Context: an optimization exercise on an open-source flow, tuned for small area, a short achievable clock period and few clock cycles per item. The choices shown serve that exercise and are no tape-out recipe. Where RTL was checked, it was by simulation tests only, not by an equivalence proof against the original. The series may have gaps, and a smaller design here may also do less where the tests do not look. For runs 4 and 5, only the layout was checked, not whether the RTL still works.

run_1/port_nets.png
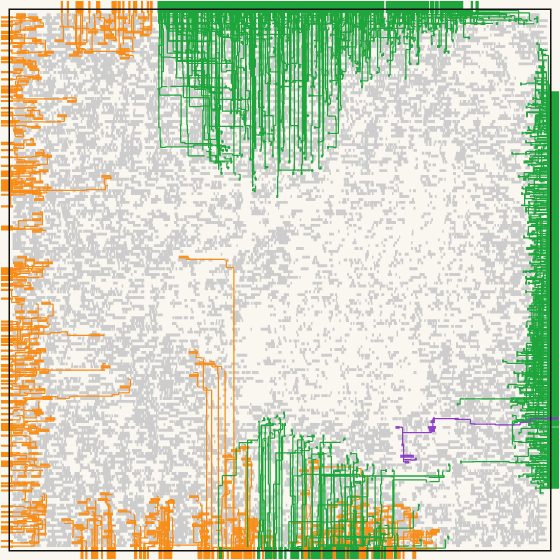
run_1/final_worst_path.png
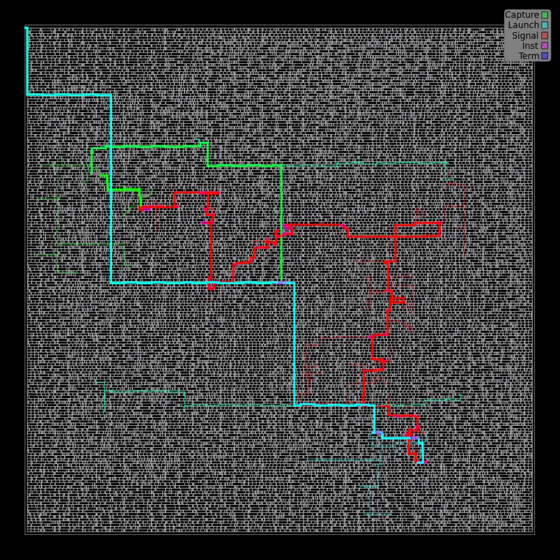
run_1/registers.png
Bar = 200 µm. Other sequential cells in the stronger gray, the rest of the logic in the fainter gray.
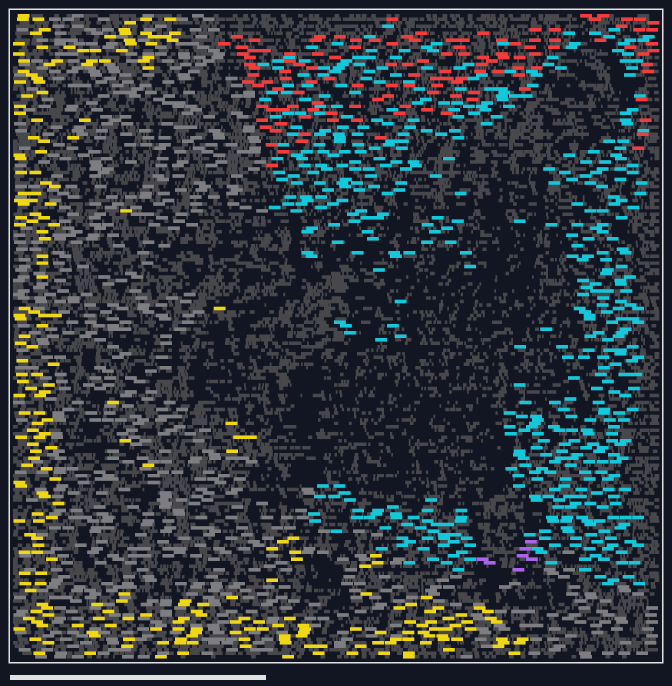
[flow/run.sh]
#!/bin/bash
# synth_recipe.tcl (not shown) runs the flow's synth.tcl, then flattens the netlist and writes it again
# the make line also repeats each setting of config.mk as NAME=value (left out here)
make -C /OpenROAD-flow-scripts/flow DESIGN_CONFIG=/design/flow/config.mk WORK_HOME=/design/flow/orfs CLKGATE_MAP_FILE= SYNTH_SCRIPT=/design/flow/synth_recipe.tcl finish
[flow/config.mk]
export PLATFORM = sky130hd
export DESIGN_NAME = sha256_1
export DESIGN_NICKNAME = sha256_1
export VERILOG_FILES = /design/flow/design.v
export SDC_FILE = /design/flow/constraint.sdc
export NUM_CORES = 4
export LEC_CHECK = 0
export CAP_MARGIN = 20
export CORE_MARGIN = 2
export CORE_UTILIZATION = 40
export PLACE_DENSITY = 0.6
export SLEW_MARGIN = 20
[flow/constraint.sdc]
create_clock -name core_clock -period 15.0 [get_ports {CLK}]
set_input_delay 3.0000 -clock core_clock [delete_from_list [all_inputs] [get_ports {CLK}]]
set_output_delay 3.0000 -clock core_clock [all_outputs]
set_load 0.01 [all_outputs]
[flow/design.v]
module sha256_1(
						input 	wire 			CLK,
						input	wire			RST,
						input	wire			write_en,
						input	wire	[639:0]	block_in,
						input	wire	[255:0]	digest_in,
						output	wire	[255:0]	digest_out_1,
						output	wire	[255:0]	digest_out_2,
						output  wire            valid_out
);
	wire [31:0] d0_256;
	wire [31:0] d1_256;
	wire 	[31:0]  w_i;
	wire 	[31:0]  w1;
	wire 	[31:0]  w2;
	wire 	[31:0]  w3;
	wire 	[31:0]  w4;
	wire 	[31:0]  w5;
	wire 	[31:0]  w6;
	wire 	[31:0]  w7;
	wire 	[31:0]  w8;
	wire 	[31:0]  w9;
	wire 	[31:0]  w10;
	wire 	[31:0]  w11;
	wire 	[31:0]  w12;
	wire 	[31:0]  w13;
	wire 	[31:0]  w14;
	wire 	[31:0]  w15;
	wire 	[31:0]  w16;
	reg  [31:0] K;
	wire [31:0] K_i;
	wire [511:0] block_out_wire;
	wire [255:0] digest_out_wire;
	reg [255:0] digest_out_1_reg;
	reg [255:0] digest_out_2_reg;
	reg [511:0] block_in_reg;
	reg [127:0] block_in_2_reg;
	reg [6:0] counter_reg;
	wire [5:0] counter_w_reg;
	reg [255:0] digest_in_reg;
	reg [255:0] digest_initial_reg;
	reg        valid_out_reg;
	assign w1 = block_in_reg[511:480];
	assign w2 = block_in_reg[479:448];
	assign w3 = block_in_reg[447:416];
	assign w4 = block_in_reg[415:384];
	assign w5 = block_in_reg[383:352];
	assign w6 = block_in_reg[351:320];
	assign w7 = block_in_reg[319:288];
	assign w8 = block_in_reg[287:256];
	assign w9 = block_in_reg[255:224];
	assign w10 = block_in_reg[223:192];
	assign w11 = block_in_reg[191:160];
	assign w12 = block_in_reg[159:128];
	assign w13 = block_in_reg[127:96];
	assign w14 = block_in_reg[95:64];
	assign w15 = block_in_reg[63:32];
	assign w16 = block_in_reg[31:0];
	assign d0_256 = {w2[6:0],w2[31:7],w2[6:0],w2[31:7]}^{w2[17:0],w2[31:18],w2[17:0],w2[31:18]}^{3'b000,w2[31:3],3'b000,w2[31:3]};
	assign d1_256 = {w15[16:0],w15[31:17],w15[16:0],w15[31:17]}^{w15[18:0],w15[31:19],w15[18:0],w15[31:19]}^{10'b0000000000,w15[31:10],10'b0000000000,w15[31:10]};
	assign w_i = 	(counter_w_reg==0) ?   w1: 
					(counter_w_reg==1) ?   w2:
					(counter_w_reg==2) ?   w3:
					(counter_w_reg==3) ?   w4:
					(counter_w_reg==4) ?   w5:
					(counter_w_reg==5) ?   w6:
					(counter_w_reg==6) ?   w7:
					(counter_w_reg==7) ?   w8:
					(counter_w_reg==8) ?   w9:
					(counter_w_reg==9) ?   w10:
					(counter_w_reg==10) ?   w11:
					(counter_w_reg==11) ?   w12:
					(counter_w_reg==12) ?   w13:
					(counter_w_reg==13) ?   w14:
					(counter_w_reg==14) ?   w15:
					(counter_w_reg==15) ?   w16: d0_256 + w10 + d1_256 + w1;  
	assign block_out_wire = {w2,w3,w4,w5,w6,w7,w8,w9,w10,w11,w12,w13,w14,w15,w16,w_i};
	always @(posedge CLK or negedge RST) 
	begin
		if(RST == 1'b0) begin
			block_in_reg <= 512'b0;
			block_in_2_reg <= 128'b0;
		end
		else begin
			if(write_en == 1'b1 && counter_reg >= 65 && counter_reg <= 69) begin
				block_in_reg <= {block_in_2_reg,384'b0};
			end
			else if(write_en == 1'b1 && counter_reg > 16 && counter_reg <= 65) begin
				block_in_reg <= block_out_wire;
				block_in_2_reg <= block_in_2_reg;
			end
			else if(write_en == 1'b1 && counter_reg== 0) begin
				block_in_reg <= block_in[639:128];
				block_in_2_reg <= block_in[127:0];
			end
			else begin
				block_in_reg <= block_in_reg;
				block_in_2_reg <= block_in_2_reg;
			end
		end
	end
	wire 	[31:0]  a;
	wire 	[31:0]  b;
	wire 	[31:0]  c;
	wire 	[31:0]  d;
	wire 	[31:0]  e;
	wire 	[31:0]  f;
	wire 	[31:0]  g;
	wire 	[31:0]  h;
	wire 	[31:0]  updated_a;
	wire 	[31:0]  updated_b;
	wire 	[31:0]  updated_c;
	wire 	[31:0]  updated_d;
	wire 	[31:0]  updated_e;
	wire 	[31:0]  updated_f;
	wire 	[31:0]  updated_g;
	wire 	[31:0]  updated_h;
	wire 	[31:0]  sum_0;
	wire 	[31:0]  sum_1;
	wire	[31:0]  ch;
	wire	[31:0]  maj;
	wire	[31:0]  T1;
	wire	[31:0]  T2;
	assign a = digest_in_reg[255:224];
	assign b = digest_in_reg[223:192];
	assign c = digest_in_reg[191:160];
	assign d = digest_in_reg[159:128];
	assign e = digest_in_reg[127:96];
	assign f = digest_in_reg[95:64];
	assign g = digest_in_reg[63:32];
	assign h = digest_in_reg[31:0];
	assign sum_1 = {e[5:0],e[31:6]} ^ {e[10:0], e[31:11]} ^ {e[24:0], e[31:25]};
	assign sum_0 = {a[1:0], a[31:2]} ^ {a[12:0], a[31:13]} ^ {a[21:0], a[31:22]};
	assign ch    = (e & f) ^ ((~e) & g);
	assign maj	 = (a & b) ^ (a & c) ^ (b & c);
	assign T1 = h + sum_1 + ch + K_i + w_i;
	assign T2 = sum_0 + maj;  
	assign updated_a = T1 + T2;  
	assign updated_e = d + T1;  
	assign updated_b = a;
	assign updated_c = b;
	assign updated_d = c;
	assign updated_f = e;
	assign updated_g = f;
	assign updated_h = g;
	assign digest_out_wire = {updated_a,updated_b,updated_c,updated_d,updated_e,updated_f,updated_g,updated_h};
  	always @(posedge CLK or negedge RST) 
	begin
		if(RST == 1'b0) begin
			counter_reg <= 6'b0;
			valid_out_reg <= 1'b0;
			digest_out_1_reg <= 256'b0;
			digest_out_2_reg <= 256'b0;
		end
		else begin
			if(write_en == 1'b1 && counter_reg == 69) begin
                        counter_reg <= 0;
                        valid_out_reg <= 1'b1;
						digest_out_2_reg[255:224] <=  updated_a;
						digest_out_2_reg[223:192] <= updated_b;
						digest_out_2_reg[191:160] <= updated_c;
						digest_out_2_reg[159:128] <= updated_d;
						digest_out_2_reg[127:96] <= updated_e;
						digest_out_2_reg[95:64] <= updated_f;
						digest_out_2_reg[63:32] <= updated_g;
						digest_out_2_reg[31:0] <= updated_h;
            end
			else if(write_en == 1'b1 && counter_reg == 66) begin
                        counter_reg <= counter_reg + 1;
						digest_out_1_reg <= digest_in_reg;					
            end
			else if(write_en == 1'b1) begin
				counter_reg <= counter_reg + 1;
				valid_out_reg <= 1'b0;
				digest_out_1_reg <= digest_out_1_reg;
				digest_out_2_reg <= digest_out_2_reg;
			end
            else begin
                counter_reg <= 0;
                valid_out_reg <= 1'b0;  
				digest_out_1_reg <= digest_out_1_reg;
                digest_out_2_reg <= digest_out_2_reg;
            end
		end
	end
    assign valid_out = valid_out_reg;
	assign digest_out_1 = digest_out_1_reg;
    assign digest_out_2 = digest_out_2_reg;
	always @(posedge CLK or negedge RST) 
	begin
		if(RST == 1'b0) begin
			digest_in_reg <= 256'b0;
			digest_initial_reg<= 256'b0;
		end
		else begin
			if(write_en == 1'b1 && counter_reg== 0) begin
				digest_in_reg <= digest_in;
				digest_initial_reg <= digest_in;
			end
			else if(write_en == 1'b1 && counter_reg == 65) begin
						digest_in_reg[255:224] <=  digest_initial_reg[255:224] + a;
						digest_in_reg[223:192] <= digest_initial_reg[223:192] + b;
						digest_in_reg[191:160] <= digest_initial_reg[191:160] + c;
						digest_in_reg[159:128] <= digest_initial_reg[159:128] + d;
						digest_in_reg[127:96] <= digest_initial_reg[127:96] + e;
						digest_in_reg[95:64] <= digest_initial_reg[95:64] + f;
						digest_in_reg[63:32] <= digest_initial_reg[63:32] + g;
						digest_in_reg[31:0] <= digest_initial_reg[31:0] + h;
            end
			else begin
						digest_in_reg <= digest_out_wire;
			end
		end
	end
	assign K_i = (counter_reg==0)? 0: K;
	assign counter_w_reg = (counter_reg<65) ? counter_reg -1 : 
						   (counter_reg==65) ? 0 : 
						   (counter_reg==66) ? 0 : counter_reg-66;
	always @*
    begin 
      case(counter_w_reg)
        00: K = 32'h428a2f98;
        01: K = 32'h71374491;
        02: K = 32'hb5c0fbcf;
        03: K = 32'he9b5dba5;
        04: K = 32'h3956c25b;
        05: K = 32'h59f111f1;
        06: K = 32'h923f82a4;
        07: K = 32'hab1c5ed5;
        08: K = 32'hd807aa98;
        09: K = 32'h12835b01;
        10: K = 32'h243185be;
        11: K = 32'h550c7dc3;
        12: K = 32'h72be5d74;
        13: K = 32'h80deb1fe;
        14: K = 32'h9bdc06a7;
        15: K = 32'hc19bf174;
        16: K = 32'he49b69c1;
        17: K = 32'hefbe4786;
        18: K = 32'h0fc19dc6;
        19: K = 32'h240ca1cc;
        20: K = 32'h2de92c6f;
        21: K = 32'h4a7484aa;
        22: K = 32'h5cb0a9dc;
        23: K = 32'h76f988da;
        24: K = 32'h983e5152;
        25: K = 32'ha831c66d;
        26: K = 32'hb00327c8;
        27: K = 32'hbf597fc7;
        28: K = 32'hc6e00bf3;
        29: K = 32'hd5a79147;
        30: K = 32'h06ca6351;
        31: K = 32'h14292967;
        32: K = 32'h27b70a85;
        33: K = 32'h2e1b2138;
        34: K = 32'h4d2c6dfc;
        35: K = 32'h53380d13;
        36: K = 32'h650a7354;
        37: K = 32'h766a0abb;
        38: K = 32'h81c2c92e;
        39: K = 32'h92722c85;
        40: K = 32'ha2bfe8a1;
        41: K = 32'ha81a664b;
        42: K = 32'hc24b8b70;
        43: K = 32'hc76c51a3;
        44: K = 32'hd192e819;
        45: K = 32'hd6990624;
        46: K = 32'hf40e3585;
        47: K = 32'h106aa070;
        48: K = 32'h19a4c116;
        49: K = 32'h1e376c08;
        50: K = 32'h2748774c;
        51: K = 32'h34b0bcb5;
        52: K = 32'h391c0cb3;
        53: K = 32'h4ed8aa4a;
        54: K = 32'h5b9cca4f;
        55: K = 32'h682e6ff3;
        56: K = 32'h748f82ee;
        57: K = 32'h78a5636f;
        58: K = 32'h84c87814;
        59: K = 32'h8cc70208;
        60: K = 32'h90befffa;
        61: K = 32'ha4506ceb;
        62: K = 32'hbef9a3f7;
        63: K = 32'hc67178f2;
      endcase
    end
endmodule
==> results.toml, run 1 <==
[global_routing]
grt_pass1_vias = 96191
grt_max_degree = 258
antenna_found_initial = 115
grt.overflow.total = 0
grt_first_pass_wirelength_um = 797000
grt_usage_pct = 44.3

[synthesis]
synth_xor_area_share_pct = 4.68
synthMuxAreaShare_pct = 6.05
synth_top_family_by_area = "compound AO/OA/AOI/OAI gates"
synth_edf_count = 0
synth_top_area_share_pct = 41.0
avgSynthCellArea_um2 = 8.76
synthSimpleGateAreaFrac_pct = 16.9
synth_compound_area_share_pct = 18.0
ys_seq_area_share_pct = 41.0
netlist_top_cells_area = "dfrtp_1, nand2_1, mux2_2"
synth_cells = 11655
synth-async-reset-ratio_pct = 100
ys.flop_type = "dfrtp_1"
synthAdderAreaFrac_pct = 8.91
synth.ff_latch_count = 1672
yosysTopAreaCell = "dfrtp_1"
syn_nets = 13148
synth-warning-count = 1
syn-cell-area_um2 = 102000
synth.distinct_cells = 98

[run]
maxCapViolations = 0

[timing]
tns_ns = 0
rsz0062_at_grt = "false"
slew_headroom_pct = 10.7
drv_slew = 0
setup_violations = 0
period_share_pct = 93.9
worst_pin_slew_ns = 1.33
fmax_mhz = 71.0
finalHoldViolCount = 0
skew_ns = 0.105

[clocking]
clk_latency_ns = 0.93
cts_tree = "built"
clockRootBuffer = "clkbuf_16"
hold_buffers = 0
ctsResizeCount = 0
clockBufferDepth = 3
cts_made_buffers = 190
htreeDepth = 4
numClockSinks = 1672
cts_setup_buffers = 0
clk_pin_slew_ns = 0.06

[cells_and_area]
fill_cells = 23848
finalNonFillerCells = 16262
sh_seq_area_pct = 33.1
layout.nets = 14170
final_cell_mix = "nand2_1, dfrtp_1, clkdlybuf4s50_1, nor2_1, a21oi_1"
area_growth_pct = 23.7
drive_gt1_share_pct = 8.49
seq_area_um2 = 41800
inverters = 375
multi_input_area_um2 = 55900
nClkBuffers = 279
largestClassByArea = "multi-input combinational cells"
seq_cells = 1672
postLayoutCellArea_um2 = 126000
final_common_cell = "nand2_1"
buffers_excl_clock = 1639
clkCellAreaFrac_pct = 5.25
multi_input_area_share_pct = 44.3
n_antenna_cell = 62
bufAreaShareNonClock_pct = 12.8
largest_reg_flops = 512
multi_input_cells = 8799

[floorplan]
dieArea_um2 = 259000
die_w_um = 509
rows = 185
die_height_um = 509
coreArea_um2 = 254000
io_pins = 1412
nWellTaps = 3366
start_util_pct = 40.2

[worst_setup_path]
cp.required_ns = 15.76
critical_path.top_delay_family = "compound AO/OA/AOI/OAI gates"
worst_setup_path_end_kind = "flip-flop"
worst-path-buf-inv = 6
path_depth = 43
cp_slowest_cell = "nand2_1"
crit_path_max_incr_delay_ns = 0.67
crit_type = "flip-flop to flip-flop"
crit_fanout = 22
worstPathArrival_ns = 14.84
critPathMostFrequentCell = "a21o_1"
rr_worst_depth = 43
cp-start-kind = "flip-flop"

[placement]
dp.final_hpwl_um = 465000
place_congestion = 1.08
place_inst = 15849
placed_area_um2 = 119000
portBuffers = 1411

[drt]
dr.pass1.iters = 6
final_antenna_net_count = 0
wl_um = 591000
routed_via_density = 6.19
dr.first_iter.drc_count = 14258
wl_per_cell_um = 36.3
via_count = 100616
drc = 0

[worst_hold_path]
holdPathStages = 2
hold_class = "flip-flop to flip-flop"

[run_status]
status = "finished clean"
Testbench counts for the RTL of run 1, summed over its fixed seeds: cycles 13,440, items 192.
## Picture notes: port_nets.png
block_in -> green  # bits 640, direction input, edge 305 north, 273 east, 62 south, end cells 640, buffers 640, wire 35.5 mm
digest_out_1 -> orange  # bits 256, direction output, edge 119 west, 113 south, 24 north, end cells 256, buffers 256, wire 11900 µm
write_en -> purple  # bits 1, direction input, edge east, end cells 10, buffers 1, wire 234 µm

## Picture notes: final_worst_path.png
min Tclk post-route: 14.09 ns
post-layout util: 49.7%
fin worst setup slack: 0.914 ns

## Picture notes: registers.png
block_in_2_reg -> red  # sequential cells 128
counter_reg -> purple  # sequential cells 7, where south-east
digest_out_1_reg -> yellow  # sequential cells 256, where all over the die
block_in_reg -> cyan  # sequential cells 512

==> run 1: per-layer routing <==
layer / routed length, µm / share of wire (%) / GRT usage (%)
met1: 227000 / 38 / 56.2
met2: 253000 / 43 / 65.4
met3: 55900 / 9.5 / 10.1
met4: 54700 / 9.3 / 33.8
met5: 338 / 0.057 / 0
==> run 1: worst paths after layout <==
kind	startpoint	to	slack [ns]
hold / removal	block_in_2_reg[78]	block_in_2_reg[78]	0.47
min in group asynchronous	RST	digest_in_reg[8]	2.02
max in group asynchronous	RST	digest_initial_reg[75]	9.85
setup reg to reg	counter_reg[2]	digest_out_2_reg[252]	0.91
hold reg to reg	block_in_2_reg[78]	block_in_2_reg[78]	0.47
setup / recovery	counter_reg[2]	digest_out_2_reg[252]	0.91
==> run 1: synth_stat cells, types with 26 or more instances <==
| cell | number |
|---|---|
| nor3_1 | 131 |
| a31oi_1 | 89 |
| a221oi_1 | 57 |
| a311oi_1 | 379 |
| nand2_1 | 2706 |
| o211ai_1 | 91 |
| a21oi_1 | 863 |
| and3_1 | 45 |
| o21ai_0 | 644 |
| xor2_1 | 163 |
| nand4_1 | 30 |
| ha_1 | 399 |
| nor2b_1 | 44 |
| nand3_1 | 162 |
| clkbuf_1 | 733 |
| o21a_1 | 84 |
| and2_1 | 26 |
| o221ai_1 | 32 |
| fa_1 | 195 |
| nor2_1 | 891 |
| buf_1 | 47 |
| inv_1 | 371 |
| dfrtp_1 | 1672 |
| mux2i_1 | 64 |
| o31ai_1 | 26 |
| xnor2_1 | 380 |
| a21o_1 | 171 |
| o22ai_1 | 60 |
| mux2_2 | 489 |
| nor4_1 | 37 |
| a211oi_1 | 69 |
| or3_1 | 30 |
| nand2b_1 | 62 |
| o21bai_1 | 45 |
==> run 1: per-stage QoR <==
stage	utilization (%)	hold slack, ns	worst slack [ns]
finish	49.7	0.474	0.914
global route	49.7	0.489	0.203
CTS	49.6	0.478	1.28
detailed placement	47.0	0.463	1.29
global placement	47.0	0.459	1.47
floorplan	-	0.446	3.85
==> run 1: worst min-delay path, cell delays in order (launching register included) <==
cell     delay, ns
dfrtp_1       0.34
nand2_1       0.05
nand2_1       0.05
## Run 2: files that changed since run 1, shown whole
==> flow/design.v <==
module sha256_1(
	input  wire         CLK,
	input  wire         RST,
	input  wire         write_en,
	input  wire [639:0] block_in,
	input  wire [255:0] digest_in,
	output wire [255:0] digest_out_1,
	output wire [255:0] digest_out_2,
	output wire         valid_out
);
	localparam [6:0] LAST = 7'd75;
	reg  [6:0]  cnt;
	reg         valid_r;
	reg  [31:0] a, b, c, d, e, f, g, h;
	reg  [31:0] wr [0:15];
	reg  [31:0] pk;
	reg  [31:0] kr;
	function [31:0] add32(input [31:0] x, input [31:0] y);
		reg [31:0] gg, pp;
		integer l, i, k;
		begin
			gg = x & y;
			pp = x ^ y;
			for (l = 0; l < 5; l = l + 1)
				for (i = 0; i < 32; i = i + 1)
					if ((i >> l) & 1) begin
						k = ((i >> l) << l) - 1;
						gg[i] = gg[i] | (pp[i] & gg[k]);
						pp[i] = pp[i] & pp[k];
					end
			add32 = x ^ y ^ {gg[30:0], 1'b0};
		end
	endfunction
	always @(posedge CLK or negedge RST) begin
		if (!RST) begin
			cnt     <= 7'd0;
			valid_r <= 1'b0;
		end else if (!write_en) begin
			cnt     <= 7'd0;
			valid_r <= 1'b0;
		end else if (cnt == LAST) begin
			cnt     <= 7'd0;
			valid_r <= 1'b1;
		end else begin
			cnt     <= cnt + 7'd1;
			valid_r <= 1'b0;
		end
	end
	wire ldc  = (cnt < 7'd4);
	wire ffc  = (cnt >= 7'd68) && (cnt < 7'd72);
	wire capc = (cnt >= 7'd72);
	wire [31:0] s0w = {wr[1][6:0], wr[1][31:7]} ^ {wr[1][17:0], wr[1][31:18]} ^ (wr[1] >> 3);
	wire [31:0] s1w = {wr[14][16:0], wr[14][31:17]} ^ {wr[14][18:0], wr[14][31:19]} ^ (wr[14] >> 10);
	wire [31:0] ws0 = s1w ^ wr[9] ^ s0w;
	wire [31:0] wc0 = ((s1w & wr[9]) | (s1w & s0w) | (wr[9] & s0w)) << 1;
	wire [31:0] ws1 = ws0 ^ wc0 ^ wr[0];
	wire [31:0] wc1 = ((ws0 & wc0) | (ws0 & wr[0]) | (wc0 & wr[0])) << 1;
	wire [31:0] wsum = add32(ws1, wc1);
	reg  [31:0] bw;
	always @* begin
		case (cnt)
		7'd2: bw = block_in[639:608];
		7'd3: bw = block_in[607:576];
		7'd4: bw = block_in[575:544];
		7'd5: bw = block_in[543:512];
		7'd6: bw = block_in[511:480];
		7'd7: bw = block_in[479:448];
		7'd8: bw = block_in[447:416];
		7'd9: bw = block_in[415:384];
		7'd10: bw = block_in[383:352];
		7'd11: bw = block_in[351:320];
		7'd12: bw = block_in[319:288];
		7'd13: bw = block_in[287:256];
		7'd14: bw = block_in[255:224];
		7'd15: bw = block_in[223:192];
		7'd16: bw = block_in[191:160];
		7'd17: bw = block_in[159:128];
		7'd70: bw = block_in[127:96];
		7'd71: bw = block_in[95:64];
		7'd72: bw = block_in[63:32];
		7'd73: bw = block_in[31:0];
		default: bw = wsum;
		endcase
	end
	reg [31:0] kv;    
	always @* begin
		case (cnt)
		7'd2: kv = 32'h428a2f98;
		7'd3: kv = 32'h71374491;
		7'd4: kv = 32'hb5c0fbcf;
		7'd5: kv = 32'he9b5dba5;
		7'd6: kv = 32'h3956c25b;
		7'd7: kv = 32'h59f111f1;
		7'd8: kv = 32'h923f82a4;
		7'd9: kv = 32'hab1c5ed5;
		7'd10: kv = 32'hd807aa98;
		7'd11: kv = 32'h12835b01;
		7'd12: kv = 32'h243185be;
		7'd13: kv = 32'h550c7dc3;
		7'd14: kv = 32'h72be5d74;
		7'd15: kv = 32'h80deb1fe;
		7'd16: kv = 32'h9bdc06a7;
		7'd17: kv = 32'hc19bf174;
		7'd18: kv = 32'he49b69c1;
		7'd19: kv = 32'hefbe4786;
		7'd20: kv = 32'h0fc19dc6;
		7'd21: kv = 32'h240ca1cc;
		7'd22: kv = 32'h2de92c6f;
		7'd23: kv = 32'h4a7484aa;
		7'd24: kv = 32'h5cb0a9dc;
		7'd25: kv = 32'h76f988da;
		7'd26: kv = 32'h983e5152;
		7'd27: kv = 32'ha831c66d;
		7'd28: kv = 32'hb00327c8;
		7'd29: kv = 32'hbf597fc7;
		7'd30: kv = 32'hc6e00bf3;
		7'd31: kv = 32'hd5a79147;
		7'd32: kv = 32'h06ca6351;
		7'd33: kv = 32'h14292967;
		7'd34: kv = 32'h27b70a85;
		7'd35: kv = 32'h2e1b2138;
		7'd36: kv = 32'h4d2c6dfc;
		7'd37: kv = 32'h53380d13;
		7'd38: kv = 32'h650a7354;
		7'd39: kv = 32'h766a0abb;
		7'd40: kv = 32'h81c2c92e;
		7'd41: kv = 32'h92722c85;
		7'd42: kv = 32'ha2bfe8a1;
		7'd43: kv = 32'ha81a664b;
		7'd44: kv = 32'hc24b8b70;
		7'd45: kv = 32'hc76c51a3;
		7'd46: kv = 32'hd192e819;
		7'd47: kv = 32'hd6990624;
		7'd48: kv = 32'hf40e3585;
		7'd49: kv = 32'h106aa070;
		7'd50: kv = 32'h19a4c116;
		7'd51: kv = 32'h1e376c08;
		7'd52: kv = 32'h2748774c;
		7'd53: kv = 32'h34b0bcb5;
		7'd54: kv = 32'h391c0cb3;
		7'd55: kv = 32'h4ed8aa4a;
		7'd56: kv = 32'h5b9cca4f;
		7'd57: kv = 32'h682e6ff3;
		7'd58: kv = 32'h748f82ee;
		7'd59: kv = 32'h78a5636f;
		7'd60: kv = 32'h84c87814;
		7'd61: kv = 32'h8cc70208;
		7'd62: kv = 32'h90befffa;
		7'd63: kv = 32'ha4506ceb;
		7'd64: kv = 32'hbef9a3f7;
		7'd65: kv = 32'hc67178f2;
		7'd70: kv = 32'h428a2f98;
		7'd71: kv = 32'h71374491;
		7'd72: kv = 32'hb5c0fbcf;
		7'd73: kv = 32'he9b5dba5;
		default: kv = 32'h00000000;
		endcase
	end
	wire [31:0] S1  = {e[5:0], e[31:6]} ^ {e[10:0], e[31:11]} ^ {e[24:0], e[31:25]};
	wire [31:0] S0  = {a[1:0], a[31:2]} ^ {a[12:0], a[31:13]} ^ {a[21:0], a[31:22]};
	wire [31:0] CH  = (e & f) ^ (~e & g);
	wire [31:0] MAJ = (a & b) | (a & c) | (b & c);
	wire [31:0] xs = pk ^ S1 ^ CH;
	wire [31:0] xc = ((pk & S1) | (pk & CH) | (S1 & CH)) << 1;
	wire [31:0] zs = xs ^ xc ^ S0;
	wire [31:0] zc = ((xs & xc) | (xs & S0) | (xc & S0)) << 1;
	wire [31:0] os = zs ^ zc ^ MAJ;
	wire [31:0] oc = ((zs & zc) | (zs & MAJ) | (zc & MAJ)) << 1;
	wire [31:0] anew = add32(os, oc);
	wire [31:0] qs = xs ^ xc ^ d;
	wire [31:0] qc = ((xs & xc) | (xs & d) | (xc & d)) << 1;
	wire [31:0] enew = add32(qs, qc);
	wire [1:0] hs = cnt[1:0] + {1'b0, cnt[6]};
	reg  [31:0] ha, he;
	always @* begin
		case (hs)
		2'd0: begin ha = digest_in[159:128]; he = digest_in[31:0];   end
		2'd1: begin ha = digest_in[191:160]; he = digest_in[63:32];  end
		2'd2: begin ha = digest_in[223:192]; he = digest_in[95:64];  end
		default: begin ha = digest_in[255:224]; he = digest_in[127:96]; end
		endcase
	end
	reg  [31:0] hra, hre;
	wire [31:0] ffa = add32(d, hra);
	wire [31:0] ffe = add32(h, hre);
	integer i;
	always @(posedge CLK) begin
		for (i = 0; i < 15; i = i + 1) wr[i] <= wr[i+1];
		wr[15] <= bw;
		if (capc) begin
			wr[7] <= d;
			wr[3] <= h;
		end
		hra <= ha;
		hre <= he;
		kr <= kv;
		pk <= add32(g ^ kr ^ wr[15], ((g & kr) | (g & wr[15]) | (kr & wr[15])) << 1);
		a <= ldc ? ha : ffc ? ffa : anew;
		b <= a; c <= b; d <= c;
		e <= ldc ? he : ffc ? ffe : enew;
		f <= e; g <= f; h <= g;
	end
	assign valid_out = valid_r;
	assign digest_out_2 = {a, b, c, d, e, f, g, h};
	assign digest_out_1 = {wr[7], wr[6], wr[5], wr[4], wr[3], wr[2], wr[1], wr[0]};
endmodule
==> run 2 against run 1 <==
Effect of this change:
- the run now fails in I/O pin placement
- synthesized cell count shrank 66%
- area after synthesis shrank 58%
==> results.toml, run 2 <==
[floorplan]
start_util_pct = 40.3
die_w_um = 333
die_height_um = 333
rows = 120

[run_status]
status = "aborted with a tool error"
haltStage = "I/O pin placement"
tool.error = "[ERROR PPL-0024] Number of IO pins (1412) exceeds maximum number of available positions (1202). Increase the die perimeter from 1331.36um to 1920.32um."

[synthesis]
ys_seq_area_share_pct = 41.9
ys.flop_type = "dfxtp_1"
avgSynthCellArea_um2 = 10.8
synth-async-reset-ratio_pct = 0.885
synth_top_area_share_pct = 41.5
synth-warning-count = 2
synth_cells = 4007
syn_nets = 5335
netlist_top_cells_area = "dfxtp_1, fa_1, xnor2_1"
synth_most_common_cell = "dfxtp_1"
synth_edf_count = 0
yosysTopAreaCell = "dfxtp_1"
synth.ff_latch_count = 904
synth_common_cells = "dfxtp_1, xnor2_1, fa_1"
synth.distinct_cells = 84
syn-cell-area_um2 = 43300
Testbench counts for the RTL of run 2, summed over its fixed seeds: cycles 14,592, items 192.
[run 2: cell count changes after synthesis, moves of 482 or more]
cell / change
dfxtp_1: +896
nand2_1: -2510
clkbuf_1: -573
o21ai_0: -482
dfrtp_1: -1664
nor2_1: -673
a21oi_1: -671
[run 2: logic make-up after synthesis]
| kind of cell | Yosys count | synth area share [%] |
|---|---|---|
| xor gates and xnor gates | 416 | 8.42 |
| DFF | 904 | 41.9 |
| adders and majority gates | 460 | 17.0 |
| buffers and inverters | 358 | 3.16 |
| AOI/OAI and AO/OA | 991 | 15.7 |
| muxes | 168 | 6.07 |
| and+or+nand+nor | 710 | 7.66 |
--- run 3 (diff from run 2) ---
--- a/flow/design.v
+++ b/flow/design.v
@@ -81,2 +81,3 @@
 		7'd73: bw = block_in[31:0];
+		7'd66, 7'd67, 7'd68, 7'd69: bw = he;
 		default: bw = wsum;
@@ -172,15 +173,21 @@
 	wire [31:0] enew = add32(qs, qc);
-	wire [1:0] hs = cnt[1:0] + {1'b0, cnt[6]};
+	wire [1:0] hsa = cnt[1:0] + {1'b0, cnt[6]};
+	wire [1:0] hse = cnt[1:0] + {cnt[6], 1'b0};
 	reg  [31:0] ha, he;
 	always @* begin
-		case (hs)
-		2'd0: begin ha = digest_in[159:128]; he = digest_in[31:0];   end
-		2'd1: begin ha = digest_in[191:160]; he = digest_in[63:32];  end
-		2'd2: begin ha = digest_in[223:192]; he = digest_in[95:64];  end
-		default: begin ha = digest_in[255:224]; he = digest_in[127:96]; end
-		endcase
-	end
-	reg  [31:0] hra, hre;
+		case (hsa)
+		2'd0: ha = digest_in[159:128];
+		2'd1: ha = digest_in[191:160];
+		2'd2: ha = digest_in[223:192];
+		default: ha = digest_in[255:224];
+		endcase
+		case (hse)
+		2'd0: he = digest_in[31:0];
+		2'd1: he = digest_in[63:32];
+		2'd2: he = digest_in[95:64];
+		default: he = digest_in[127:96];
+		endcase
+	end
+	reg  [31:0] hra;
 	wire [31:0] ffa = add32(d, hra);
-	wire [31:0] ffe = add32(h, hre);
 	integer i;
@@ -194,3 +201,2 @@
 		hra <= ha;
-		hre <= he;
 		kr <= kv;
@@ -199,3 +205,3 @@
 		b <= a; c <= b; d <= c;
-		e <= ldc ? he : ffc ? ffe : enew;
+		e <= ldc ? he : ffc ? pk : enew;
 		f <= e; g <= f; h <= g;
--- a/flow/config.mk
+++ b/flow/config.mk
@@ -8,4 +8,4 @@
 export CAP_MARGIN = 20
-export CORE_MARGIN = 2
-export CORE_UTILIZATION = 40
+export CORE_AREA = 5 5 485 485
+export DIE_AREA = 0 0 490 490
 export PLACE_DENSITY = 0.6
run_3/zoom.png
Window x 220 to 270, y 122 to 172 µm. Cells in gray, sequential cells in the stronger gray; small squares are vias.
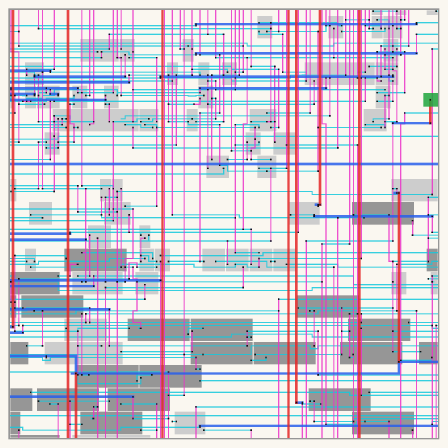
met4 -> red
met1 -> cyan
met5 -> green
met2 -> magenta
met3 -> blue
most frequent = dfxtp_1 (18)
sequential cells in the window = 18
netlist names of flops here include = wr (18)
cells with their middle in the window = 70

run_3/port_nets.png
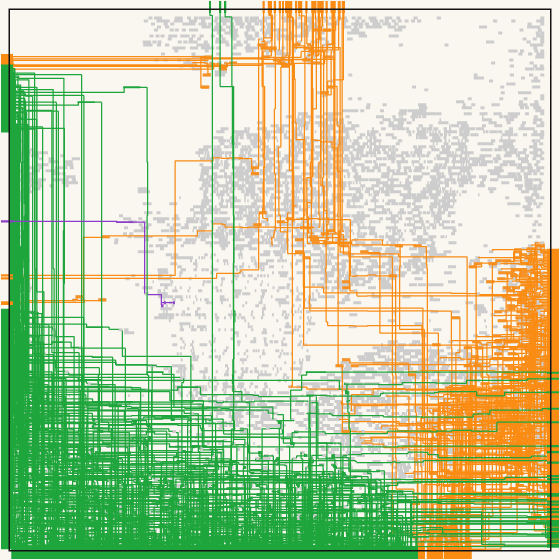
write_en -> purple  # bits 1, direction input, edge west, end cells 3, buffers 1, wire 220 µm
block_in -> green  # bits 640, direction input, edge 400 south, 205 west, 32 east, 3 north, end cells 288, buffers 640, wire 85.2 mm
digest_out_1 -> orange  # bits 256, direction output, edge 167 east, 46 south, 32 north, 11 west, end cells 256, buffers 256, wire 35.7 mm

==> run 3 against run 2 <==
Effect of this change:
- the run now finishes clean
- area after synthesis fell by 3.6%
- synthesized cell count fell by 3.3%
==> results.toml, run 3 <==
[run_status]
status = "finished clean"

[clocking]
clockRootBuffer = "clkbuf_16"
clk_latency_ns = 0.82
ctsResizeCount = 0
cts_tree = "built"
htreeDepth = 3
cts_made_buffers = 104
numClockSinks = 872

[global_routing]
grt_pass1_vias = 40699
grt.overflow.total = 0
grt.busiest_layer = "met2"
gr-usage-met2_pct = 42.7
grt_use_met1_pct = 35.3
grt_max_degree = 61

[synthesis]
synthAdderAreaFrac_pct = 16.5
avgSynthCellArea_um2 = 10.8
ys_seq_area_share_pct = 42.0
synth_most_common_cell = "dfxtp_1"
synth_top_area_share_pct = 41.5
syn-cell-area_um2 = 41700
synth.ff_latch_count = 872
synthMuxAreaShare_pct = 6.37
synth_edf_count = 0
netlist_top_cells_area = "dfxtp_1, fa_1, xnor2_1"
synth-async-reset-ratio_pct = 0.917
synth_xor_area_share_pct = 8.25
synthSimpleGateAreaFrac_pct = 7.48
synth.distinct_cells = 74
synth_cells = 3874
syn_nets = 5167
synth-warning-count = 2
ys.flop_type = "dfxtp_1"
yosysTopAreaCell = "dfxtp_1"
synth_common_cells = "dfxtp_1, xnor2_1, nand2_1"
synth_compound_area_share_pct = 16.0
synth_top_family_by_area = "adder cells"

[worst_setup_path]
cp-start-kind = "flip-flop"
crit_type = "flip-flop to flip-flop"
cp.required_ns = 15.60
r2r_start = "e[27]"
worstPathArrival_ns = 6.30
r2r_end = "a[17]"

[worst_hold_path]
holdPathStages = 0
hold_start = "wr[10][11]"
worstHoldEndpoint = "wr[9][11]"

[floorplan]
die_w_um = 490
coreArea_um2 = 230000
die_height_um = 490
start_util_pct = 18.2
io_pins = 1412
rows = 176

[timing]
finalHoldViolCount = 0
worst_pin_slew_ns = 1.29

[cells_and_area]
final_common_cell = "clkdlybuf4s50_1"
area_growth_pct = 52.5
drive_gt1_share_pct = 8.36

[drt]
drc = 0
wl_per_cell_um = 43.1
wl_met2_um = 153000
routed_via_density = 4.84
met1Wirelength_um = 144000

[placement]
portBuffers = 1411
place_congestion = 1.05
Testbench counts for the RTL of run 3, summed over its fixed seeds: cycles 14,592, items 192.
run_3/final_worst_path.png
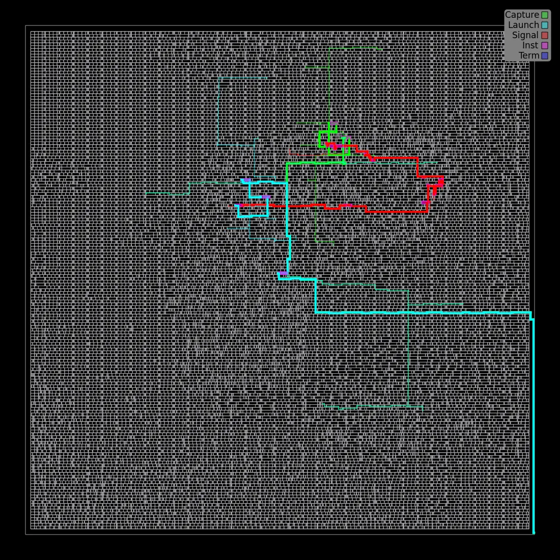
non-filler cells, final: 8471
setup_tns: 0 ns
fin worst setup slack: 9.30 ns
post-layout util: 27.7%
min Tclk post-route: 5.70 ns

-- run 3: cell types whose count changed after synthesis, moves of 13 or more --
cell / before / now
o21ai_1: 31 / 5
xor2_1: 123 / 103
ha_1: 204 / 174
nor2b_1: 27 / 7
and3_1: 11 / 24
a222oi_1: 43 / 64
nor2_1: 218 / 180
o21ai_0: 162 / 185
a211oi_1: 22 / 38
nand2_1: 196 / 221
dfxtp_1: 896 / 864
-- run 3: worst max path at each step --
stage	startpoint	endpoint	depth (start not counted)
6_report	e[27]	a[17]	16
5_1_grt	e[27]	a[17]	16
4_1_cts	d[15]	digest_out_2[143]	1
3_5_place_dp	block_in[17]	wr[15][17]	6
3_3_place_gp	digest_in[97]	wr[15][1]	6
2_1_floorplan	e[2]	a[17]	16
-- run 3: critical path, cell delays in order, from the launching register on --
cell      delay [ns]
dfxtp_1         0.60
xor2_1          0.14
xnor2_1         0.44
fa_1            0.58
xnor2_1         0.31
xor2_1          0.22
fa_1            0.46
ha_1            0.31
a211oi_1        0.34
o211ai_1        0.25
a41o_1          0.33
a31oi_1         0.59
inv_1           0.15
fa_1            0.45
xor2_1          0.15
a21oi_1         0.15
o21ai_0         0.09
-- run 3: stage by stage --
step	cells	instance area (µm²)	hold WS, ns
final	8471	63600	0.264
after global placement	8176	59500	0.310
after global routing	8423	63500	0.295
after detailed placement	8181	59500	0.312
after floorplan	3874	41700	0.310
after CTS	8374	63400	0.264
-- run 3: area by class of cell --
cell class / count / area [µm²]
sequential: 872 / 17500
fill: 24067 / 166000
antenna: 97 / 243
timing repair buffer: 1483 / 14700
multi-input combinational: 2636 / 23000
clock buffer: 135 / 2950
inverter: 164 / 616
clock inverter: 58 / 887
tap: 3026 / 3790
-- run 3: kinds of logic (layout without fill, tap and decap cells) --
kind of cell / count (synthesis) / after routing
compound gates: 977 / 977
buf+inv: 366 / 1840
mux: 171 / 171
fa+ha+maj: 425 / 425
xor+xnor: 393 / 393
simple gates: 670 / 670
flops: 872 / 872
other cells: 0 / 97
run_3/drive_strength.png
Bar = 100 µm.
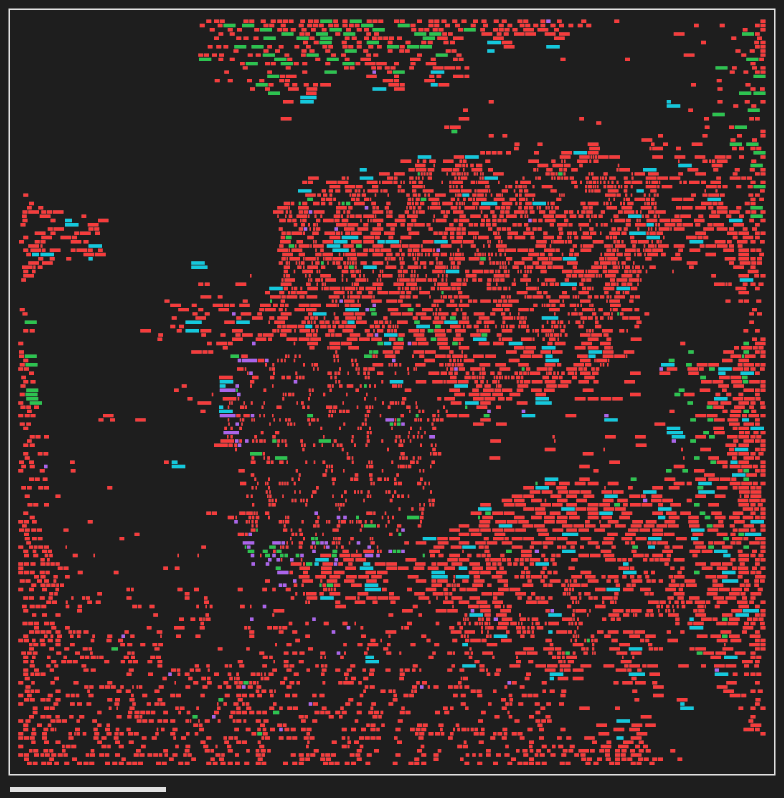

==> run 4: a larger rewrite; changed files in full <==
removed: flow/run.sh
==> flow/design.v <==
module sha256_1(
	input  wire         CLK,
	input  wire         RST,
	input  wire         write_en,
	input  wire [639:0] block_in,
	input  wire [255:0] digest_in,
	output wire [255:0] digest_out_1,
	output wire [255:0] digest_out_2,
	output wire         valid_out
);
	localparam [6:0] LAST = 7'd73;
	reg  [6:0]  cnt;
	reg         valid_r;
	reg  [31:0] a, b, c, d, e, f, g, h;
	reg  [31:0] wr [0:15];
	reg  [31:0] pk;
	reg  [31:0] kr;
	reg  [31:0] hra;
	function [31:0] add32(input [31:0] x, input [31:0] y);
		reg [31:0] gg, pp;
		integer l, i, k;
		begin
			gg = x & y;
			pp = x ^ y;
			for (l = 0; l < 5; l = l + 1)
				for (i = 0; i < 32; i = i + 1)
					if ((i >> l) & 1) begin
						k = ((i >> l) << l) - 1;
						gg[i] = gg[i] | (pp[i] & gg[k]);
						pp[i] = pp[i] & pp[k];
					end
			add32 = x ^ y ^ {gg[30:0], 1'b0};
		end
	endfunction
	always @(posedge CLK or negedge RST) begin
		if (!RST) begin
			cnt     <= 7'd0;
			valid_r <= 1'b0;
		end else if (!write_en) begin
			cnt     <= 7'd0;
			valid_r <= 1'b0;
		end else if (cnt == LAST) begin
			cnt     <= 7'd0;
			valid_r <= 1'b1;
		end else begin
			cnt     <= cnt + 7'd1;
			valid_r <= 1'b0;
		end
	end
	wire ldc  = (cnt < 7'd2);
	wire ffc  = (cnt >= 7'd66) && (cnt <= 7'd69);
	wire capc = (cnt >= 7'd70);
	wire [1:0] sa = cnt[1:0] + {cnt[6], cnt[6]};
	wire [1:0] se = cnt[1:0];
	wire [31:0] al = sa[0] ? digest_in[255:224] : digest_in[223:192];
	wire [31:0] ah = sa[0] ? digest_in[191:160] : digest_in[159:128];
	wire [31:0] ha = sa[1] ? al : ah;
	wire [31:0] el = se[0] ? digest_in[127:96] : digest_in[95:64];
	wire [31:0] eh = se[0] ? digest_in[63:32]  : digest_in[31:0];
	wire [31:0] he = se[1] ? el : eh;
	wire [31:0] s0w = {wr[1][6:0], wr[1][31:7]} ^ {wr[1][17:0], wr[1][31:18]} ^ (wr[1] >> 3);
	wire [31:0] s1w = {wr[14][16:0], wr[14][31:17]} ^ {wr[14][18:0], wr[14][31:19]} ^ (wr[14] >> 10);
	wire [31:0] ws0 = s1w ^ wr[9] ^ s0w;
	wire [31:0] wc0 = ((s1w & wr[9]) | (s1w & s0w) | (wr[9] & s0w)) << 1;
	wire [31:0] ws1 = ws0 ^ wc0 ^ wr[0];
	wire [31:0] wc1 = ((ws0 & wc0) | (ws0 & wr[0]) | (wc0 & wr[0])) << 1;
	wire [31:0] wsum = add32(ffc ? d : ws1, ffc ? hra : wc1);
	reg  [31:0] bw;
	always @* begin
		case (cnt)
		7'd0: bw = block_in[639:608];
		7'd1: bw = block_in[607:576];
		7'd2: bw = block_in[575:544];
		7'd3: bw = block_in[543:512];
		7'd4: bw = block_in[511:480];
		7'd5: bw = block_in[479:448];
		7'd6: bw = block_in[447:416];
		7'd7: bw = block_in[415:384];
		7'd8: bw = block_in[383:352];
		7'd9: bw = block_in[351:320];
		7'd10: bw = block_in[319:288];
		7'd11: bw = block_in[287:256];
		7'd12: bw = block_in[255:224];
		7'd13: bw = block_in[223:192];
		7'd14: bw = block_in[191:160];
		7'd15: bw = block_in[159:128];
		7'd64, 7'd65, 7'd66, 7'd67: bw = he;
		7'd68: bw = block_in[127:96];
		7'd69: bw = block_in[95:64];
		7'd70: bw = block_in[63:32];
		7'd71: bw = block_in[31:0];
		default: bw = wsum;
		endcase
	end
	reg [31:0] kv;
	always @* begin
		case (cnt)
		7'd0: kv = 32'h428a2f98;
		7'd1: kv = 32'h71374491;
		7'd2: kv = 32'hb5c0fbcf;
		7'd3: kv = 32'he9b5dba5;
		7'd4: kv = 32'h3956c25b;
		7'd5: kv = 32'h59f111f1;
		7'd6: kv = 32'h923f82a4;
		7'd7: kv = 32'hab1c5ed5;
		7'd8: kv = 32'hd807aa98;
		7'd9: kv = 32'h12835b01;
		7'd10: kv = 32'h243185be;
		7'd11: kv = 32'h550c7dc3;
		7'd12: kv = 32'h72be5d74;
		7'd13: kv = 32'h80deb1fe;
		7'd14: kv = 32'h9bdc06a7;
		7'd15: kv = 32'hc19bf174;
		7'd16: kv = 32'he49b69c1;
		7'd17: kv = 32'hefbe4786;
		7'd18: kv = 32'h0fc19dc6;
		7'd19: kv = 32'h240ca1cc;
		7'd20: kv = 32'h2de92c6f;
		7'd21: kv = 32'h4a7484aa;
		7'd22: kv = 32'h5cb0a9dc;
		7'd23: kv = 32'h76f988da;
		7'd24: kv = 32'h983e5152;
		7'd25: kv = 32'ha831c66d;
		7'd26: kv = 32'hb00327c8;
		7'd27: kv = 32'hbf597fc7;
		7'd28: kv = 32'hc6e00bf3;
		7'd29: kv = 32'hd5a79147;
		7'd30: kv = 32'h06ca6351;
		7'd31: kv = 32'h14292967;
		7'd32: kv = 32'h27b70a85;
		7'd33: kv = 32'h2e1b2138;
		7'd34: kv = 32'h4d2c6dfc;
		7'd35: kv = 32'h53380d13;
		7'd36: kv = 32'h650a7354;
		7'd37: kv = 32'h766a0abb;
		7'd38: kv = 32'h81c2c92e;
		7'd39: kv = 32'h92722c85;
		7'd40: kv = 32'ha2bfe8a1;
		7'd41: kv = 32'ha81a664b;
		7'd42: kv = 32'hc24b8b70;
		7'd43: kv = 32'hc76c51a3;
		7'd44: kv = 32'hd192e819;
		7'd45: kv = 32'hd6990624;
		7'd46: kv = 32'hf40e3585;
		7'd47: kv = 32'h106aa070;
		7'd48: kv = 32'h19a4c116;
		7'd49: kv = 32'h1e376c08;
		7'd50: kv = 32'h2748774c;
		7'd51: kv = 32'h34b0bcb5;
		7'd52: kv = 32'h391c0cb3;
		7'd53: kv = 32'h4ed8aa4a;
		7'd54: kv = 32'h5b9cca4f;
		7'd55: kv = 32'h682e6ff3;
		7'd56: kv = 32'h748f82ee;
		7'd57: kv = 32'h78a5636f;
		7'd58: kv = 32'h84c87814;
		7'd59: kv = 32'h8cc70208;
		7'd60: kv = 32'h90befffa;
		7'd61: kv = 32'ha4506ceb;
		7'd62: kv = 32'hbef9a3f7;
		7'd63: kv = 32'hc67178f2;
		7'd68: kv = 32'h428a2f98;
		7'd69: kv = 32'h71374491;
		7'd70: kv = 32'hb5c0fbcf;
		7'd71: kv = 32'he9b5dba5;
		default: kv = 32'h00000000;
		endcase
	end
	wire [31:0] S1  = {e[5:0], e[31:6]} ^ {e[10:0], e[31:11]} ^ {e[24:0], e[31:25]};
	wire [31:0] S0  = {a[1:0], a[31:2]} ^ {a[12:0], a[31:13]} ^ {a[21:0], a[31:22]};
	wire [31:0] CH  = (e & f) ^ (~e & g);
	wire [31:0] MAJ = (a & b) | (a & c) | (b & c);
	wire [31:0] xs = pk ^ S1 ^ CH;
	wire [31:0] xc = ((pk & S1) | (pk & CH) | (S1 & CH)) << 1;
	wire [31:0] zs = xs ^ xc ^ S0;
	wire [31:0] zc = ((xs & xc) | (xs & S0) | (xc & S0)) << 1;
	wire [31:0] os = zs ^ zc ^ MAJ;
	wire [31:0] oc = ((zs & zc) | (zs & MAJ) | (zc & MAJ)) << 1;
	wire [31:0] anew = add32(os, oc);
	wire [31:0] qs = xs ^ xc ^ d;
	wire [31:0] qc = ((xs & xc) | (xs & d) | (xc & d)) << 1;
	wire [31:0] enew = add32(qs, qc);
	integer i;
	always @(posedge CLK) begin
		for (i = 0; i < 15; i = i + 1) wr[i] <= wr[i+1];
		wr[15] <= bw;
		if (capc) begin
			wr[7] <= d;
			wr[3] <= h;
		end
		hra <= ha;
		kr  <= kv;
		pk  <= add32(g ^ kr ^ wr[15], ((g & kr) | (g & wr[15]) | (kr & wr[15])) << 1);
		a <= ldc ? al : ffc ? wsum : anew;
		b <= a;
		c <= ldc ? ah : b;
		d <= c;
		e <= ldc ? el : ffc ? pk : enew;
		f <= e;
		g <= ldc ? eh : f;
		h <= g;
	end
	assign valid_out = valid_r;
	assign digest_out_2 = {a, b, c, d, e, f, g, h};
	assign digest_out_1 = {wr[7], wr[6], wr[5], wr[4], wr[3], wr[2], wr[1], wr[0]};
endmodule
==> flow/flow/run.sh <==
#!/bin/bash
# Standard layout, with the port buffers made of the smallest buffer cell.
set -euo pipefail
export BUFFER_PORTS_ARGS="-buffer_cell sky130_fd_sc_hd__buf_1"
bash standard.sh > standard_flow.log 2>&1
==> flow/standard.sh <==
#!/bin/bash
# synth_recipe.tcl (not shown) runs the flow's synth.tcl, then flattens the netlist and writes it again
# the make line also repeats each setting of config.mk as NAME=value (left out here)
make -C /OpenROAD-flow-scripts/flow DESIGN_CONFIG=/design/flow/config.mk WORK_HOME=/design/flow/orfs CLKGATE_MAP_FILE= SYNTH_SCRIPT=/design/flow/synth_recipe.tcl "${@:-finish}"
run_4/drive_strength.png
Bar = 100 µm.
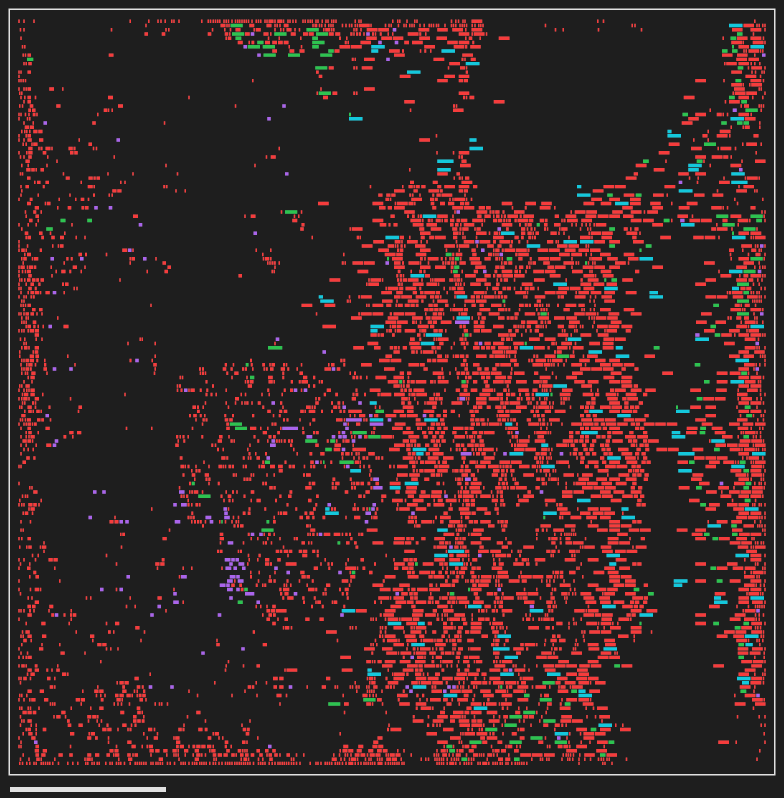
drive 2 -> green  # cells 169, share 3.0%
drive 1 or less -> red  # cells 5245, share 92%
drive 3 to 4 -> purple  # cells 170, share 3.0%
drive 6 and up -> cyan  # cells 129, share 2.3%

run_4/final_worst_path.png
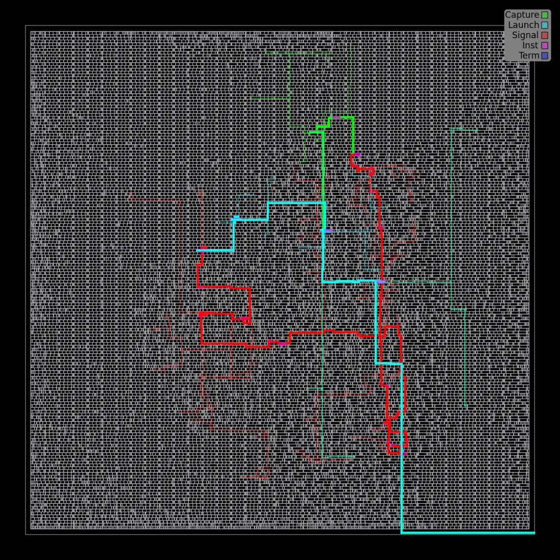
fin worst setup slack: 8.43 ns
min Tclk post-route: 6.57 ns
post-layout util: 24.3%

==> run 4 against run 3 <==
Effect of this change:
- still clean
- setup slack worse by 0.87 ns
- wire length is 2.2% lower
- cell area is 12% lower
- register-to-register slack worse by 0.87 ns
- die area stayed put
==> results.toml, run 4 <==
[run_status]
status = "finished clean"

[synthesis]
synthSimpleGateAreaFrac_pct = 8.91
synthMuxAreaShare_pct = 7.95
synth_top_family_by_area = "compound AO/OA/AOI/OAI gates"
ys.flop_type = "dfxtp_1"
synth_top_area_share_pct = 40.1
synth_most_common_cell = "dfxtp_1"
synth-async-reset-ratio_pct = 0.917
avgSynthCellArea_um2 = 10.2
ys_seq_area_share_pct = 40.6
syn_nets = 5504
synth_edf_count = 0
synth.distinct_cells = 81
netlist_top_cells_area = "dfxtp_1, fa_1, xnor2_1"
yosysTopAreaCell = "dfxtp_1"
synth_cells = 4247
synth_xor_area_share_pct = 7.58
synth_compound_area_share_pct = 16.5
synthAdderAreaFrac_pct = 14.9
synth_common_cells = "dfxtp_1, nand2_1, xnor2_1"
synth.ff_latch_count = 872
syn-cell-area_um2 = 43100
synth-warning-count = 2

[cells_and_area]
final_common_cell = "buf_1"
drive_gt1_share_pct = 8.19
multi_input_area_um2 = 24300
fill_cells = 25270
seq_area_um2 = 17500
area_growth_pct = 29.5

[worst_setup_path]
worstPathArrival_ns = 7.16
crit_type = "flip-flop to flip-flop"
path_depth = 23
rr_worst_depth = 23
cp-start-kind = "flip-flop"
critical_path.top_delay_family = "compound AO/OA/AOI/OAI gates"
critPathMostFrequentCell = "buf_4"
cp_slowest_cell = "a41oi_1"
worst-path-buf-inv = 6
r2r_start = "cnt[1]"
critical_path.cell_chain = "clkinv_1 > buf_4 > ha_1 > buf_4 > inv_1 > nor2_4 > buf_4 > o211ai_1 > buf_12 > nand2_1 > nand2_1 > ha_1 > fa_1 > a211oi_1 > o211ai_1 > a41oi_1 > o21ai_1 > a211oi_2 > a21oi_1 > a211o_1 > xor2_1 > nor2_1 > a21oi_1"
crit_path_max_incr_delay_ns = 0.59
worstSetupStartpoint = "cnt[1]"
rrSetupSlack_ns = 8.43
cp.required_ns = 15.59

[floorplan]
die_height_um = 490
die_w_um = 490
rows = 176
io_pins = 1412
coreArea_um2 = 230000
dieArea_um2 = 240000
start_util_pct = 18.8

[clocking]
cts_tree = "built"
clockRootBuffer = "clkbuf_16"
htreeDepth = 3
clk_latency_ns = 0.74
numClockSinks = 872
ctsResizeCount = 0
hold_buffers = 0
cts_made_buffers = 93

[global_routing]
grt_pass1_vias = 42626
grt_first_pass_wirelength_um = 454000
grt_max_degree = 127
grt.overflow.total = 0

[timing]
tns_ns = 0
worst_pin_slew_ns = 1.20
finalHoldViolCount = 0

[drt]
wl_per_cell_um = 40.6
routed_via_density = 4.82
drc = 0
via_count = 42377

[placement]
portBuffers = 1411
place_congestion = 1.03

[worst_hold_path]
hold_start = "wr[12][6]"
holdPathStages = 0

[run]
maxCapViolations = 0
run_4/zoom.png
Window x 220 to 270, y 122 to 172 µm. Cells in gray, sequential cells in the stronger gray; small squares are vias.
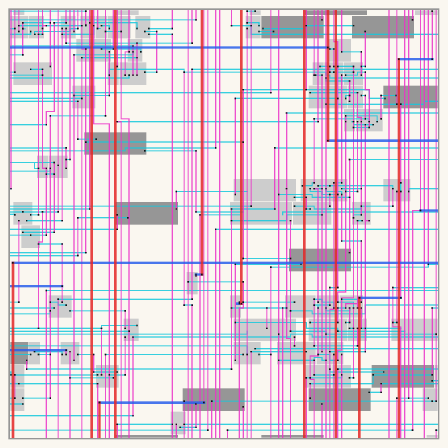
met1 -> cyan
met4 -> red
met3 -> blue
met2 -> magenta
cells with their middle in the window = 64
sequential cells in the window = 9
most frequent = dfxtp_1 (9), ha_1 (5)
netlist names of flops here include = pk (3), kr (2), wr (2)

run 4: worst reg2reg max path, cell delays in order (launching register included):
cell and delay (ns):
dfrtp_2 0.40, clkinv_1 0.16, buf_4 0.39, ha_1 0.24, buf_4 0.28, inv_1 0.15, nor2_4 0.12, buf_4 0.28
o211ai_1 0.21, buf_12 0.30, nand2_1 0.27, nand2_1 0.07, ha_1 0.21, fa_1 0.48, a211oi_1 0.35, o211ai_1 0.21
a41oi_1 0.59, o21ai_1 0.30, a211oi_2 0.39, a21oi_1 0.22, a211o_1 0.34, xor2_1 0.23, nor2_1 0.07, a21oi_1 0.17
run 4: path summary, 6_finish.rpt:
check                        endpoint
max                        wr[15][30]
min                         wr[11][6]
max reg2reg                wr[15][30]
min reg2reg                 wr[11][6]
max in group asynchronous      cnt[0]
min in group asynchronous      cnt[2]
run 4: stage by stage:
step	instance area (µm²)	util [%]	hold slack (ns)	std cells
after CTS	55700	24.2	0.316	8739
after floorplan	43100	-	0.310	4247
after global placement	52500	22.9	0.310	8572
after global routing	55800	24.3	0.326	8779
final	55800	24.3	0.307	8801
after detailed placement	52600	22.9	0.312	8573
run 4: area by class of cell:
type	count	share of cell area (%)
clock buffers	125	4.67
well taps	3026	6.78
flip-flops and latches	872	31.4
repair buffers	1544	11.3
clock inverters	41	0.905
inverters	166	1.12
diodes	62	0.278
multi-input cells	2965	43.6
run 4: cell families after synthesis:
family          after synthesis
buf+inv                     410
flops                       872
simple gates                894
mux                         277
xor+xnor                    373
compound gates             1032
fa+ha+maj                   389
run 4: per-layer routing:
layer  GRT usage (%)  share of wire, %
met4            15.3               6.4
met2            49.5                49
met5               0              0.14
met1            32.7                38
met3            6.21               6.7
--- run 5 (diff from run 4) ---
--- a/flow/flow/run.sh
+++ b/flow/flow/run.sh
@@ -4,2 +4,3 @@
 export BUFFER_PORTS_ARGS="-buffer_cell sky130_fd_sc_hd__buf_1"
+export SETUP_SLACK_MARGIN=10.5
 bash standard.sh > standard_flow.log 2>&1
run_5/registers.png
Bar = 100 µm. Other sequential cells in the stronger gray, the rest of the logic in the fainter gray.
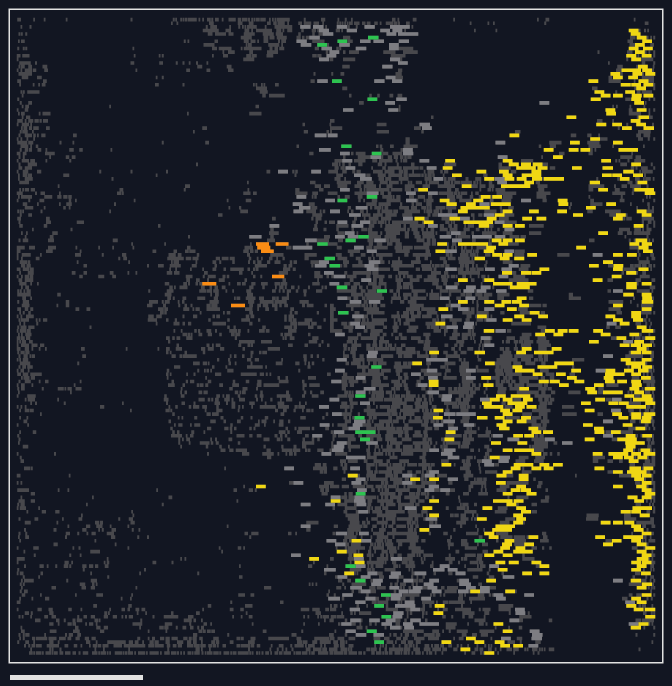
f -> green  # sequential cells 32, where a vertical strip down the middle
wr -> yellow  # sequential cells 512
cnt -> orange  # sequential cells 7

run_5/final_worst_path.png
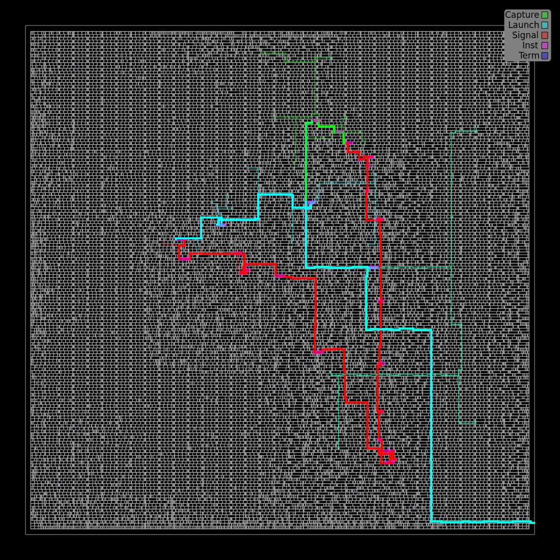
min Tclk post-route: 4.73 ns
non-filler cells, final: 8926
post-layout util: 25.7%
fin worst setup slack: 10.27 ns

==> run 5 against run 4 <==
Effect of this change:
- hold slack improved by 0.013 ns
- clock skew decreased by 0.024 ns
- sequential share of layout area decreased by 1.1 points
- cell area increased by 5.9%
- largest cell class unchanged
==> results.toml, run 5 <==
[run_status]
status = "finished clean"

[timing]
setup_violations = 0
tns_ns = 0
drv_slew = 0
skew_ns = 0.0382
slew_headroom_pct = 10.7
fmax_mhz = 212
worst_pin_slew_ns = 1.34
finalHoldViolCount = 0
period_share_pct = 31.5
rsz0062_at_grt = "true"

[worst_setup_path]
worstPathArrival_ns = 5.27
critical_path.top_delay_family = "compound AO/OA/AOI/OAI gates"
cp.required_ns = 15.54
worstSetupStartpoint = "cnt[2]"
crit_fanout = 5
crit_path_max_incr_delay_ns = 0.56
worst-path-buf-inv = 4
worst_setup_path_end_kind = "flip-flop"
rrSetupSlack_ns = 10.27
cp_slowest_cell = "dfrtp_4"
critical_path.cell_chain = "buf_16 > ha_4 > nand2b_4 > a21oi_4 > o211ai_1 > buf_4 > clkbuf_16 > buf_16 > nand2_4 > nand2_4 > ha_4 > fa_2 > a211oi_2 > o211ai_1 > a41oi_2 > o21ai_4 > a211oi_4 > a21oi_2 > a211o_1 > xor2_2 > o22ai_1 > a21oi_1"
cp-start-kind = "flip-flop"
rr_worst_depth = 22
endpoint = "a[30]"
crit_type = "flip-flop to flip-flop"
path_depth = 22
r2r_start = "cnt[2]"
r2r_end = "a[30]"

[synthesis]
synth-async-reset-ratio_pct = 0.917
synth_top_area_share_pct = 40.1
synth.ff_latch_count = 872
ys.flop_type = "dfxtp_1"
synth-warning-count = 2
syn_nets = 5504
synth_common_cells = "dfxtp_1, nand2_1, xnor2_1"
ys_seq_area_share_pct = 40.6
synth_edf_count = 0
synth_most_common_cell = "dfxtp_1"
yosysTopAreaCell = "dfxtp_1"
avgSynthCellArea_um2 = 10.2
syn-cell-area_um2 = 43100
synth_cells = 4247
synth.distinct_cells = 81
netlist_top_cells_area = "dfxtp_1, fa_1, xnor2_1"

[floorplan]
io_pins = 1412
nWellTaps = 3026
die_w_um = 490
coreArea_um2 = 230000
die_height_um = 490
rows = 176
start_util_pct = 18.8
dieArea_um2 = 240000

[cells_and_area]
final_common_cell = "buf_1"
area_growth_pct = 37.2
layout.nets = 7012
buffers_excl_clock = 1654
inverters = 168
sh_seq_area_pct = 30.2
largest_reg_flops = 512
multi_input_area_um2 = 25500
fill_cells = 24858
nClkBuffers = 111
multi_input_area_share_pct = 43.1
bufAreaShareNonClock_pct = 13.5
final_cell_mix = "buf_1, dfxtp_1, nand2_1, xnor2_1, buf_4"
multi_input_cells = 2965
seq_area_um2 = 17900
drive_gt1_share_pct = 17.8
clkCellAreaFrac_pct = 5.35
n_antenna_cell = 69
largestClassByArea = "multi-input combinational cells"
seq_cells = 872

[clocking]
clockBufferDepth = 3
htreeDepth = 3
numClockSinks = 872
cts_made_buffers = 94
cts_tree = "built"
clk_latency_ns = 0.73
clockRootBuffer = "clkbuf_16"
hold_buffers = 0
clk_pin_slew_ns = 0.07

[global_routing]
grt.busiest_layer = "met2"
gr-usage-met2_pct = 49.7
grt.overflow.total = 0
grt_pass1_vias = 43430
grt_util_met3_pct = 6.78
grt_usage_pct = 28.8
grt_first_pass_wirelength_um = 457000
antenna_found_initial = 183
grt_use_met1_pct = 32.4
grt_max_degree = 89

[drt]
met1Wirelength_um = 134000
wl_um = 362000
wl_per_cell_um = 40.6
dr.pass1.iters = 7
routed_via_density = 4.85
wl_met2_um = 174000
dr_wl_met3_um = 26400
dr.first_iter.drc_count = 4005
drc = 0
via_count = 43331
top_layer_used = "met5"
final_antenna_net_count = 0

[worst_hold_path]
hold_class = "flip-flop to flip-flop"
holdPathStages = 0

[run]
maxCapViolations = 0

[placement]
portBuffers = 1411
dp.final_hpwl_um = 305000
place_congestion = 1.02
run_5/zoom.png
Window x 220 to 270, y 122 to 172 µm. Cells in gray, sequential cells in the stronger gray; small squares are vias.
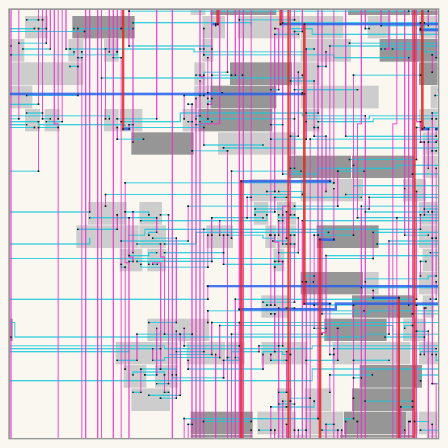
met1 -> cyan
met2 -> magenta
met3 -> blue
met4 -> red
most frequent = dfxtp_1 (14), o21ai_0 (6), ha_1 (6)
cells with their middle in the window = 81
netlist names of flops here include = pk (6), kr (4), f (2)
sequential cells in the window = 16

-- run 5: cell types whose count changed in the layout (fill, tap and decap cells not counted), sizes merged --
cell / previous run / this run
buf: 1544 / 1638
clkinv: 23 / 28
inv: 173 / 179
bufinv: 6 / 8
bufbuf: 0 / 8
clkinvlp: 5 / 14
diode: 62 / 69
clkbuf: 125 / 119
-- run 5: repair_timing --
item | in CTS | in global routing
buffers inserted | 57 | 41
endpoints found under the setup margin | 306 | 61
resized for setup | 541 | 117
pin swaps | 78 | 82
gates cloned | 13 | 5
hold endpoints to repair | 0 | 0
-- run 5: worst min-delay path by stage --
stage | startpoint | end | slack (ns)
2_1_floorplan | wr[11][0] | wr[10][0] | 0.31
3_3_place_gp | wr[10][19] | wr[9][19] | 0.31
3_5_place_dp | wr[10][4] | wr[9][4] | 0.31
4_1_cts | wr[11][12] | wr[10][12] | 0.32
5_1_grt | wr[11][27] | wr[10][27] | 0.33
6_report | wr[11][17] | wr[10][17] | 0.32
-- run 5: kinds of logic (layout without fill, tap and decap cells) --
logic type                 count (synthesis)  in the layout  share of synthesized area (%)
other                                      0             69                              0
AOI/OAI and AO/OA                       1032           1032                           16.5
and+or+nand+nor                          894            894                           8.91
adders and majority gates                389            389                           14.9
xor gates and xnor gates                 373            373                           7.58
buffers and inverters                    410           1994                           3.58
DFF                                      872            872                           40.6
muxes                                    277            277                           7.95
-- run 5: stage by stage --
stage	hold slack [ns]	utilization, %	std cells	setup slack, ns	instance area, µm²
after floorplan	0.310	-	4247	10.51	43300
after global placement	0.310	22.9	8566	8.12	52500
after detailed placement	0.312	22.9	8568	7.98	52500
after CTS	0.320	25.2	8810	10.19	58000
after global routing	0.328	25.7	8905	10.18	59100
final	0.320	25.7	8926	10.27	59100
-- run 5: worst register-to-register path, cell delays in order (launching register included) --
cell,delay [ns]
dfrtp_4,0.56
buf_16,0.17
ha_4,0.16
nand2b_4,0.14
a21oi_4,0.13
o211ai_1,0.11
buf_4,0.17
clkbuf_16,0.16
buf_16,0.14
nand2_4,0.07
nand2_4,0.05
ha_4,0.16
fa_2,0.37
a211oi_2,0.29
o211ai_1,0.21
a41oi_2,0.33
o21ai_4,0.13
a211oi_4,0.29
a21oi_2,0.12
a211o_1,0.37
xor2_2,0.17
o22ai_1,0.17
a21oi_1,0.07
--- run 6 (diff from run 5) ---
--- a/flow/design.v
+++ b/flow/design.v
@@ -34,2 +34,4 @@
 	endfunction
+	wire [6:0] cnt_n = (!write_en || cnt == LAST) ? 7'd0 : cnt + 7'd1;
+	reg ldc, ffc, capc;
 	always @(posedge CLK or negedge RST) begin
@@ -38,16 +40,13 @@
 			valid_r <= 1'b0;
-		end else if (!write_en) begin
-			cnt     <= 7'd0;
-			valid_r <= 1'b0;
-		end else if (cnt == LAST) begin
-			cnt     <= 7'd0;
-			valid_r <= 1'b1;
+			ldc     <= 1'b1;
+			ffc     <= 1'b0;
+			capc    <= 1'b0;
 		end else begin
-			cnt     <= cnt + 7'd1;
-			valid_r <= 1'b0;
+			cnt     <= cnt_n;
+			valid_r <= write_en && cnt == LAST;
+			ldc     <= cnt_n < 7'd2;
+			ffc     <= cnt_n >= 7'd66 && cnt_n <= 7'd69;
+			capc    <= cnt_n >= 7'd70;
 		end
 	end
-	wire ldc  = (cnt < 7'd2);
-	wire ffc  = (cnt >= 7'd66) && (cnt <= 7'd69);
-	wire capc = (cnt >= 7'd70);
 	wire [1:0] sa = cnt[1:0] + {cnt[6], cnt[6]};
--- a/flow/flow/run.sh
+++ b/flow/flow/run.sh
@@ -4,3 +4,2 @@
 export BUFFER_PORTS_ARGS="-buffer_cell sky130_fd_sc_hd__buf_1"
-export SETUP_SLACK_MARGIN=10.5
 bash standard.sh > standard_flow.log 2>&1
--- a/flow/config.mk
+++ b/flow/config.mk
@@ -9,2 +9,3 @@
 export CORE_AREA = 5 5 485 485
+export CTS_BUF_LIST = sky130_fd_sc_hd__clkbuf_4 sky130_fd_sc_hd__clkbuf_8
 export DIE_AREA = 0 0 490 490
==> run 6 against run 5 <==
Effect of this change:
- clock-buffer cell count rose by 125
- setup slack worse by 1.0 ns
- sequential share of layout area grew 0.92 points
- non-clock buffer count decreased by 136
- critical path type unchanged
- cell area down 4.4%
- critical endpoint is now a[21]
- die area did not move
- cell count is 1.7% lower
- largest cell class unchanged
- core utilization is 1.1 points lower
- still clean
- global-route usage down 0.63 points
==> results.toml, run 6 <==
[run_status]
status = "finished clean"

[worst_hold_path]
hold_class = "flip-flop to flip-flop"
hold_start = "wr[10][27]"

[clocking]
clk_latency_ns = 0.92
htreeDepth = 4
ctsResizeCount = 0
clockRootBuffer = "clkbuf_8"
cts_setup_buffers = 0
clockBufferDepth = 3
hold_buffers = 0

[drt]
dr.first_iter.drc_count = 3772
wl_per_cell_um = 40.2
via_count = 42751
dr.pass1.iters = 8
wl_um = 353000
routed_via_density = 4.87

[timing]
fmax_mhz = 174
whs_ns = 0.302
finalHoldViolCount = 0
period_needed_ns = 5.74
skew_ns = 0.0454
worst_pin_slew_ns = 1.30
finalWorstSetupSlack_ns = 9.26
setup_violations = 0
tns_ns = 0
rsz0062_at_grt = "false"
drv_slew = 0
slew_headroom_pct = 13.0

[cells_and_area]
final_common_cell = "buf_1"
postLayoutCellArea_um2 = 56500
fill_cells = 25135
finalNonFillerCells = 8773
layout.nets = 6818

[synthesis]
yosysTopAreaCell = "dfxtp_1"
netlist_top_cells_area = "dfxtp_1, fa_1, xnor2_1"
synth_common_cells = "dfxtp_1, xnor2_1, a21oi_1"
synth_edf_count = 0
synth.ff_latch_count = 875
synth_most_common_cell = "dfxtp_1"
synth_top_area_share_pct = 39.7
avgSynthCellArea_um2 = 10.6
ys_seq_area_share_pct = 40.3
syn-cell-area_um2 = 43600
ys.flop_type = "dfxtp_1"
synth-warning-count = 2
synth.distinct_cells = 87

[floorplan]
start_util_pct = 19.0
die_height_um = 490
rows = 176
die_w_um = 490
coreArea_um2 = 230000

[global_routing]
grt_first_pass_wirelength_um = 448000
grt_max_degree = 149
grt_pass1_vias = 42954
grt.overflow.total = 0
antenna_found_initial = 165

[worst_setup_path]
worst_setup_path_end_kind = "flip-flop"
worstPathArrival_ns = 6.57
crit_type = "flip-flop to flip-flop"
r2r_start = "ffc"
crit_fanout = 55
worstSetupStartpoint = "ffc"
cp-start-kind = "flip-flop"
cp.required_ns = 15.83

[placement]
placed_area_um2 = 52900
pre_cts_ws_ns = 8.72
place_congestion = 1.06

[run]
maxCapViolations = 0
Testbench counts for the RTL of run 6, summed over its fixed seeds: cycles 14,208, items 192.
## run 6: routing by layer
metal	part of all wire [%]	GRT usage, %	vias up
li1	-	-	17881
met1	38	32.2	21270
met2	49	49.0	2772
met3	7.3	6.85	748
met4	5.8	13.7	80
met5	0.16	0	-
## run 6: cell type report
cell class | instances | area, µm² | area share [%]
diodes | 62 | 155 | 0.275
clock buffers | 236 | 2960 | 5.24
inverters | 173 | 649 | 1.15
well taps | 3026 | 3790 | 6.70
clock inverters | 46 | 508 | 0.899
flip-flops and latches | 875 | 17600 | 31.1
multi-input cells | 2837 | 24700 | 43.8
repair buffers | 1518 | 6130 | 10.8
## run 6: worst paths after layout
kind / slack, ns / depth (start not counted) / to
worst min register to register: 0.30 / 0 / wr[9][27]
worst max-delay path: 9.26 / 14 / a[21]
min in group asynchronous: 2.07 / 1 / ffc
worst max register to register: 9.26 / 14 / a[21]
max in group asynchronous: 12.53 / 1 / cnt[3]
worst min-delay path: 0.30 / 0 / wr[9][27]
## run 6: cell families (layout without fill, tap and decap cells)
family,count (synthesis),after routing,share of synthesized area [%]
flops,875,875,40.3
fa+ha+maj,391,391,14.8
compound gates,1018,1018,16.3
mux,348,348,9.88
simple gates,719,719,7.73
buf+inv,418,1973,3.74
other cells,0,62,0
xor+xnor,361,361,7.26
## run 6: critical path, stage by stage (launching register included)
cell and delay, ns:
dfrtp_4 0.63, buf_4 0.52, buf_4 0.65, mux2_2 0.42, ha_1 0.22, fa_1 0.47
a211oi_1 0.36, o21a_1 0.24, nor3_2 0.09, o211a_1 0.32, or3b_1 0.49, a21oi_1 0.21
xnor2_1 0.56, a221oi_1 0.24, a21oi_1 0.16
run_6/zoom.png
Window x 220 to 270, y 122 to 172 µm. Cells in gray, sequential cells in the stronger gray; small squares are vias.
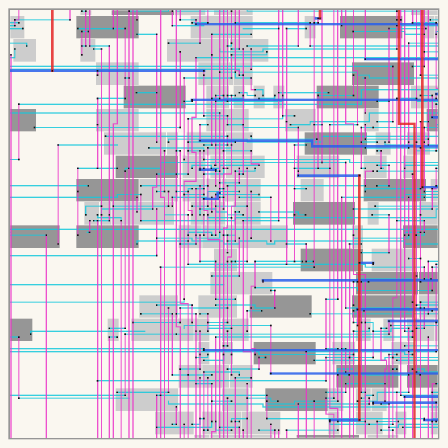
met4 -> red
met2 -> magenta
met1 -> cyan
met3 -> blue
cells with their middle in the window = 101
most frequent = dfxtp_1 (20), a21oi_1 (9), fa_1 (8)
netlist names of flops here include = pk (7), e (5), f (3)
sequential cells in the window = 20

run_6/drive_strength.png
Bar = 100 µm.
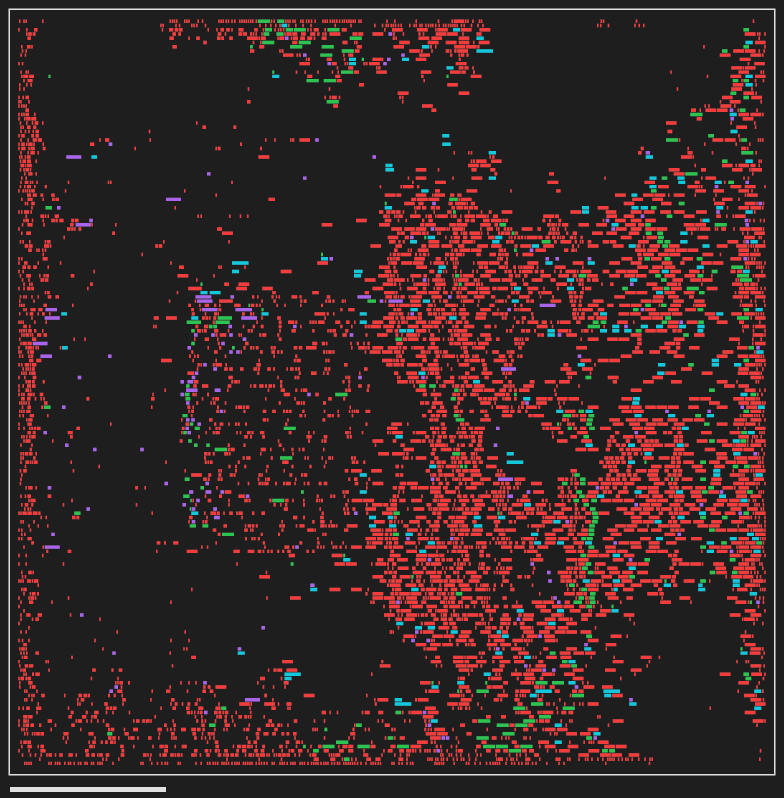
drive 3 to 4 -> purple  # cells 180, share 3.2%
drive 6 and up -> cyan  # cells 213, share 3.7%
drive 2 -> green  # cells 272, share 4.8%
drive 1 or less -> red  # cells 5020, share 88%

run_6/port_nets.png
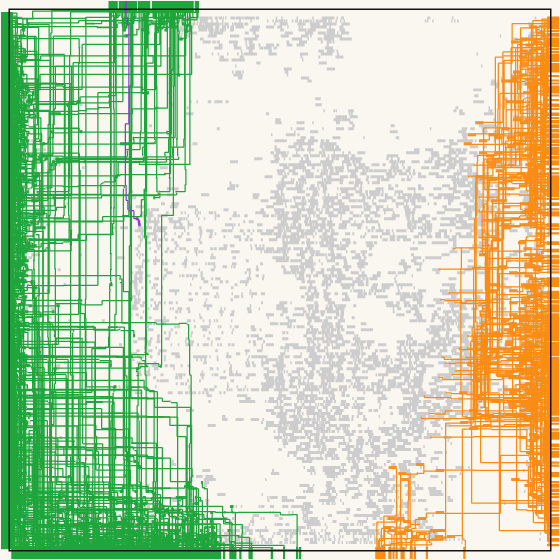
digest_out_1 -> orange  # bits 256, direction output, edge 238 east, 18 south, end cells 256, buffers 259, wire 23.9 mm
write_en -> purple  # bits 1, direction input, edge north, end cells 3, buffers 1, wire 211 µm
block_in -> green  # bits 640, direction input, edge 358 west, 219 south, 63 north, end cells 345, buffers 640, wire 57.6 mm

run_6/final_worst_path.png
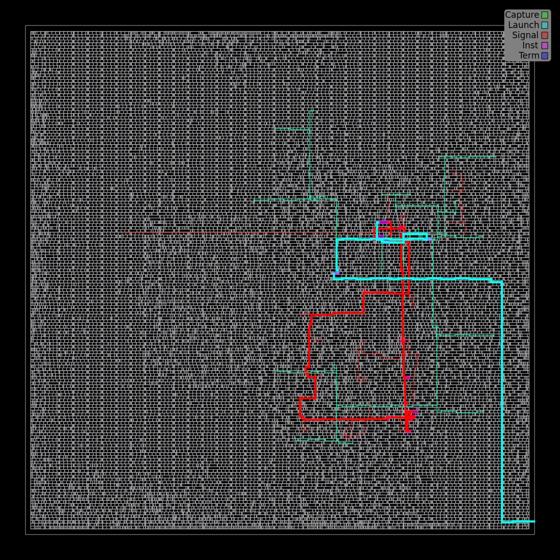

--- run 7 (diff from run 6) ---
--- a/flow/flow/run.sh
+++ b/flow/flow/run.sh
@@ -4,2 +4,3 @@
 export BUFFER_PORTS_ARGS="-buffer_cell sky130_fd_sc_hd__buf_1"
+export SETUP_SLACK_MARGIN=10.5
 bash standard.sh > standard_flow.log 2>&1
--- a/flow/config.mk
+++ b/flow/config.mk
@@ -9,3 +9,2 @@
 export CORE_AREA = 5 5 485 485
-export CTS_BUF_LIST = sky130_fd_sc_hd__clkbuf_4 sky130_fd_sc_hd__clkbuf_8
 export DIE_AREA = 0 0 490 490
run_7/final_worst_path.png
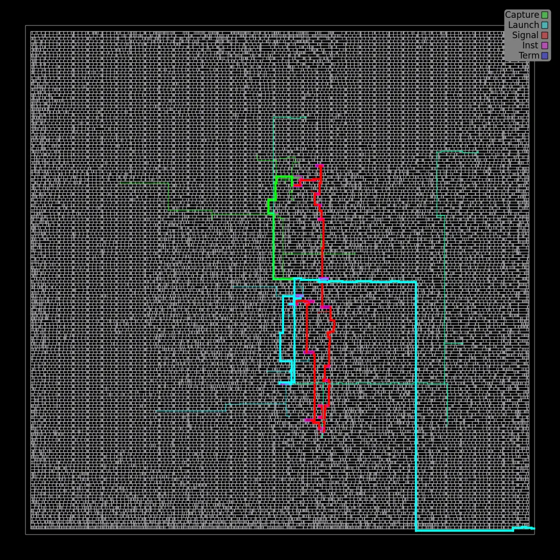
fin worst setup slack: 10.31 ns
non-filler cells, final: 8829
min Tclk post-route: 4.69 ns

run_7/registers.png
Bar = 100 µm. Other sequential cells in the stronger gray, the rest of the logic in the fainter gray.
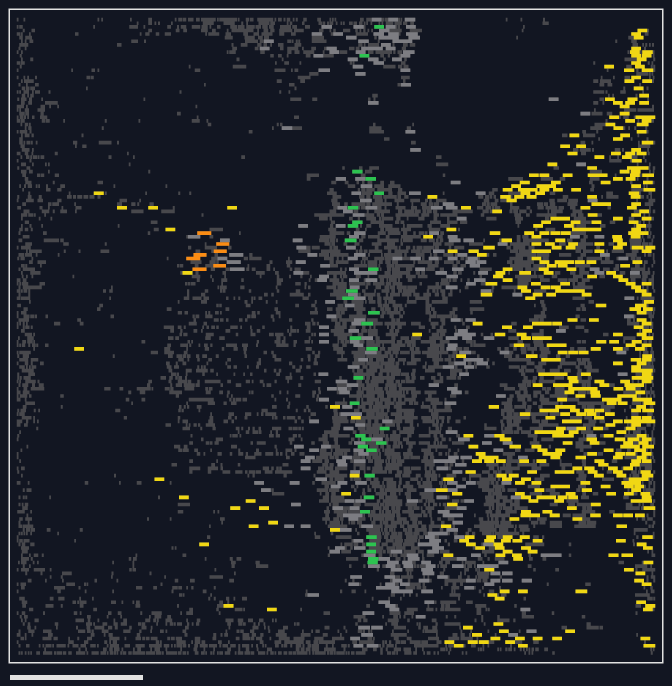
cnt -> orange  # sequential cells 7
f -> green  # sequential cells 32
wr -> yellow  # sequential cells 512

==> run 7 against run 6 <==
Effect of this change:
- critical path type unchanged
- clock skew is 0.032 ns higher
- sequential share of layout area down 1.3 points
- non-clock buffer count increased by 147
- maximum frequency rose by 22%
- via count rose by 0.83%
- cell area increased by 7.9%
- setup slack gained 1.0 ns
- critical path depth is 4 higher
- critical endpoint is now e[30]
- still clean
- clock-buffer cell count fell by 96
==> results.toml, run 7 <==
[timing]
rsz0062_at_grt = "true"
slew_headroom_pct = 26.9
period_share_pct = 31.3
worst_pin_slew_ns = 1.09
setup_violations = 0
whs_ns = 0.311
finalHoldViolCount = 0
tns_ns = 0
fmax_mhz = 213
drv_slew = 0
skew_ns = 0.0773

[synthesis]
synth_cells = 4130
ys_seq_area_share_pct = 40.3
synthAdderAreaFrac_pct = 14.8
syn-cell-area_um2 = 43600
synth_most_common_cell = "dfxtp_1"
syn_nets = 5389
ys.flop_type = "dfxtp_1"
synth_compound_area_share_pct = 16.3
synth-warning-count = 2
synthSimpleGateAreaFrac_pct = 7.73
synth_top_family_by_area = "compound AO/OA/AOI/OAI gates"
avgSynthCellArea_um2 = 10.6
synth_xor_area_share_pct = 7.26
synth-async-reset-ratio_pct = 1.26
synth_edf_count = 0
netlist_top_cells_area = "dfxtp_1, fa_1, xnor2_1"
synth_top_area_share_pct = 39.7
synth.distinct_cells = 87
yosysTopAreaCell = "dfxtp_1"
synth_common_cells = "dfxtp_1, xnor2_1, a21oi_1"
synth.ff_latch_count = 875
synthMuxAreaShare_pct = 9.88

[worst_setup_path]
crit_type = "flip-flop to flip-flop"
cp_slowest_cell = "fa_2"
crit_fanout = 7
crit_path_max_incr_delay_ns = 0.63
worst-path-buf-inv = 3
worstPathArrival_ns = 5.33
critical_path.top_delay_family = "compound AO/OA/AOI/OAI gates"
cp.required_ns = 15.64
cp-start-kind = "flip-flop"
critical_path.cell_chain = "buf_4 > xor2_4 > xnor2_4 > fa_2 > xor2_2 > xor2_1 > ha_1 > a211oi_2 > o211ai_1 > a32o_2 > buf_6 > a32oi_4 > a21oi_4 > a41o_1 > buf_6 > o31ai_4 > xor2_1 > a222oi_1"
worst_setup_path_end_kind = "flip-flop"

[placement]
place_inst = 8433
portBuffers = 1411
dp.final_hpwl_um = 301000
place_congestion = 1.08

[cells_and_area]
final_util_pct = 26.5
multi_input_area_um2 = 26700
final_common_cell = "buf_1"
area_growth_pct = 39.9
seq_area_um2 = 18200
fill_cells = 24515
final_cell_mix = "buf_1, dfxtp_1, buf_4, a21oi_1, nand2_1"
largest_reg_flops = 512
layout.nets = 6913
drive_gt1_share_pct = 23.4

[clocking]
clk_latency_ns = 0.78
cts_made_buffers = 102
clk_pin_slew_ns = 0.06
htreeDepth = 3
hold_buffers = 0
cts_tree = "built"
numClockSinks = 875
clockBufferDepth = 3
clockRootBuffer = "clkbuf_16"

[floorplan]
dieArea_um2 = 240000
coreArea_um2 = 230000
start_util_pct = 19.0
die_w_um = 490
io_pins = 1412
die_height_um = 490
rows = 176

[global_routing]
grt.overflow.total = 0
grt_pass1_vias = 43276
grt_first_pass_wirelength_um = 455000
grt_max_degree = 86
grt_usage_pct = 28.6
antenna_found_initial = 173

[run]
maxCapViolations = 0

[worst_hold_path]
hold_class = "flip-flop to flip-flop"

[run_status]
status = "finished clean"

[drt]
drc = 0
routed_via_density = 4.88
dr.pass1.iters = 6
dr.first_iter.drc_count = 4293
wl_per_cell_um = 40.7
final_antenna_net_count = 0
wl_um = 359000
via_count = 43106
run_7/zoom.png
Window x 220 to 270, y 122 to 172 µm. Cells in gray, sequential cells in the stronger gray; small squares are vias.
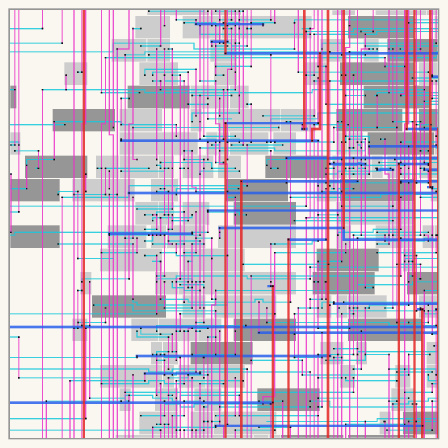
met1 -> cyan
met3 -> blue
met4 -> red
met2 -> magenta
netlist names of flops here include = pk (6), e (5), kr (5)
cells with their middle in the window = 115
most frequent = dfxtp_1 (14), nor2_1 (11)
sequential cells in the window = 23

run 7: cell counts after synthesis:
No cell type changed its count.
run 7: layer usage:
| metal | vias to the layer above | share of wire, % | global-route usage (%) |
|---|---|---|---|
| li1 | 18053 | - | - |
| met1 | 21608 | 38 | 32.8 |
| met2 | 2633 | 48 | 48.5 |
| met3 | 748 | 7.3 | 6.84 |
| met4 | 64 | 7.1 | 16.7 |
| met5 | - | 0.11 | 0 |
run 7: worst register-to-register path, cell delays in order, from the launching register on:
cell and delay [ns]:
dfxtp_4 0.35, buf_4 0.13, xor2_4 0.24, xnor2_4 0.14, fa_2 0.63, xor2_2 0.19, xor2_1 0.27, ha_1 0.31
a211oi_2 0.27, o211ai_1 0.18, a32o_2 0.31, buf_6 0.14, a32oi_4 0.34, a21oi_4 0.10, a41o_1 0.25, buf_6 0.15
o31ai_4 0.19, xor2_1 0.11, a222oi_1 0.28
run 7: final timing paths:
path | from | endpoint | slack (ns) | cells past startpoint
min reg2reg | wr[10][23] | wr[9][23] | 0.31 | 0
max in group asynchronous | RST | ffc | 12.28 | 1
min | wr[10][23] | wr[9][23] | 0.31 | 0
max | e[13] | e[30] | 10.31 | 18
min in group asynchronous | RST | cnt[4] | 2.24 | 1
max reg2reg | e[13] | e[30] | 10.31 | 18
run 7: final cells by class:
type,instances,share of cell area (%)
repair buffers,1665,13.2
clock buffers,140,4.72
clock inverters,46,0.973
inverters,173,1.07
diodes,67,0.275
well taps,3026,6.21
flip-flops and latches,875,29.9
multi-input cells,2837,43.7
run 7: what timing repair did:
| action | in CTS | in global routing |
|---|---|---|
| setup endpoints to repair | 342 | 71 |
| setup buffers | 95 | 48 |
| gates cloned | 0 | 0 |
| gates resized for setup | 835 | 158 |
| pin swaps | 81 | 100 |
run 7: kinds of logic after synthesis:
| family | Yosys count |
|---|---|
| AND/OR/NAND/NOR | 719 |
| adder cells (fa/ha/maj) | 391 |
| AO/OA/AOI/OAI | 1018 |
| multiplexers | 348 |
| buffers and inverters | 418 |
| flip-flops | 875 |
| XOR/XNOR | 361 |
run 7: metrics by stage:
stage               area [µm²]  worst slack [ns]
detailed placement       52900              9.05
finish                   61000             10.31
global route             60900             10.12
CTS                      59600             10.26
global placement         52700              8.03
floorplan                43600             10.51
--- run 8 (diff from run 7) ---
--- a/flow/config.mk
+++ b/flow/config.mk
@@ -10,3 +10,3 @@
 export DIE_AREA = 0 0 490 490
-export PLACE_DENSITY = 0.6
+export PLACE_DENSITY = 0.75
 export SLEW_MARGIN = 20
run_8/zoom.png
Window x 220 to 270, y 122 to 172 µm. Cells in gray, sequential cells in the stronger gray; small squares are vias.
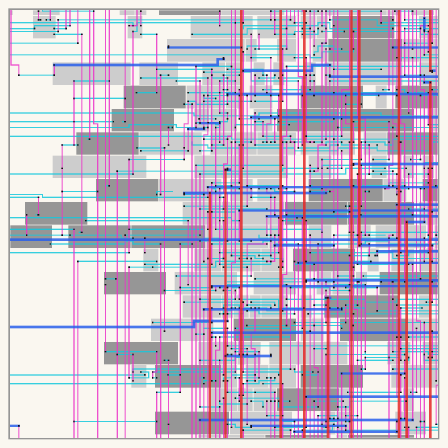
met1 -> cyan
met2 -> magenta
met4 -> red
met3 -> blue
netlist names of flops here include = kr (8), pk (8), e (7)
most frequent = dfxtp_1 (17), fa_1 (10), a21oi_1 (9)
sequential cells in the window = 29
cells with their middle in the window = 119

run_8/final_worst_path.png
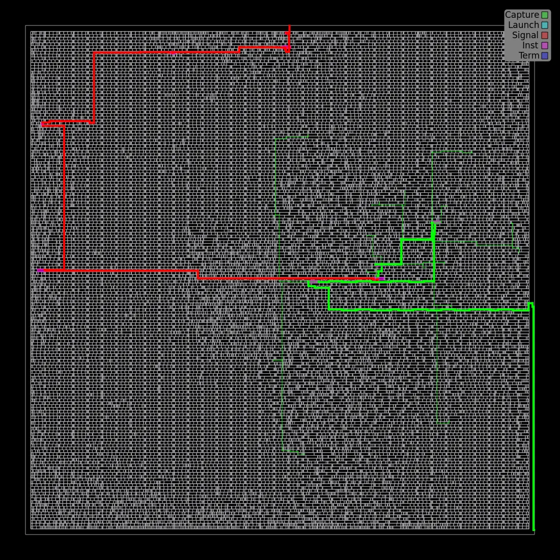
post-layout util: 26.2%
min Tclk post-route: 4.81 ns
non-filler cells, final: 8824

==> run 8 against run 7 <==
Effect of this change:
- critical endpoint is now wr[15][19]
- sequential share of layout area grew 0.27 points
- largest cell class unchanged
- cell count is essentially flat
- hold slack got worse by 0.015 ns
==> results.toml, run 8 <==
[synthesis]
synth_most_common_cell = "dfxtp_1"
yosysTopAreaCell = "dfxtp_1"
synth_xor_area_share_pct = 7.26
synth.ff_latch_count = 875
synth_cells = 4130
syn-cell-area_um2 = 43600
avgSynthCellArea_um2 = 10.6
synth_top_family_by_area = "compound AO/OA/AOI/OAI gates"
syn_nets = 5389
synth.distinct_cells = 87
synthMuxAreaShare_pct = 9.88
synth_compound_area_share_pct = 16.3
synth_top_area_share_pct = 39.7
synth-async-reset-ratio_pct = 1.26
netlist_top_cells_area = "dfxtp_1, fa_1, xnor2_1"
synth-warning-count = 2
synthAdderAreaFrac_pct = 14.8
ys_seq_area_share_pct = 40.3
ys.flop_type = "dfxtp_1"
synthSimpleGateAreaFrac_pct = 7.73
synth_edf_count = 0
synth_common_cells = "dfxtp_1, xnor2_1, a21oi_1"

[worst_setup_path]
rr_worst_depth = 19
critical_path.cell_chain = "buf_1 > mux4_2 > a22oi_2 > nand4_1 > nor4_4 > a21oi_1"
cp_slowest_cell = "nor4_4"
r2r_start = "e[15]"
cp.required_ns = 15.60
critical_path.top_delay_family = "simple AND/OR/NAND/NOR gates"
r2r_end = "a[27]"
worstPathArrival_ns = 5.41
rrSetupSlack_ns = 10.25
crit_fanout = 2
cp-start-kind = "primary input"
crit_path_max_incr_delay_ns = 0.78
worst_setup_path_end_kind = "flip-flop"
crit_type = "primary input to flip-flop"
worst-path-buf-inv = 1

[cells_and_area]
final_cell_mix = "buf_1, dfxtp_1, buf_4, a21oi_1, nand2_1"
layout.nets = 6880
final_common_cell = "buf_1"
fill_cells = 24567
drive_gt1_share_pct = 22.6
area_growth_pct = 38.3
largest_reg_flops = 512

[timing]
slew_headroom_pct = 23.2
setup_violations = 0
skew_ns = 0.0767
drv_slew = 0
fmax_mhz = 208
rsz0062_at_grt = "true"
period_share_pct = 32.1
tns_ns = 0
finalWorstSetupSlack_ns = 10.19
worst_pin_slew_ns = 1.15
finalHoldViolCount = 0

[drt]
wl_per_cell_um = 39.9
routed_via_density = 4.93
dr.pass1.iters = 9
drc = 0
via_count = 43539
dr.first_iter.drc_count = 4926
final_antenna_net_count = 0
wl_um = 352000

[worst_hold_path]
hold_start = "wr[13][28]"
worstHoldEndpoint = "wr[12][28]"
hold_class = "flip-flop to flip-flop"
holdPathStages = 0

[clocking]
clk_latency_ns = 0.77
hold_buffers = 0
cts_tree = "built"
cts_made_buffers = 102
clk_pin_slew_ns = 0.06
clockRootBuffer = "clkbuf_16"
clockBufferDepth = 3
numClockSinks = 875
htreeDepth = 3

[placement]
dp.final_hpwl_um = 294000
pre_cts_ws_ns = 8.75
place_congestion = 1.01
portBuffers = 1411

[global_routing]
grt_usage_pct = 28.0
grt_max_degree = 76
antenna_found_initial = 153
grt_pass1_vias = 42731
grt.overflow.total = 0
grt_first_pass_wirelength_um = 444000

[floorplan]
coreArea_um2 = 230000
start_util_pct = 19.0
io_pins = 1412
die_w_um = 490
rows = 176
die_height_um = 490
dieArea_um2 = 240000

[run]
maxCapViolations = 0

[run_status]
status = "finished clean"
run_8/drive_strength.png
Bar = 100 µm.
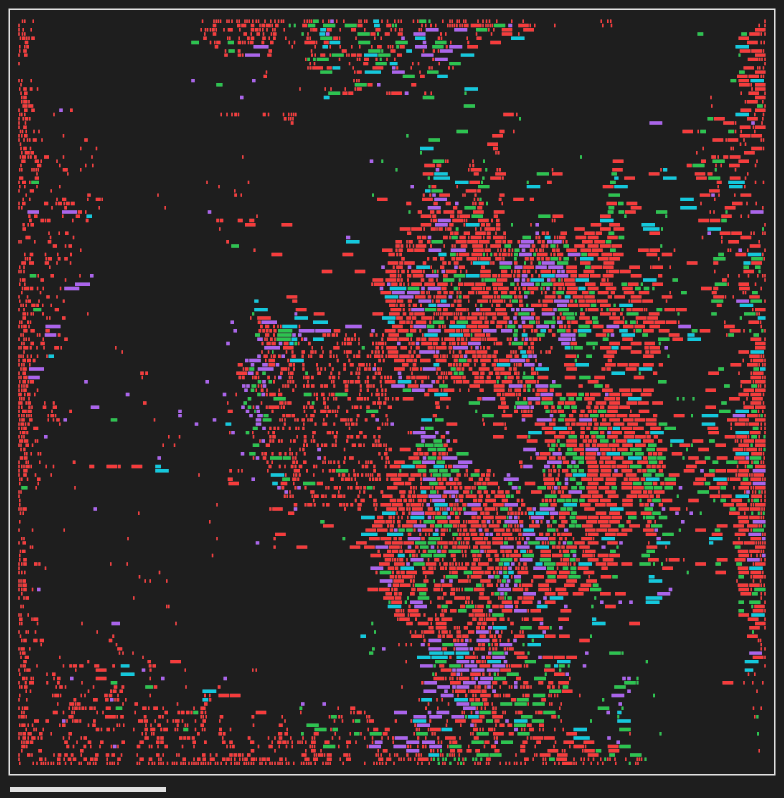
drive 2 -> green  # cells 649, share 11%
drive 3 to 4 -> purple  # cells 450, share 7.9%
drive 6 and up -> cyan  # cells 193, share 3.4%
drive 1 or less -> red  # cells 4418, share 77%

-- run 8: cell types whose count changed in the layout (fill, tap and decap cells not counted), sizes merged --
| cell | change |
|---|---|
| buf | -32 |
| diode | +21 |
| clkinv | +17 |
| clkbuf | -15 |
| bufinv | +2 |
| inv | +2 |
-- run 8: routing by layer --
metal  part of all wire [%]  GRT usage (%)  wire length, µm
met1                     36           31.2           126000
met2                     46           46.1           163000
met3                    9.2           7.98            32300
met4                    8.3           19.4            29200
met5                   0.16          0.476              563
-- run 8: cell families after synthesis --
family | after synthesis
buffers and inverters | 418
xor gates and xnor gates | 361
AOI/OAI and AO/OA | 1018
and+or+nand+nor | 719
DFF | 875
adders and majority gates | 391
muxes | 348
-- run 8: stage by stage --
step,std cells,util [%],instance area (µm²),hold WS [ns]
floorplan,4130,-,43600,0.310
global placement,8422,22.9,52700,0.310
detailed placement,8425,23.0,52800,0.312
CTS,8703,25.7,59100,0.289
global route,8792,26.2,60200,0.307
finish,8824,26.2,60300,0.296
-- run 8: cell type report --
class | count | area, µm² | share of cell area [%]
clock inverters | 67 | 860 | 1.43
diodes | 88 | 220 | 0.365
repair buffers | 1632 | 7730 | 12.8
well taps | 3026 | 3790 | 6.28
multi-input cells | 2837 | 26100 | 43.3
clock buffers | 126 | 2730 | 4.53
flip-flops and latches | 875 | 18200 | 30.1
inverters | 173 | 657 | 1.09
-- run 8: worst max path at each step --
stage	from	endpoint	slack, ns	cells past startpoint
after floorplan	e[3]	a[27]	10.51	16
after global placement	digest_in[114]	wr[15][18]	8.02	7
after detailed placement	digest_in[114]	wr[15][18]	8.75	8
after CTS	a[31]	digest_out_2[255]	10.21	1
after global routing	e[15]	a[29]	10.10	19
final	digest_in[83]	wr[15][19]	10.19	6
-- run 8: timing repair --
action	in CTS	in global routing
setup buffers	85	32
pin swaps	48	62
gates resized for setup	762	154
endpoints found under the setup margin	348	57
--- run 9 (diff from run 8) ---
--- a/flow/config.mk
+++ b/flow/config.mk
@@ -9,2 +9,4 @@
 export CORE_AREA = 5 5 485 485
+export CTS_CLUSTER_DIAMETER = 80
+export CTS_CLUSTER_SIZE = 30
 export DIE_AREA = 0 0 490 490
run_9/registers.png
Bar = 100 µm. Other sequential cells in the stronger gray, the rest of the logic in the fainter gray.
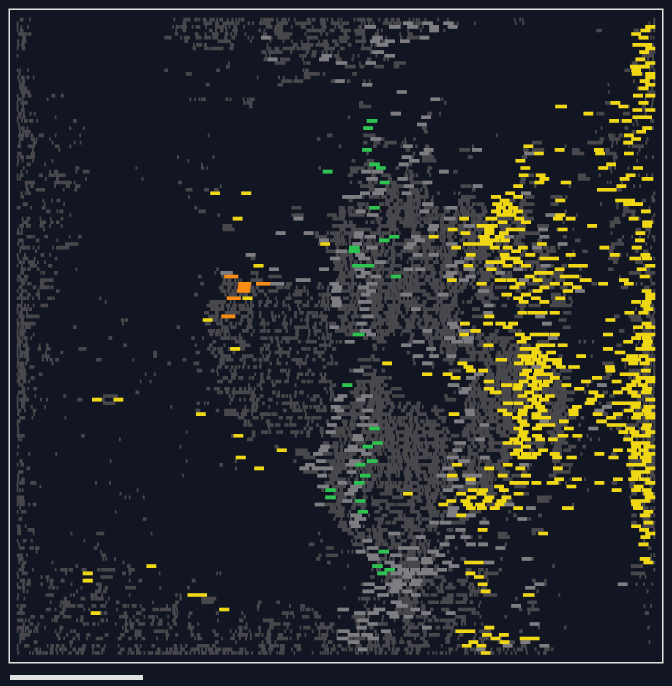
cnt -> orange  # sequential cells 7
wr -> yellow  # sequential cells 512
f -> green  # sequential cells 32
not colored = 324

run_9/drive_strength.png
Bar = 100 µm.
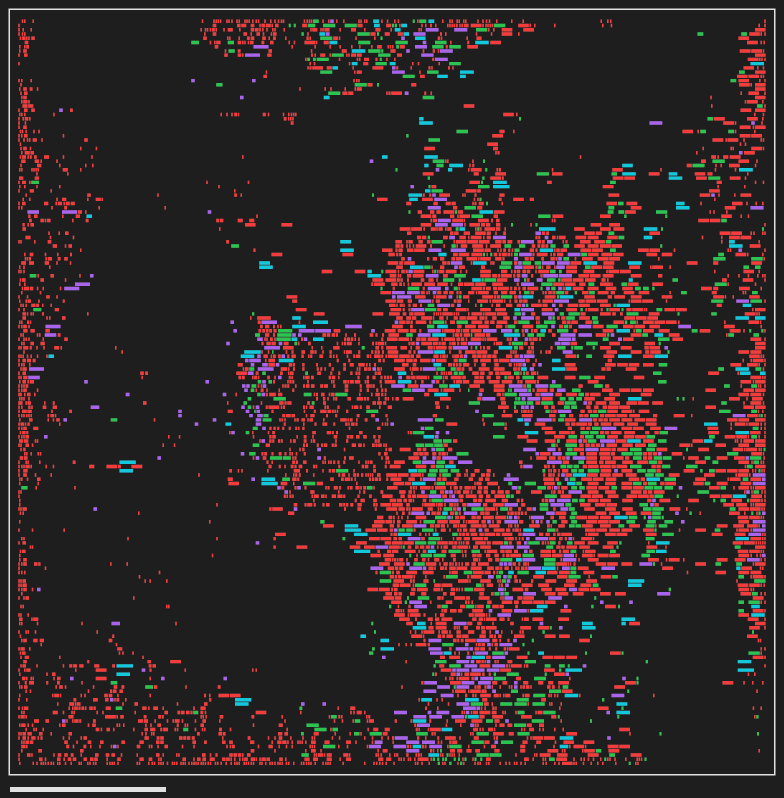
drive 1 or less -> red  # cells 4391, share 78%
drive 2 -> green  # cells 642, share 11%
drive 6 and up -> cyan  # cells 174, share 3.1%
drive 3 to 4 -> purple  # cells 434, share 7.7%

==> run 9 against run 8 <==
Effect of this change:
- cell count fell by 0.80%
- register-to-register slack got worse by 0.09 ns
- critical path type unchanged
- via count fell by 0.97%
- cell area fell by 0.96%
- critical endpoint unchanged
- largest cell class unchanged
- maximum frequency fell by 2.0%
- core utilization fell by 0.25 points
- still clean on timing, DRC and antenna
- area after synthesis did not move
- global-route usage fell by 0.11 points
==> results.toml, run 9 <==
[worst_setup_path]
crit_fanout = 2
crit_type = "primary input to flip-flop"
cp.required_ns = 15.58
worstSetupStartpoint = "digest_in[51]"
worstPathArrival_ns = 5.49
cp-start-kind = "primary input"
r2r_start = "e[10]"
r2r_end = "a[27]"
rrSetupSlack_ns = 10.16
worst_setup_path_end_kind = "flip-flop"
endpoint = "wr[15][19]"
rr_worst_depth = 19

[run_status]
status = "finished clean"

[synthesis]
avgSynthCellArea_um2 = 10.6
ys_seq_area_share_pct = 40.3
syn-cell-area_um2 = 43600
synth-warning-count = 2
synth_common_cells = "dfxtp_1, xnor2_1, a21oi_1"
synth_edf_count = 0
synth_top_area_share_pct = 39.7
ys.flop_type = "dfxtp_1"
synth-async-reset-ratio_pct = 1.26
netlist_top_cells_area = "dfxtp_1, fa_1, xnor2_1"
yosysTopAreaCell = "dfxtp_1"
synth.ff_latch_count = 875
synth.distinct_cells = 87
synth_most_common_cell = "dfxtp_1"
synth_cells = 4130
syn_nets = 5389

[drt]
via_count = 43116
dr.pass1.iters = 6
dr.first_iter.drc_count = 5178
wl_per_cell_um = 40.1
wl_um = 351000
drc = 0
final_antenna_net_count = 0
routed_via_density = 4.93

[cells_and_area]
final_cell_mix = "buf_1, dfxtp_1, a21oi_1, buf_4, nand2_1"
area_growth_pct = 36.9
multi_input_area_um2 = 26400
largest_reg_flops = 512
drive_gt1_share_pct = 22.2
postLayoutCellArea_um2 = 59700
layout.nets = 6844
seq_area_um2 = 18200
fill_cells = 24537
final_common_cell = "buf_1"

[timing]
rsz0062_at_grt = "true"
fmax_mhz = 204
skew_ns = 0.0604
worst_pin_slew_ns = 1.08
slew_headroom_pct = 27.7
setup_violations = 0
finalHoldViolCount = 0
drv_slew = 0
period_share_pct = 32.7
tns_ns = 0

[floorplan]
die_height_um = 490
dieArea_um2 = 240000
coreArea_um2 = 230000
start_util_pct = 19.0
rows = 176
die_w_um = 490
io_pins = 1412

[clocking]
clk_latency_ns = 0.74
clockBufferDepth = 3
clk_pin_slew_ns = 0.10
clockRootBuffer = "clkbuf_16"
hold_buffers = 0
cts_made_buffers = 71
htreeDepth = 3
cts_tree = "built"
numClockSinks = 875

[placement]
pre_cts_ws_ns = 8.75
dp.final_hpwl_um = 294000
place_congestion = 1.01
place_inst = 8425
placed_area_um2 = 52800
portBuffers = 1411

[global_routing]
grt_usage_pct = 27.9
grt_first_pass_wirelength_um = 442000
antenna_found_initial = 160
grt_max_degree = 76
grt.overflow.total = 0
grt_pass1_vias = 42294

[worst_hold_path]
holdPathStages = 0
hold_class = "flip-flop to flip-flop"

[run]
maxCapViolations = 0
run_9/final_worst_path.png
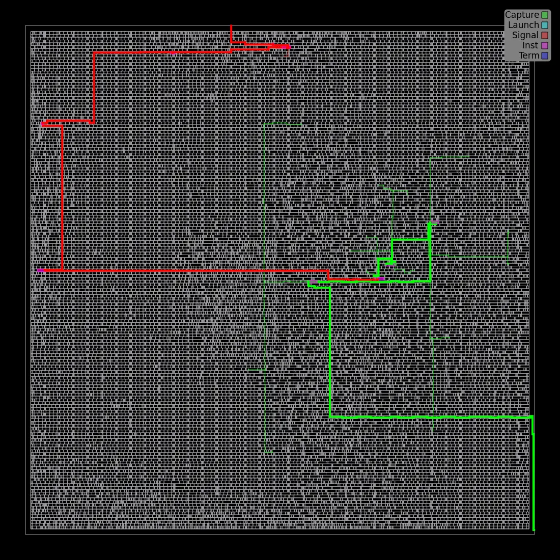
post-layout util: 26.0%
min Tclk post-route: 4.91 ns
non-filler cells, final: 8753
fin worst setup slack: 10.09 ns

## run 9: how the worst min path moves through the flow
stage	from	endpoint	slack, ns
after floorplan	wr[11][0]	wr[10][0]	0.31
after global placement	wr[11][15]	wr[10][15]	0.31
after detailed placement	wr[11][0]	wr[10][0]	0.31
after CTS	wr[2][14]	wr[1][14]	0.33
after global routing	wr[13][28]	wr[12][28]	0.33
final	wr[2][14]	wr[1][14]	0.33
## run 9: logic make-up (layout without fill, tap and decap cells)
logic type / count (synthesis) / after routing / synth area share (%)
mux: 348 / 348 / 9.88
xor+xnor: 361 / 361 / 7.26
simple gates: 719 / 719 / 7.73
buf+inv: 418 / 1929 / 3.74
fa+ha+maj: 391 / 391 / 14.8
other cells: 0 / 86 / 0
flops: 875 / 875 / 40.3
compound gates: 1018 / 1018 / 16.3
## run 9: timing repair
action / CTS / global route
endpoints found under the setup margin: 330 / 61
setup buffers: 85 / 28
pin swaps: 81 / 82
hold endpoints to repair: 0 / 0
resized for setup: 766 / 159
## run 9: critical path: stages
cell	delay, ns
clkbuf_2	0.10
mux4_2	0.55
a22oi_2	0.38
nand4_1	0.52
nor4_4	0.84
a21oi_1	0.08
## run 9: cell type report
type                            count  share of cell area [%]
Clock inverter                     56                    1.64
Inverter                          173                    1.10
Tap cell                         3026                    6.34
Antenna cell                       86                   0.361
Multi-Input combinational cell   2837                    44.2
Clock buffer                       73                    3.03
Timing Repair Buffer             1627                    12.9
Sequential cell                   875                    30.4
## run 9: layer usage
| layer | routed length (µm) | GRT usage [%] |
|---|---|---|
| met1 | 126000 | 30.9 |
| met2 | 161000 | 45.8 |
| met3 | 32100 | 8.28 |
| met4 | 30700 | 19.6 |
| met5 | 526 | 0 |
## run 9: through the flow
stage,hold WS [ns]
floorplan,0.310
global placement,0.310
detailed placement,0.312
CTS,0.331
global route,0.331
finish,0.330
--- run 10 (diff from run 9) ---
--- a/flow/flow/run.sh
+++ b/flow/flow/run.sh
@@ -4,3 +4,3 @@
 export BUFFER_PORTS_ARGS="-buffer_cell sky130_fd_sc_hd__buf_1"
-export SETUP_SLACK_MARGIN=10.5
+export SETUP_SLACK_MARGIN=10.0
 bash standard.sh > standard_flow.log 2>&1
--- a/flow/config.mk
+++ b/flow/config.mk
@@ -9,4 +9,2 @@
 export CORE_AREA = 5 5 485 485
-export CTS_CLUSTER_DIAMETER = 80
-export CTS_CLUSTER_SIZE = 30
 export DIE_AREA = 0 0 490 490
run_10/port_nets.png
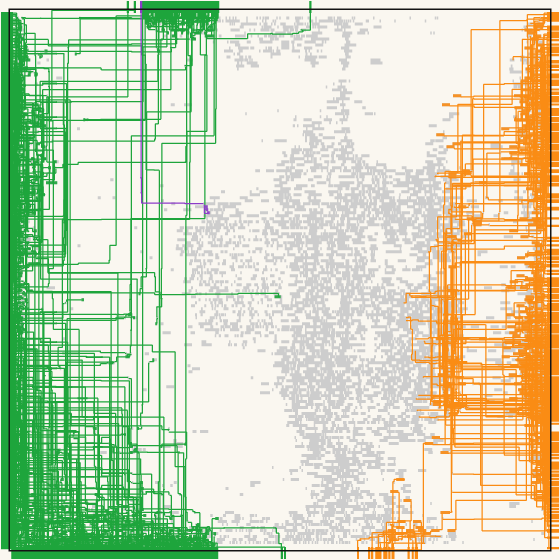
digest_out_1 -> orange  # bits 256, direction output, edge 241 east, 15 south, end cells 256, buffers 261, wire 26.5 mm
block_in -> green  # bits 640, direction input, edge 358 west, 204 south, 78 north, end cells 345, buffers 640, wire 50.9 mm
write_en -> purple  # bits 1, direction input, edge north, end cells 3, buffers 1, wire 246 µm

run_10/drive_strength.png
Bar = 100 µm.
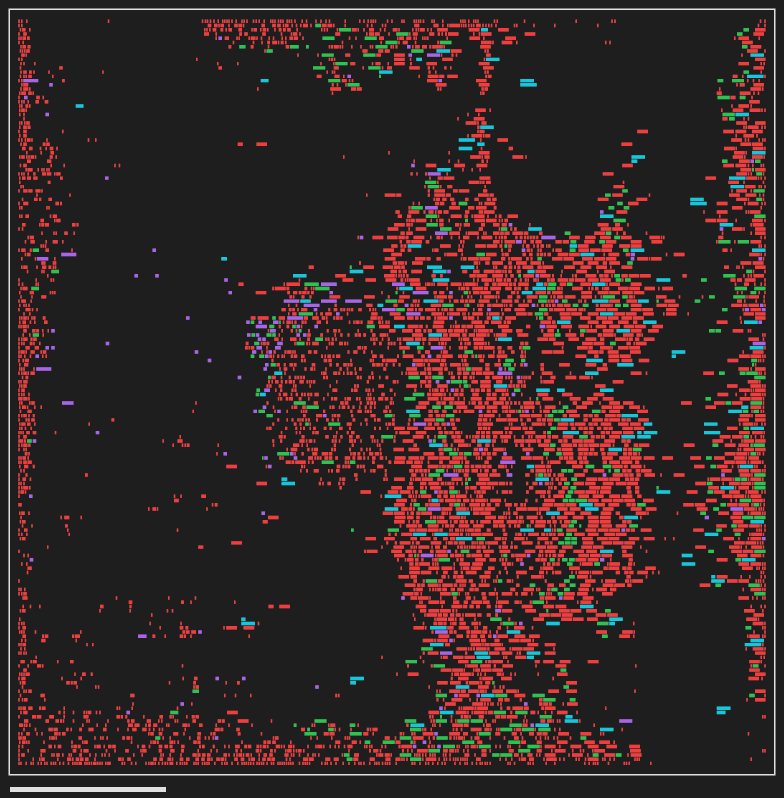
drive 1 or less -> red  # cells 4915, share 88%
drive 2 -> green  # cells 363, share 6.5%
drive 6 and up -> cyan  # cells 145, share 2.6%
drive 3 to 4 -> purple  # cells 169, share 3.0%

run_10/final_worst_path.png
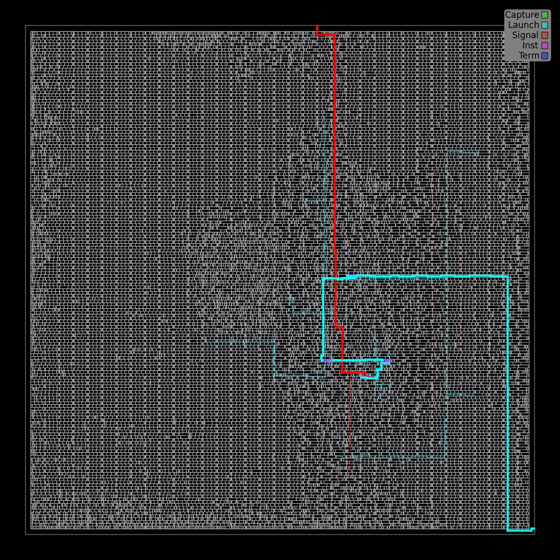
min Tclk post-route: 4.98 ns
post-layout util: 24.9%
fin worst setup slack: 10.02 ns
non-filler cells, final: 8718

==> run 10 against run 9 <==
Effect of this change:
- still clean on timing, DRC and antenna
- cell area decreased by 4.4%
- area after synthesis unchanged
==> results.toml, run 10 <==
[worst_setup_path]
cp_slowest_cell = "dfxtp_1"
worst_setup_path_end_kind = "output port"
cp-start-kind = "flip-flop"
critical_path.cell_chain = "buf_1"
crit_fanout = 6
cp.required_ns = 12.00
worst-path-buf-inv = 1
r2r_start = "wr[14][20]"
crit_type = "flip-flop to output port"
worstSetupStartpoint = "a[10]"

[placement]
placed_area_um2 = 52800
pre_cts_ws_ns = 9.20
place_inst = 8430
place_congestion = 1.01
portBuffers = 1411
dp.final_hpwl_um = 286000

[timing]
tns_ns = 0
worst_pin_slew_ns = 1.19
drv_slew = 0
whs_ns = 0.300
skew_ns = 0.0755
fmax_mhz = 201
finalHoldViolCount = 0

[drt]
via_count = 42631
dr.pass1.iters = 7
wl_per_cell_um = 38.8
routed_via_density = 4.89
final_antenna_net_count = 0
dr.first_iter.drc_count = 4949
drc = 0

[synthesis]
synthAdderAreaFrac_pct = 14.8
syn_nets = 5389
synth_edf_count = 0
synth_most_common_cell = "dfxtp_1"
syn-cell-area_um2 = 43600
synth_top_area_share_pct = 39.7
synth_compound_area_share_pct = 16.3
netlist_top_cells_area = "dfxtp_1, fa_1, xnor2_1"
synth-async-reset-ratio_pct = 1.26
synth-warning-count = 2
yosysTopAreaCell = "dfxtp_1"
synth_cells = 4130
synth.distinct_cells = 87
synth.ff_latch_count = 875
synthMuxAreaShare_pct = 9.88
ys_seq_area_share_pct = 40.3
avgSynthCellArea_um2 = 10.6
synth_xor_area_share_pct = 7.26

[global_routing]
grt_pass1_vias = 41436
grt.overflow.total = 0
grt_usage_pct = 26.9
grt_first_pass_wirelength_um = 426000
antenna_found_initial = 167

[clocking]
clk_latency_ns = 0.76
clockBufferDepth = 3
cts_tree = "built"
clk_pin_slew_ns = 0.07
cts_made_buffers = 92
clockRootBuffer = "clkbuf_16"
htreeDepth = 3

[worst_hold_path]
hold_start = "wr[13][27]"
hold_class = "flip-flop to flip-flop"

[floorplan]
rows = 176
io_pins = 1412
die_height_um = 490
dieArea_um2 = 240000

[cells_and_area]
final_common_cell = "buf_1"
largest_reg_flops = 512
area_growth_pct = 31.0
final_cell_mix = "buf_1, dfxtp_1, xnor2_1, a21oi_1"
postLayoutCellArea_um2 = 57100
layout.nets = 6774
fill_cells = 24824

[run_status]
status = "finished clean"
==> run 10: cell types whose count changed in the layout (fill, tap and decap cells not counted), sizes merged, moves of 11 or more <==
cell    previous run  this run
buf             1622      1535
clkbuf            78       112
bufinv             1        12
inv              197       181
diode             86       100
==> run 10: layout make-up <==
class | count | area, µm² | area share [%]
multi-input combinational | 2838 | 25000 | 43.8
tap | 3026 | 3790 | 6.63
inverter | 173 | 649 | 1.14
clock inverter | 59 | 827 | 1.45
clock buffer | 112 | 2500 | 4.38
timing repair buffer | 1535 | 6350 | 11.1
antenna | 100 | 250 | 0.438
sequential | 875 | 17700 | 31.0
==> run 10: metal layers <==
metal	GRT usage (%)	vias up	part of all wire (%)
li1	-	17821	-
met1	30.5	20765	37
met2	43.7	3098	45
met3	7.12	863	8.7
met4	19.3	84	8.9
met5	0	-	0.16
==> run 10: cell families (layout without fill, tap and decap cells) <==
family,after synthesis,in the layout
AO/OA/AOI/OAI,1018,1018
flip-flops,875,875
AND/OR/NAND/NOR,719,720
buffers and inverters,418,1879
adder cells (fa/ha/maj),391,391
XOR/XNOR,361,361
multiplexers,348,348
other,0,100
==> run 10: what timing repair did <==
| action | 4_1_cts | 5_1_grt |
|---|---|---|
| buffers inserted | 4 | 12 |
| pin swaps | 7 | 8 |
| resized for setup | 80 | 72 |
| gates cloned | 1 | 0 |
| endpoints found under the setup margin | 57 | 27 |
==> run 10: path summary, 6_finish.rpt <==
| path | depth (start not counted) | end | slack, ns |
|---|---|---|---|
| setup / recovery | 1 | digest_out_2[234] | 10.02 |
| hold / removal | 0 | wr[12][27] | 0.30 |
| setup reg to reg | 15 | a[21] | 10.08 |
| hold reg to reg | 0 | wr[12][27] | 0.30 |
| max in group asynchronous | 1 | capc | 12.15 |
| min in group asynchronous | 1 | cnt[0] | 2.32 |

==> screenshots <==
Cells by drive strength.
shot_01.png
Bar = 100 µm.
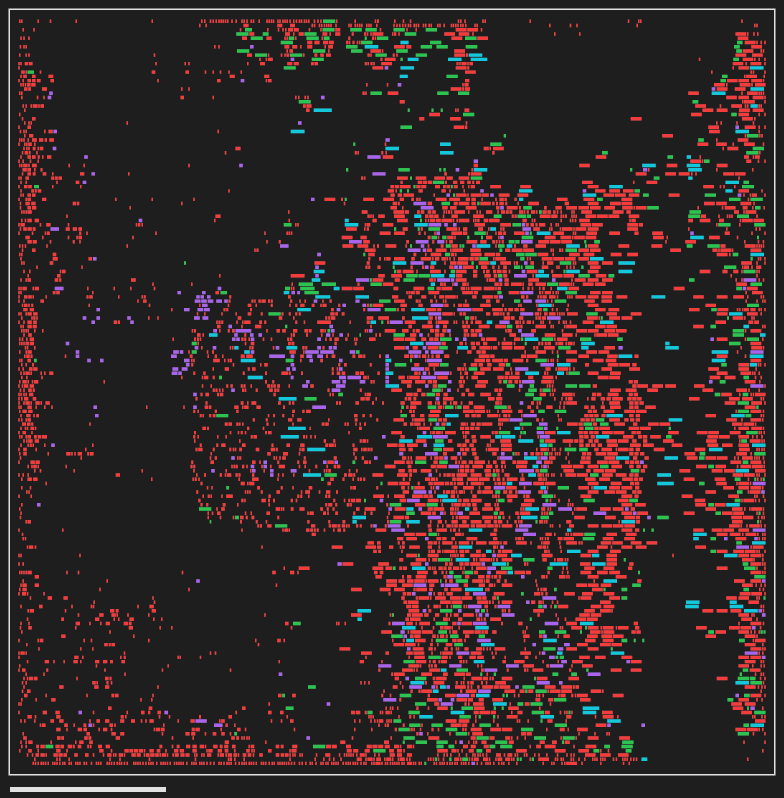
shot_02.png
Bar = 200 µm.
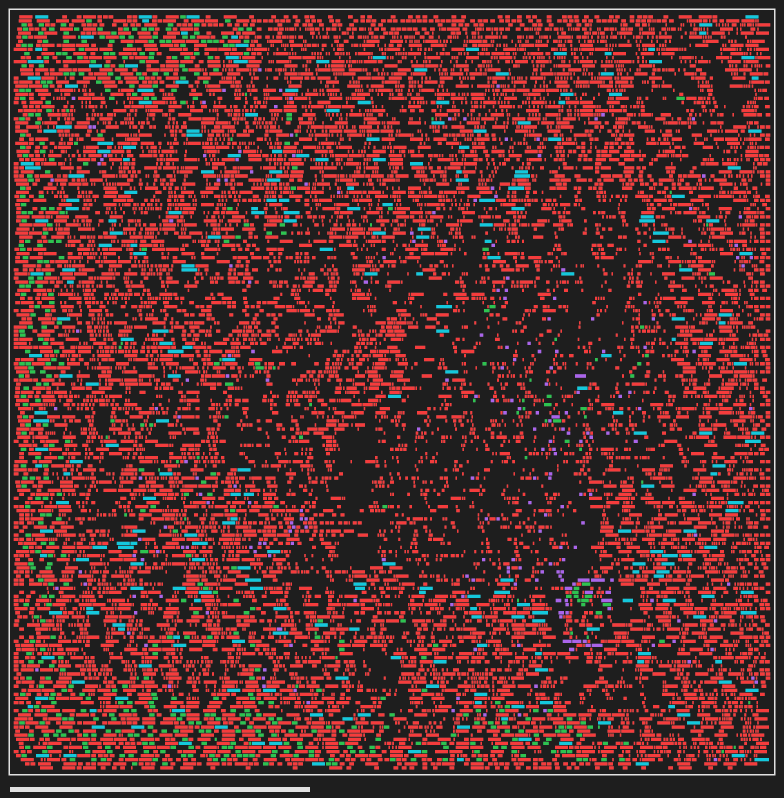
shot_03.png
Bar = 100 µm.
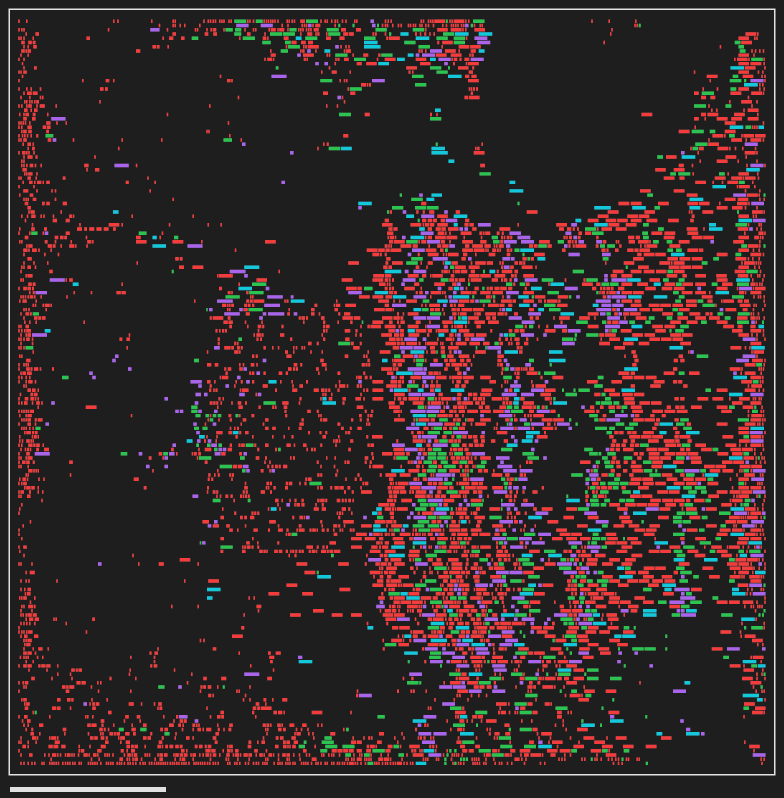
For run 5, see shot_01.png.
For run 7, see shot_03.png.
For run 1, see shot_02.png.
The one with the most cells is shot_02.png.

Key to shot_01.png:
drive 3 to 4 -> purple  # cells 375, share 6.4%
drive 6 and up -> cyan  # cells 189, share 3.2%
drive 1 or less -> red  # cells 4792, share 82%
drive 2 -> green  # cells 475, share 8.1%


==> gallery <==
Layout detail.
image #1
Window x 230 to 280, y 128 to 178 µm. Cells in gray, sequential cells in the stronger gray; small squares are vias.
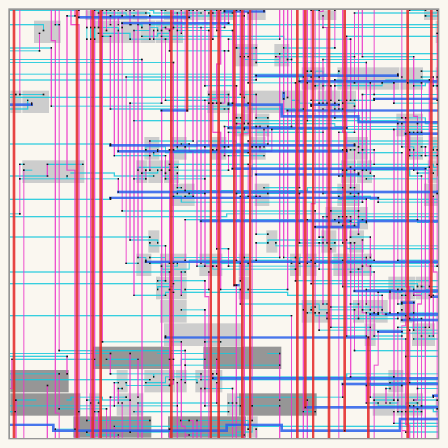
image #2
Window x 220 to 270, y 122 to 172 µm. Cells in gray, sequential cells in the stronger gray; small squares are vias.
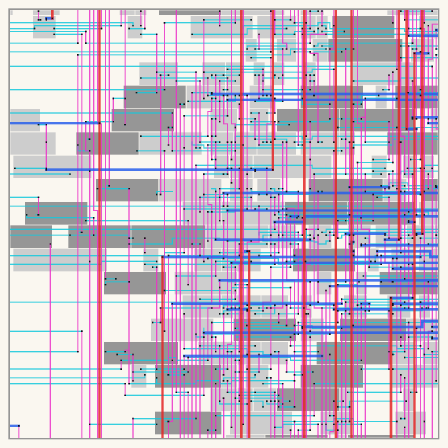
image #3
Window x 220 to 270, y 122 to 172 µm. Cells in gray, sequential cells in the stronger gray; small squares are vias.
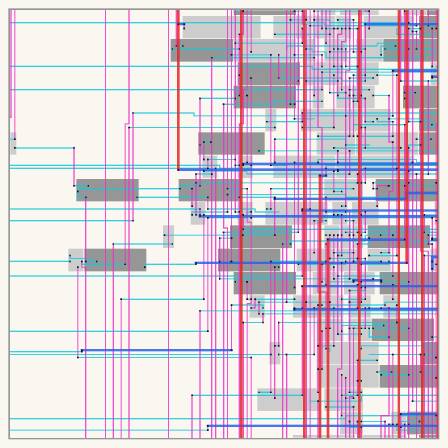
Image #2 comes from run 9.
Image #1 comes from run 1.
Image #3 comes from run 10.

Key to image #1:
met3 -> blue
met1 -> cyan
met4 -> red
met2 -> magenta
sequential cells in the window = 7
netlist names of flops here include = block_in_reg (5)
cells with their middle in the window = 81
most frequent = o21ai_0 (11), nor2_1 (9), nand2_1 (9)

what the ideal ports hide:
No port has a modelled driver above. Below, the same layouts with a new extraction and two added sets of constraints.
Step 1 (the two cells are an assumption about what drives the block):
set clk [get_ports {CLK}]
set_driving_cell -lib_cell sky130_fd_sc_hd__clkbuf_16 $clk
set_driving_cell -lib_cell sky130_fd_sc_hd__buf_2 [delete_from_list [all_inputs] $clk]
Step 2 also shifts input and output timing later by t, the mid clock arrival at the registers, as if the neighbouring blocks saw the same clock.
Slacks: ideal / step 1 / step 2; pairs: ideal / step 1.
run | t, ns | slack for setup (ns) | worst register clock-pin slew, ns | worst slew at a driven data input, ns | pins driven straight from the clock port
run 1 | 0.991 | 0.914 / 0.914 / 0.914 | 0.07 / 0.07 | 0.29 | 1
run 3 | 0.852 | 9.298 / 9.298 / 9.063 | 0.08 / 0.08 | 0.38 | 1
run 4 | 0.797 | 8.429 / 8.429 / 8.429 | 0.08 / 0.08 | 0.38 | 1
run 5 | 0.788 | 10.273 / 10.273 / 9.658 | 0.07 / 0.07 | 0.40 | 1
run 6 | 0.977 | 9.263 / 9.263 / 8.606 | 0.08 / 0.08 | 0.42 | 1
run 7 | 0.837 | 10.307 / 10.307 / 9.555 | 0.08 / 0.08 | 0.38 | 1
run 8 | 0.833 | 10.189 / 10.182 / 9.409 | 0.07 / 0.07 | 0.42 | 1
run 9 | 0.815 | 10.092 / 10.138 / 9.324 | 0.12 / 0.12 | 0.47 | 1
run 10 | 0.808 | 10.021 / 9.935 / 9.314 | 0.07 / 0.07 | 0.41 | 1
After both steps setup and hold are still met in every run listed. For run 8, which loses most, drivers alone change the setup slack by -0.007 ns; drivers and shift together by -0.780 ns.
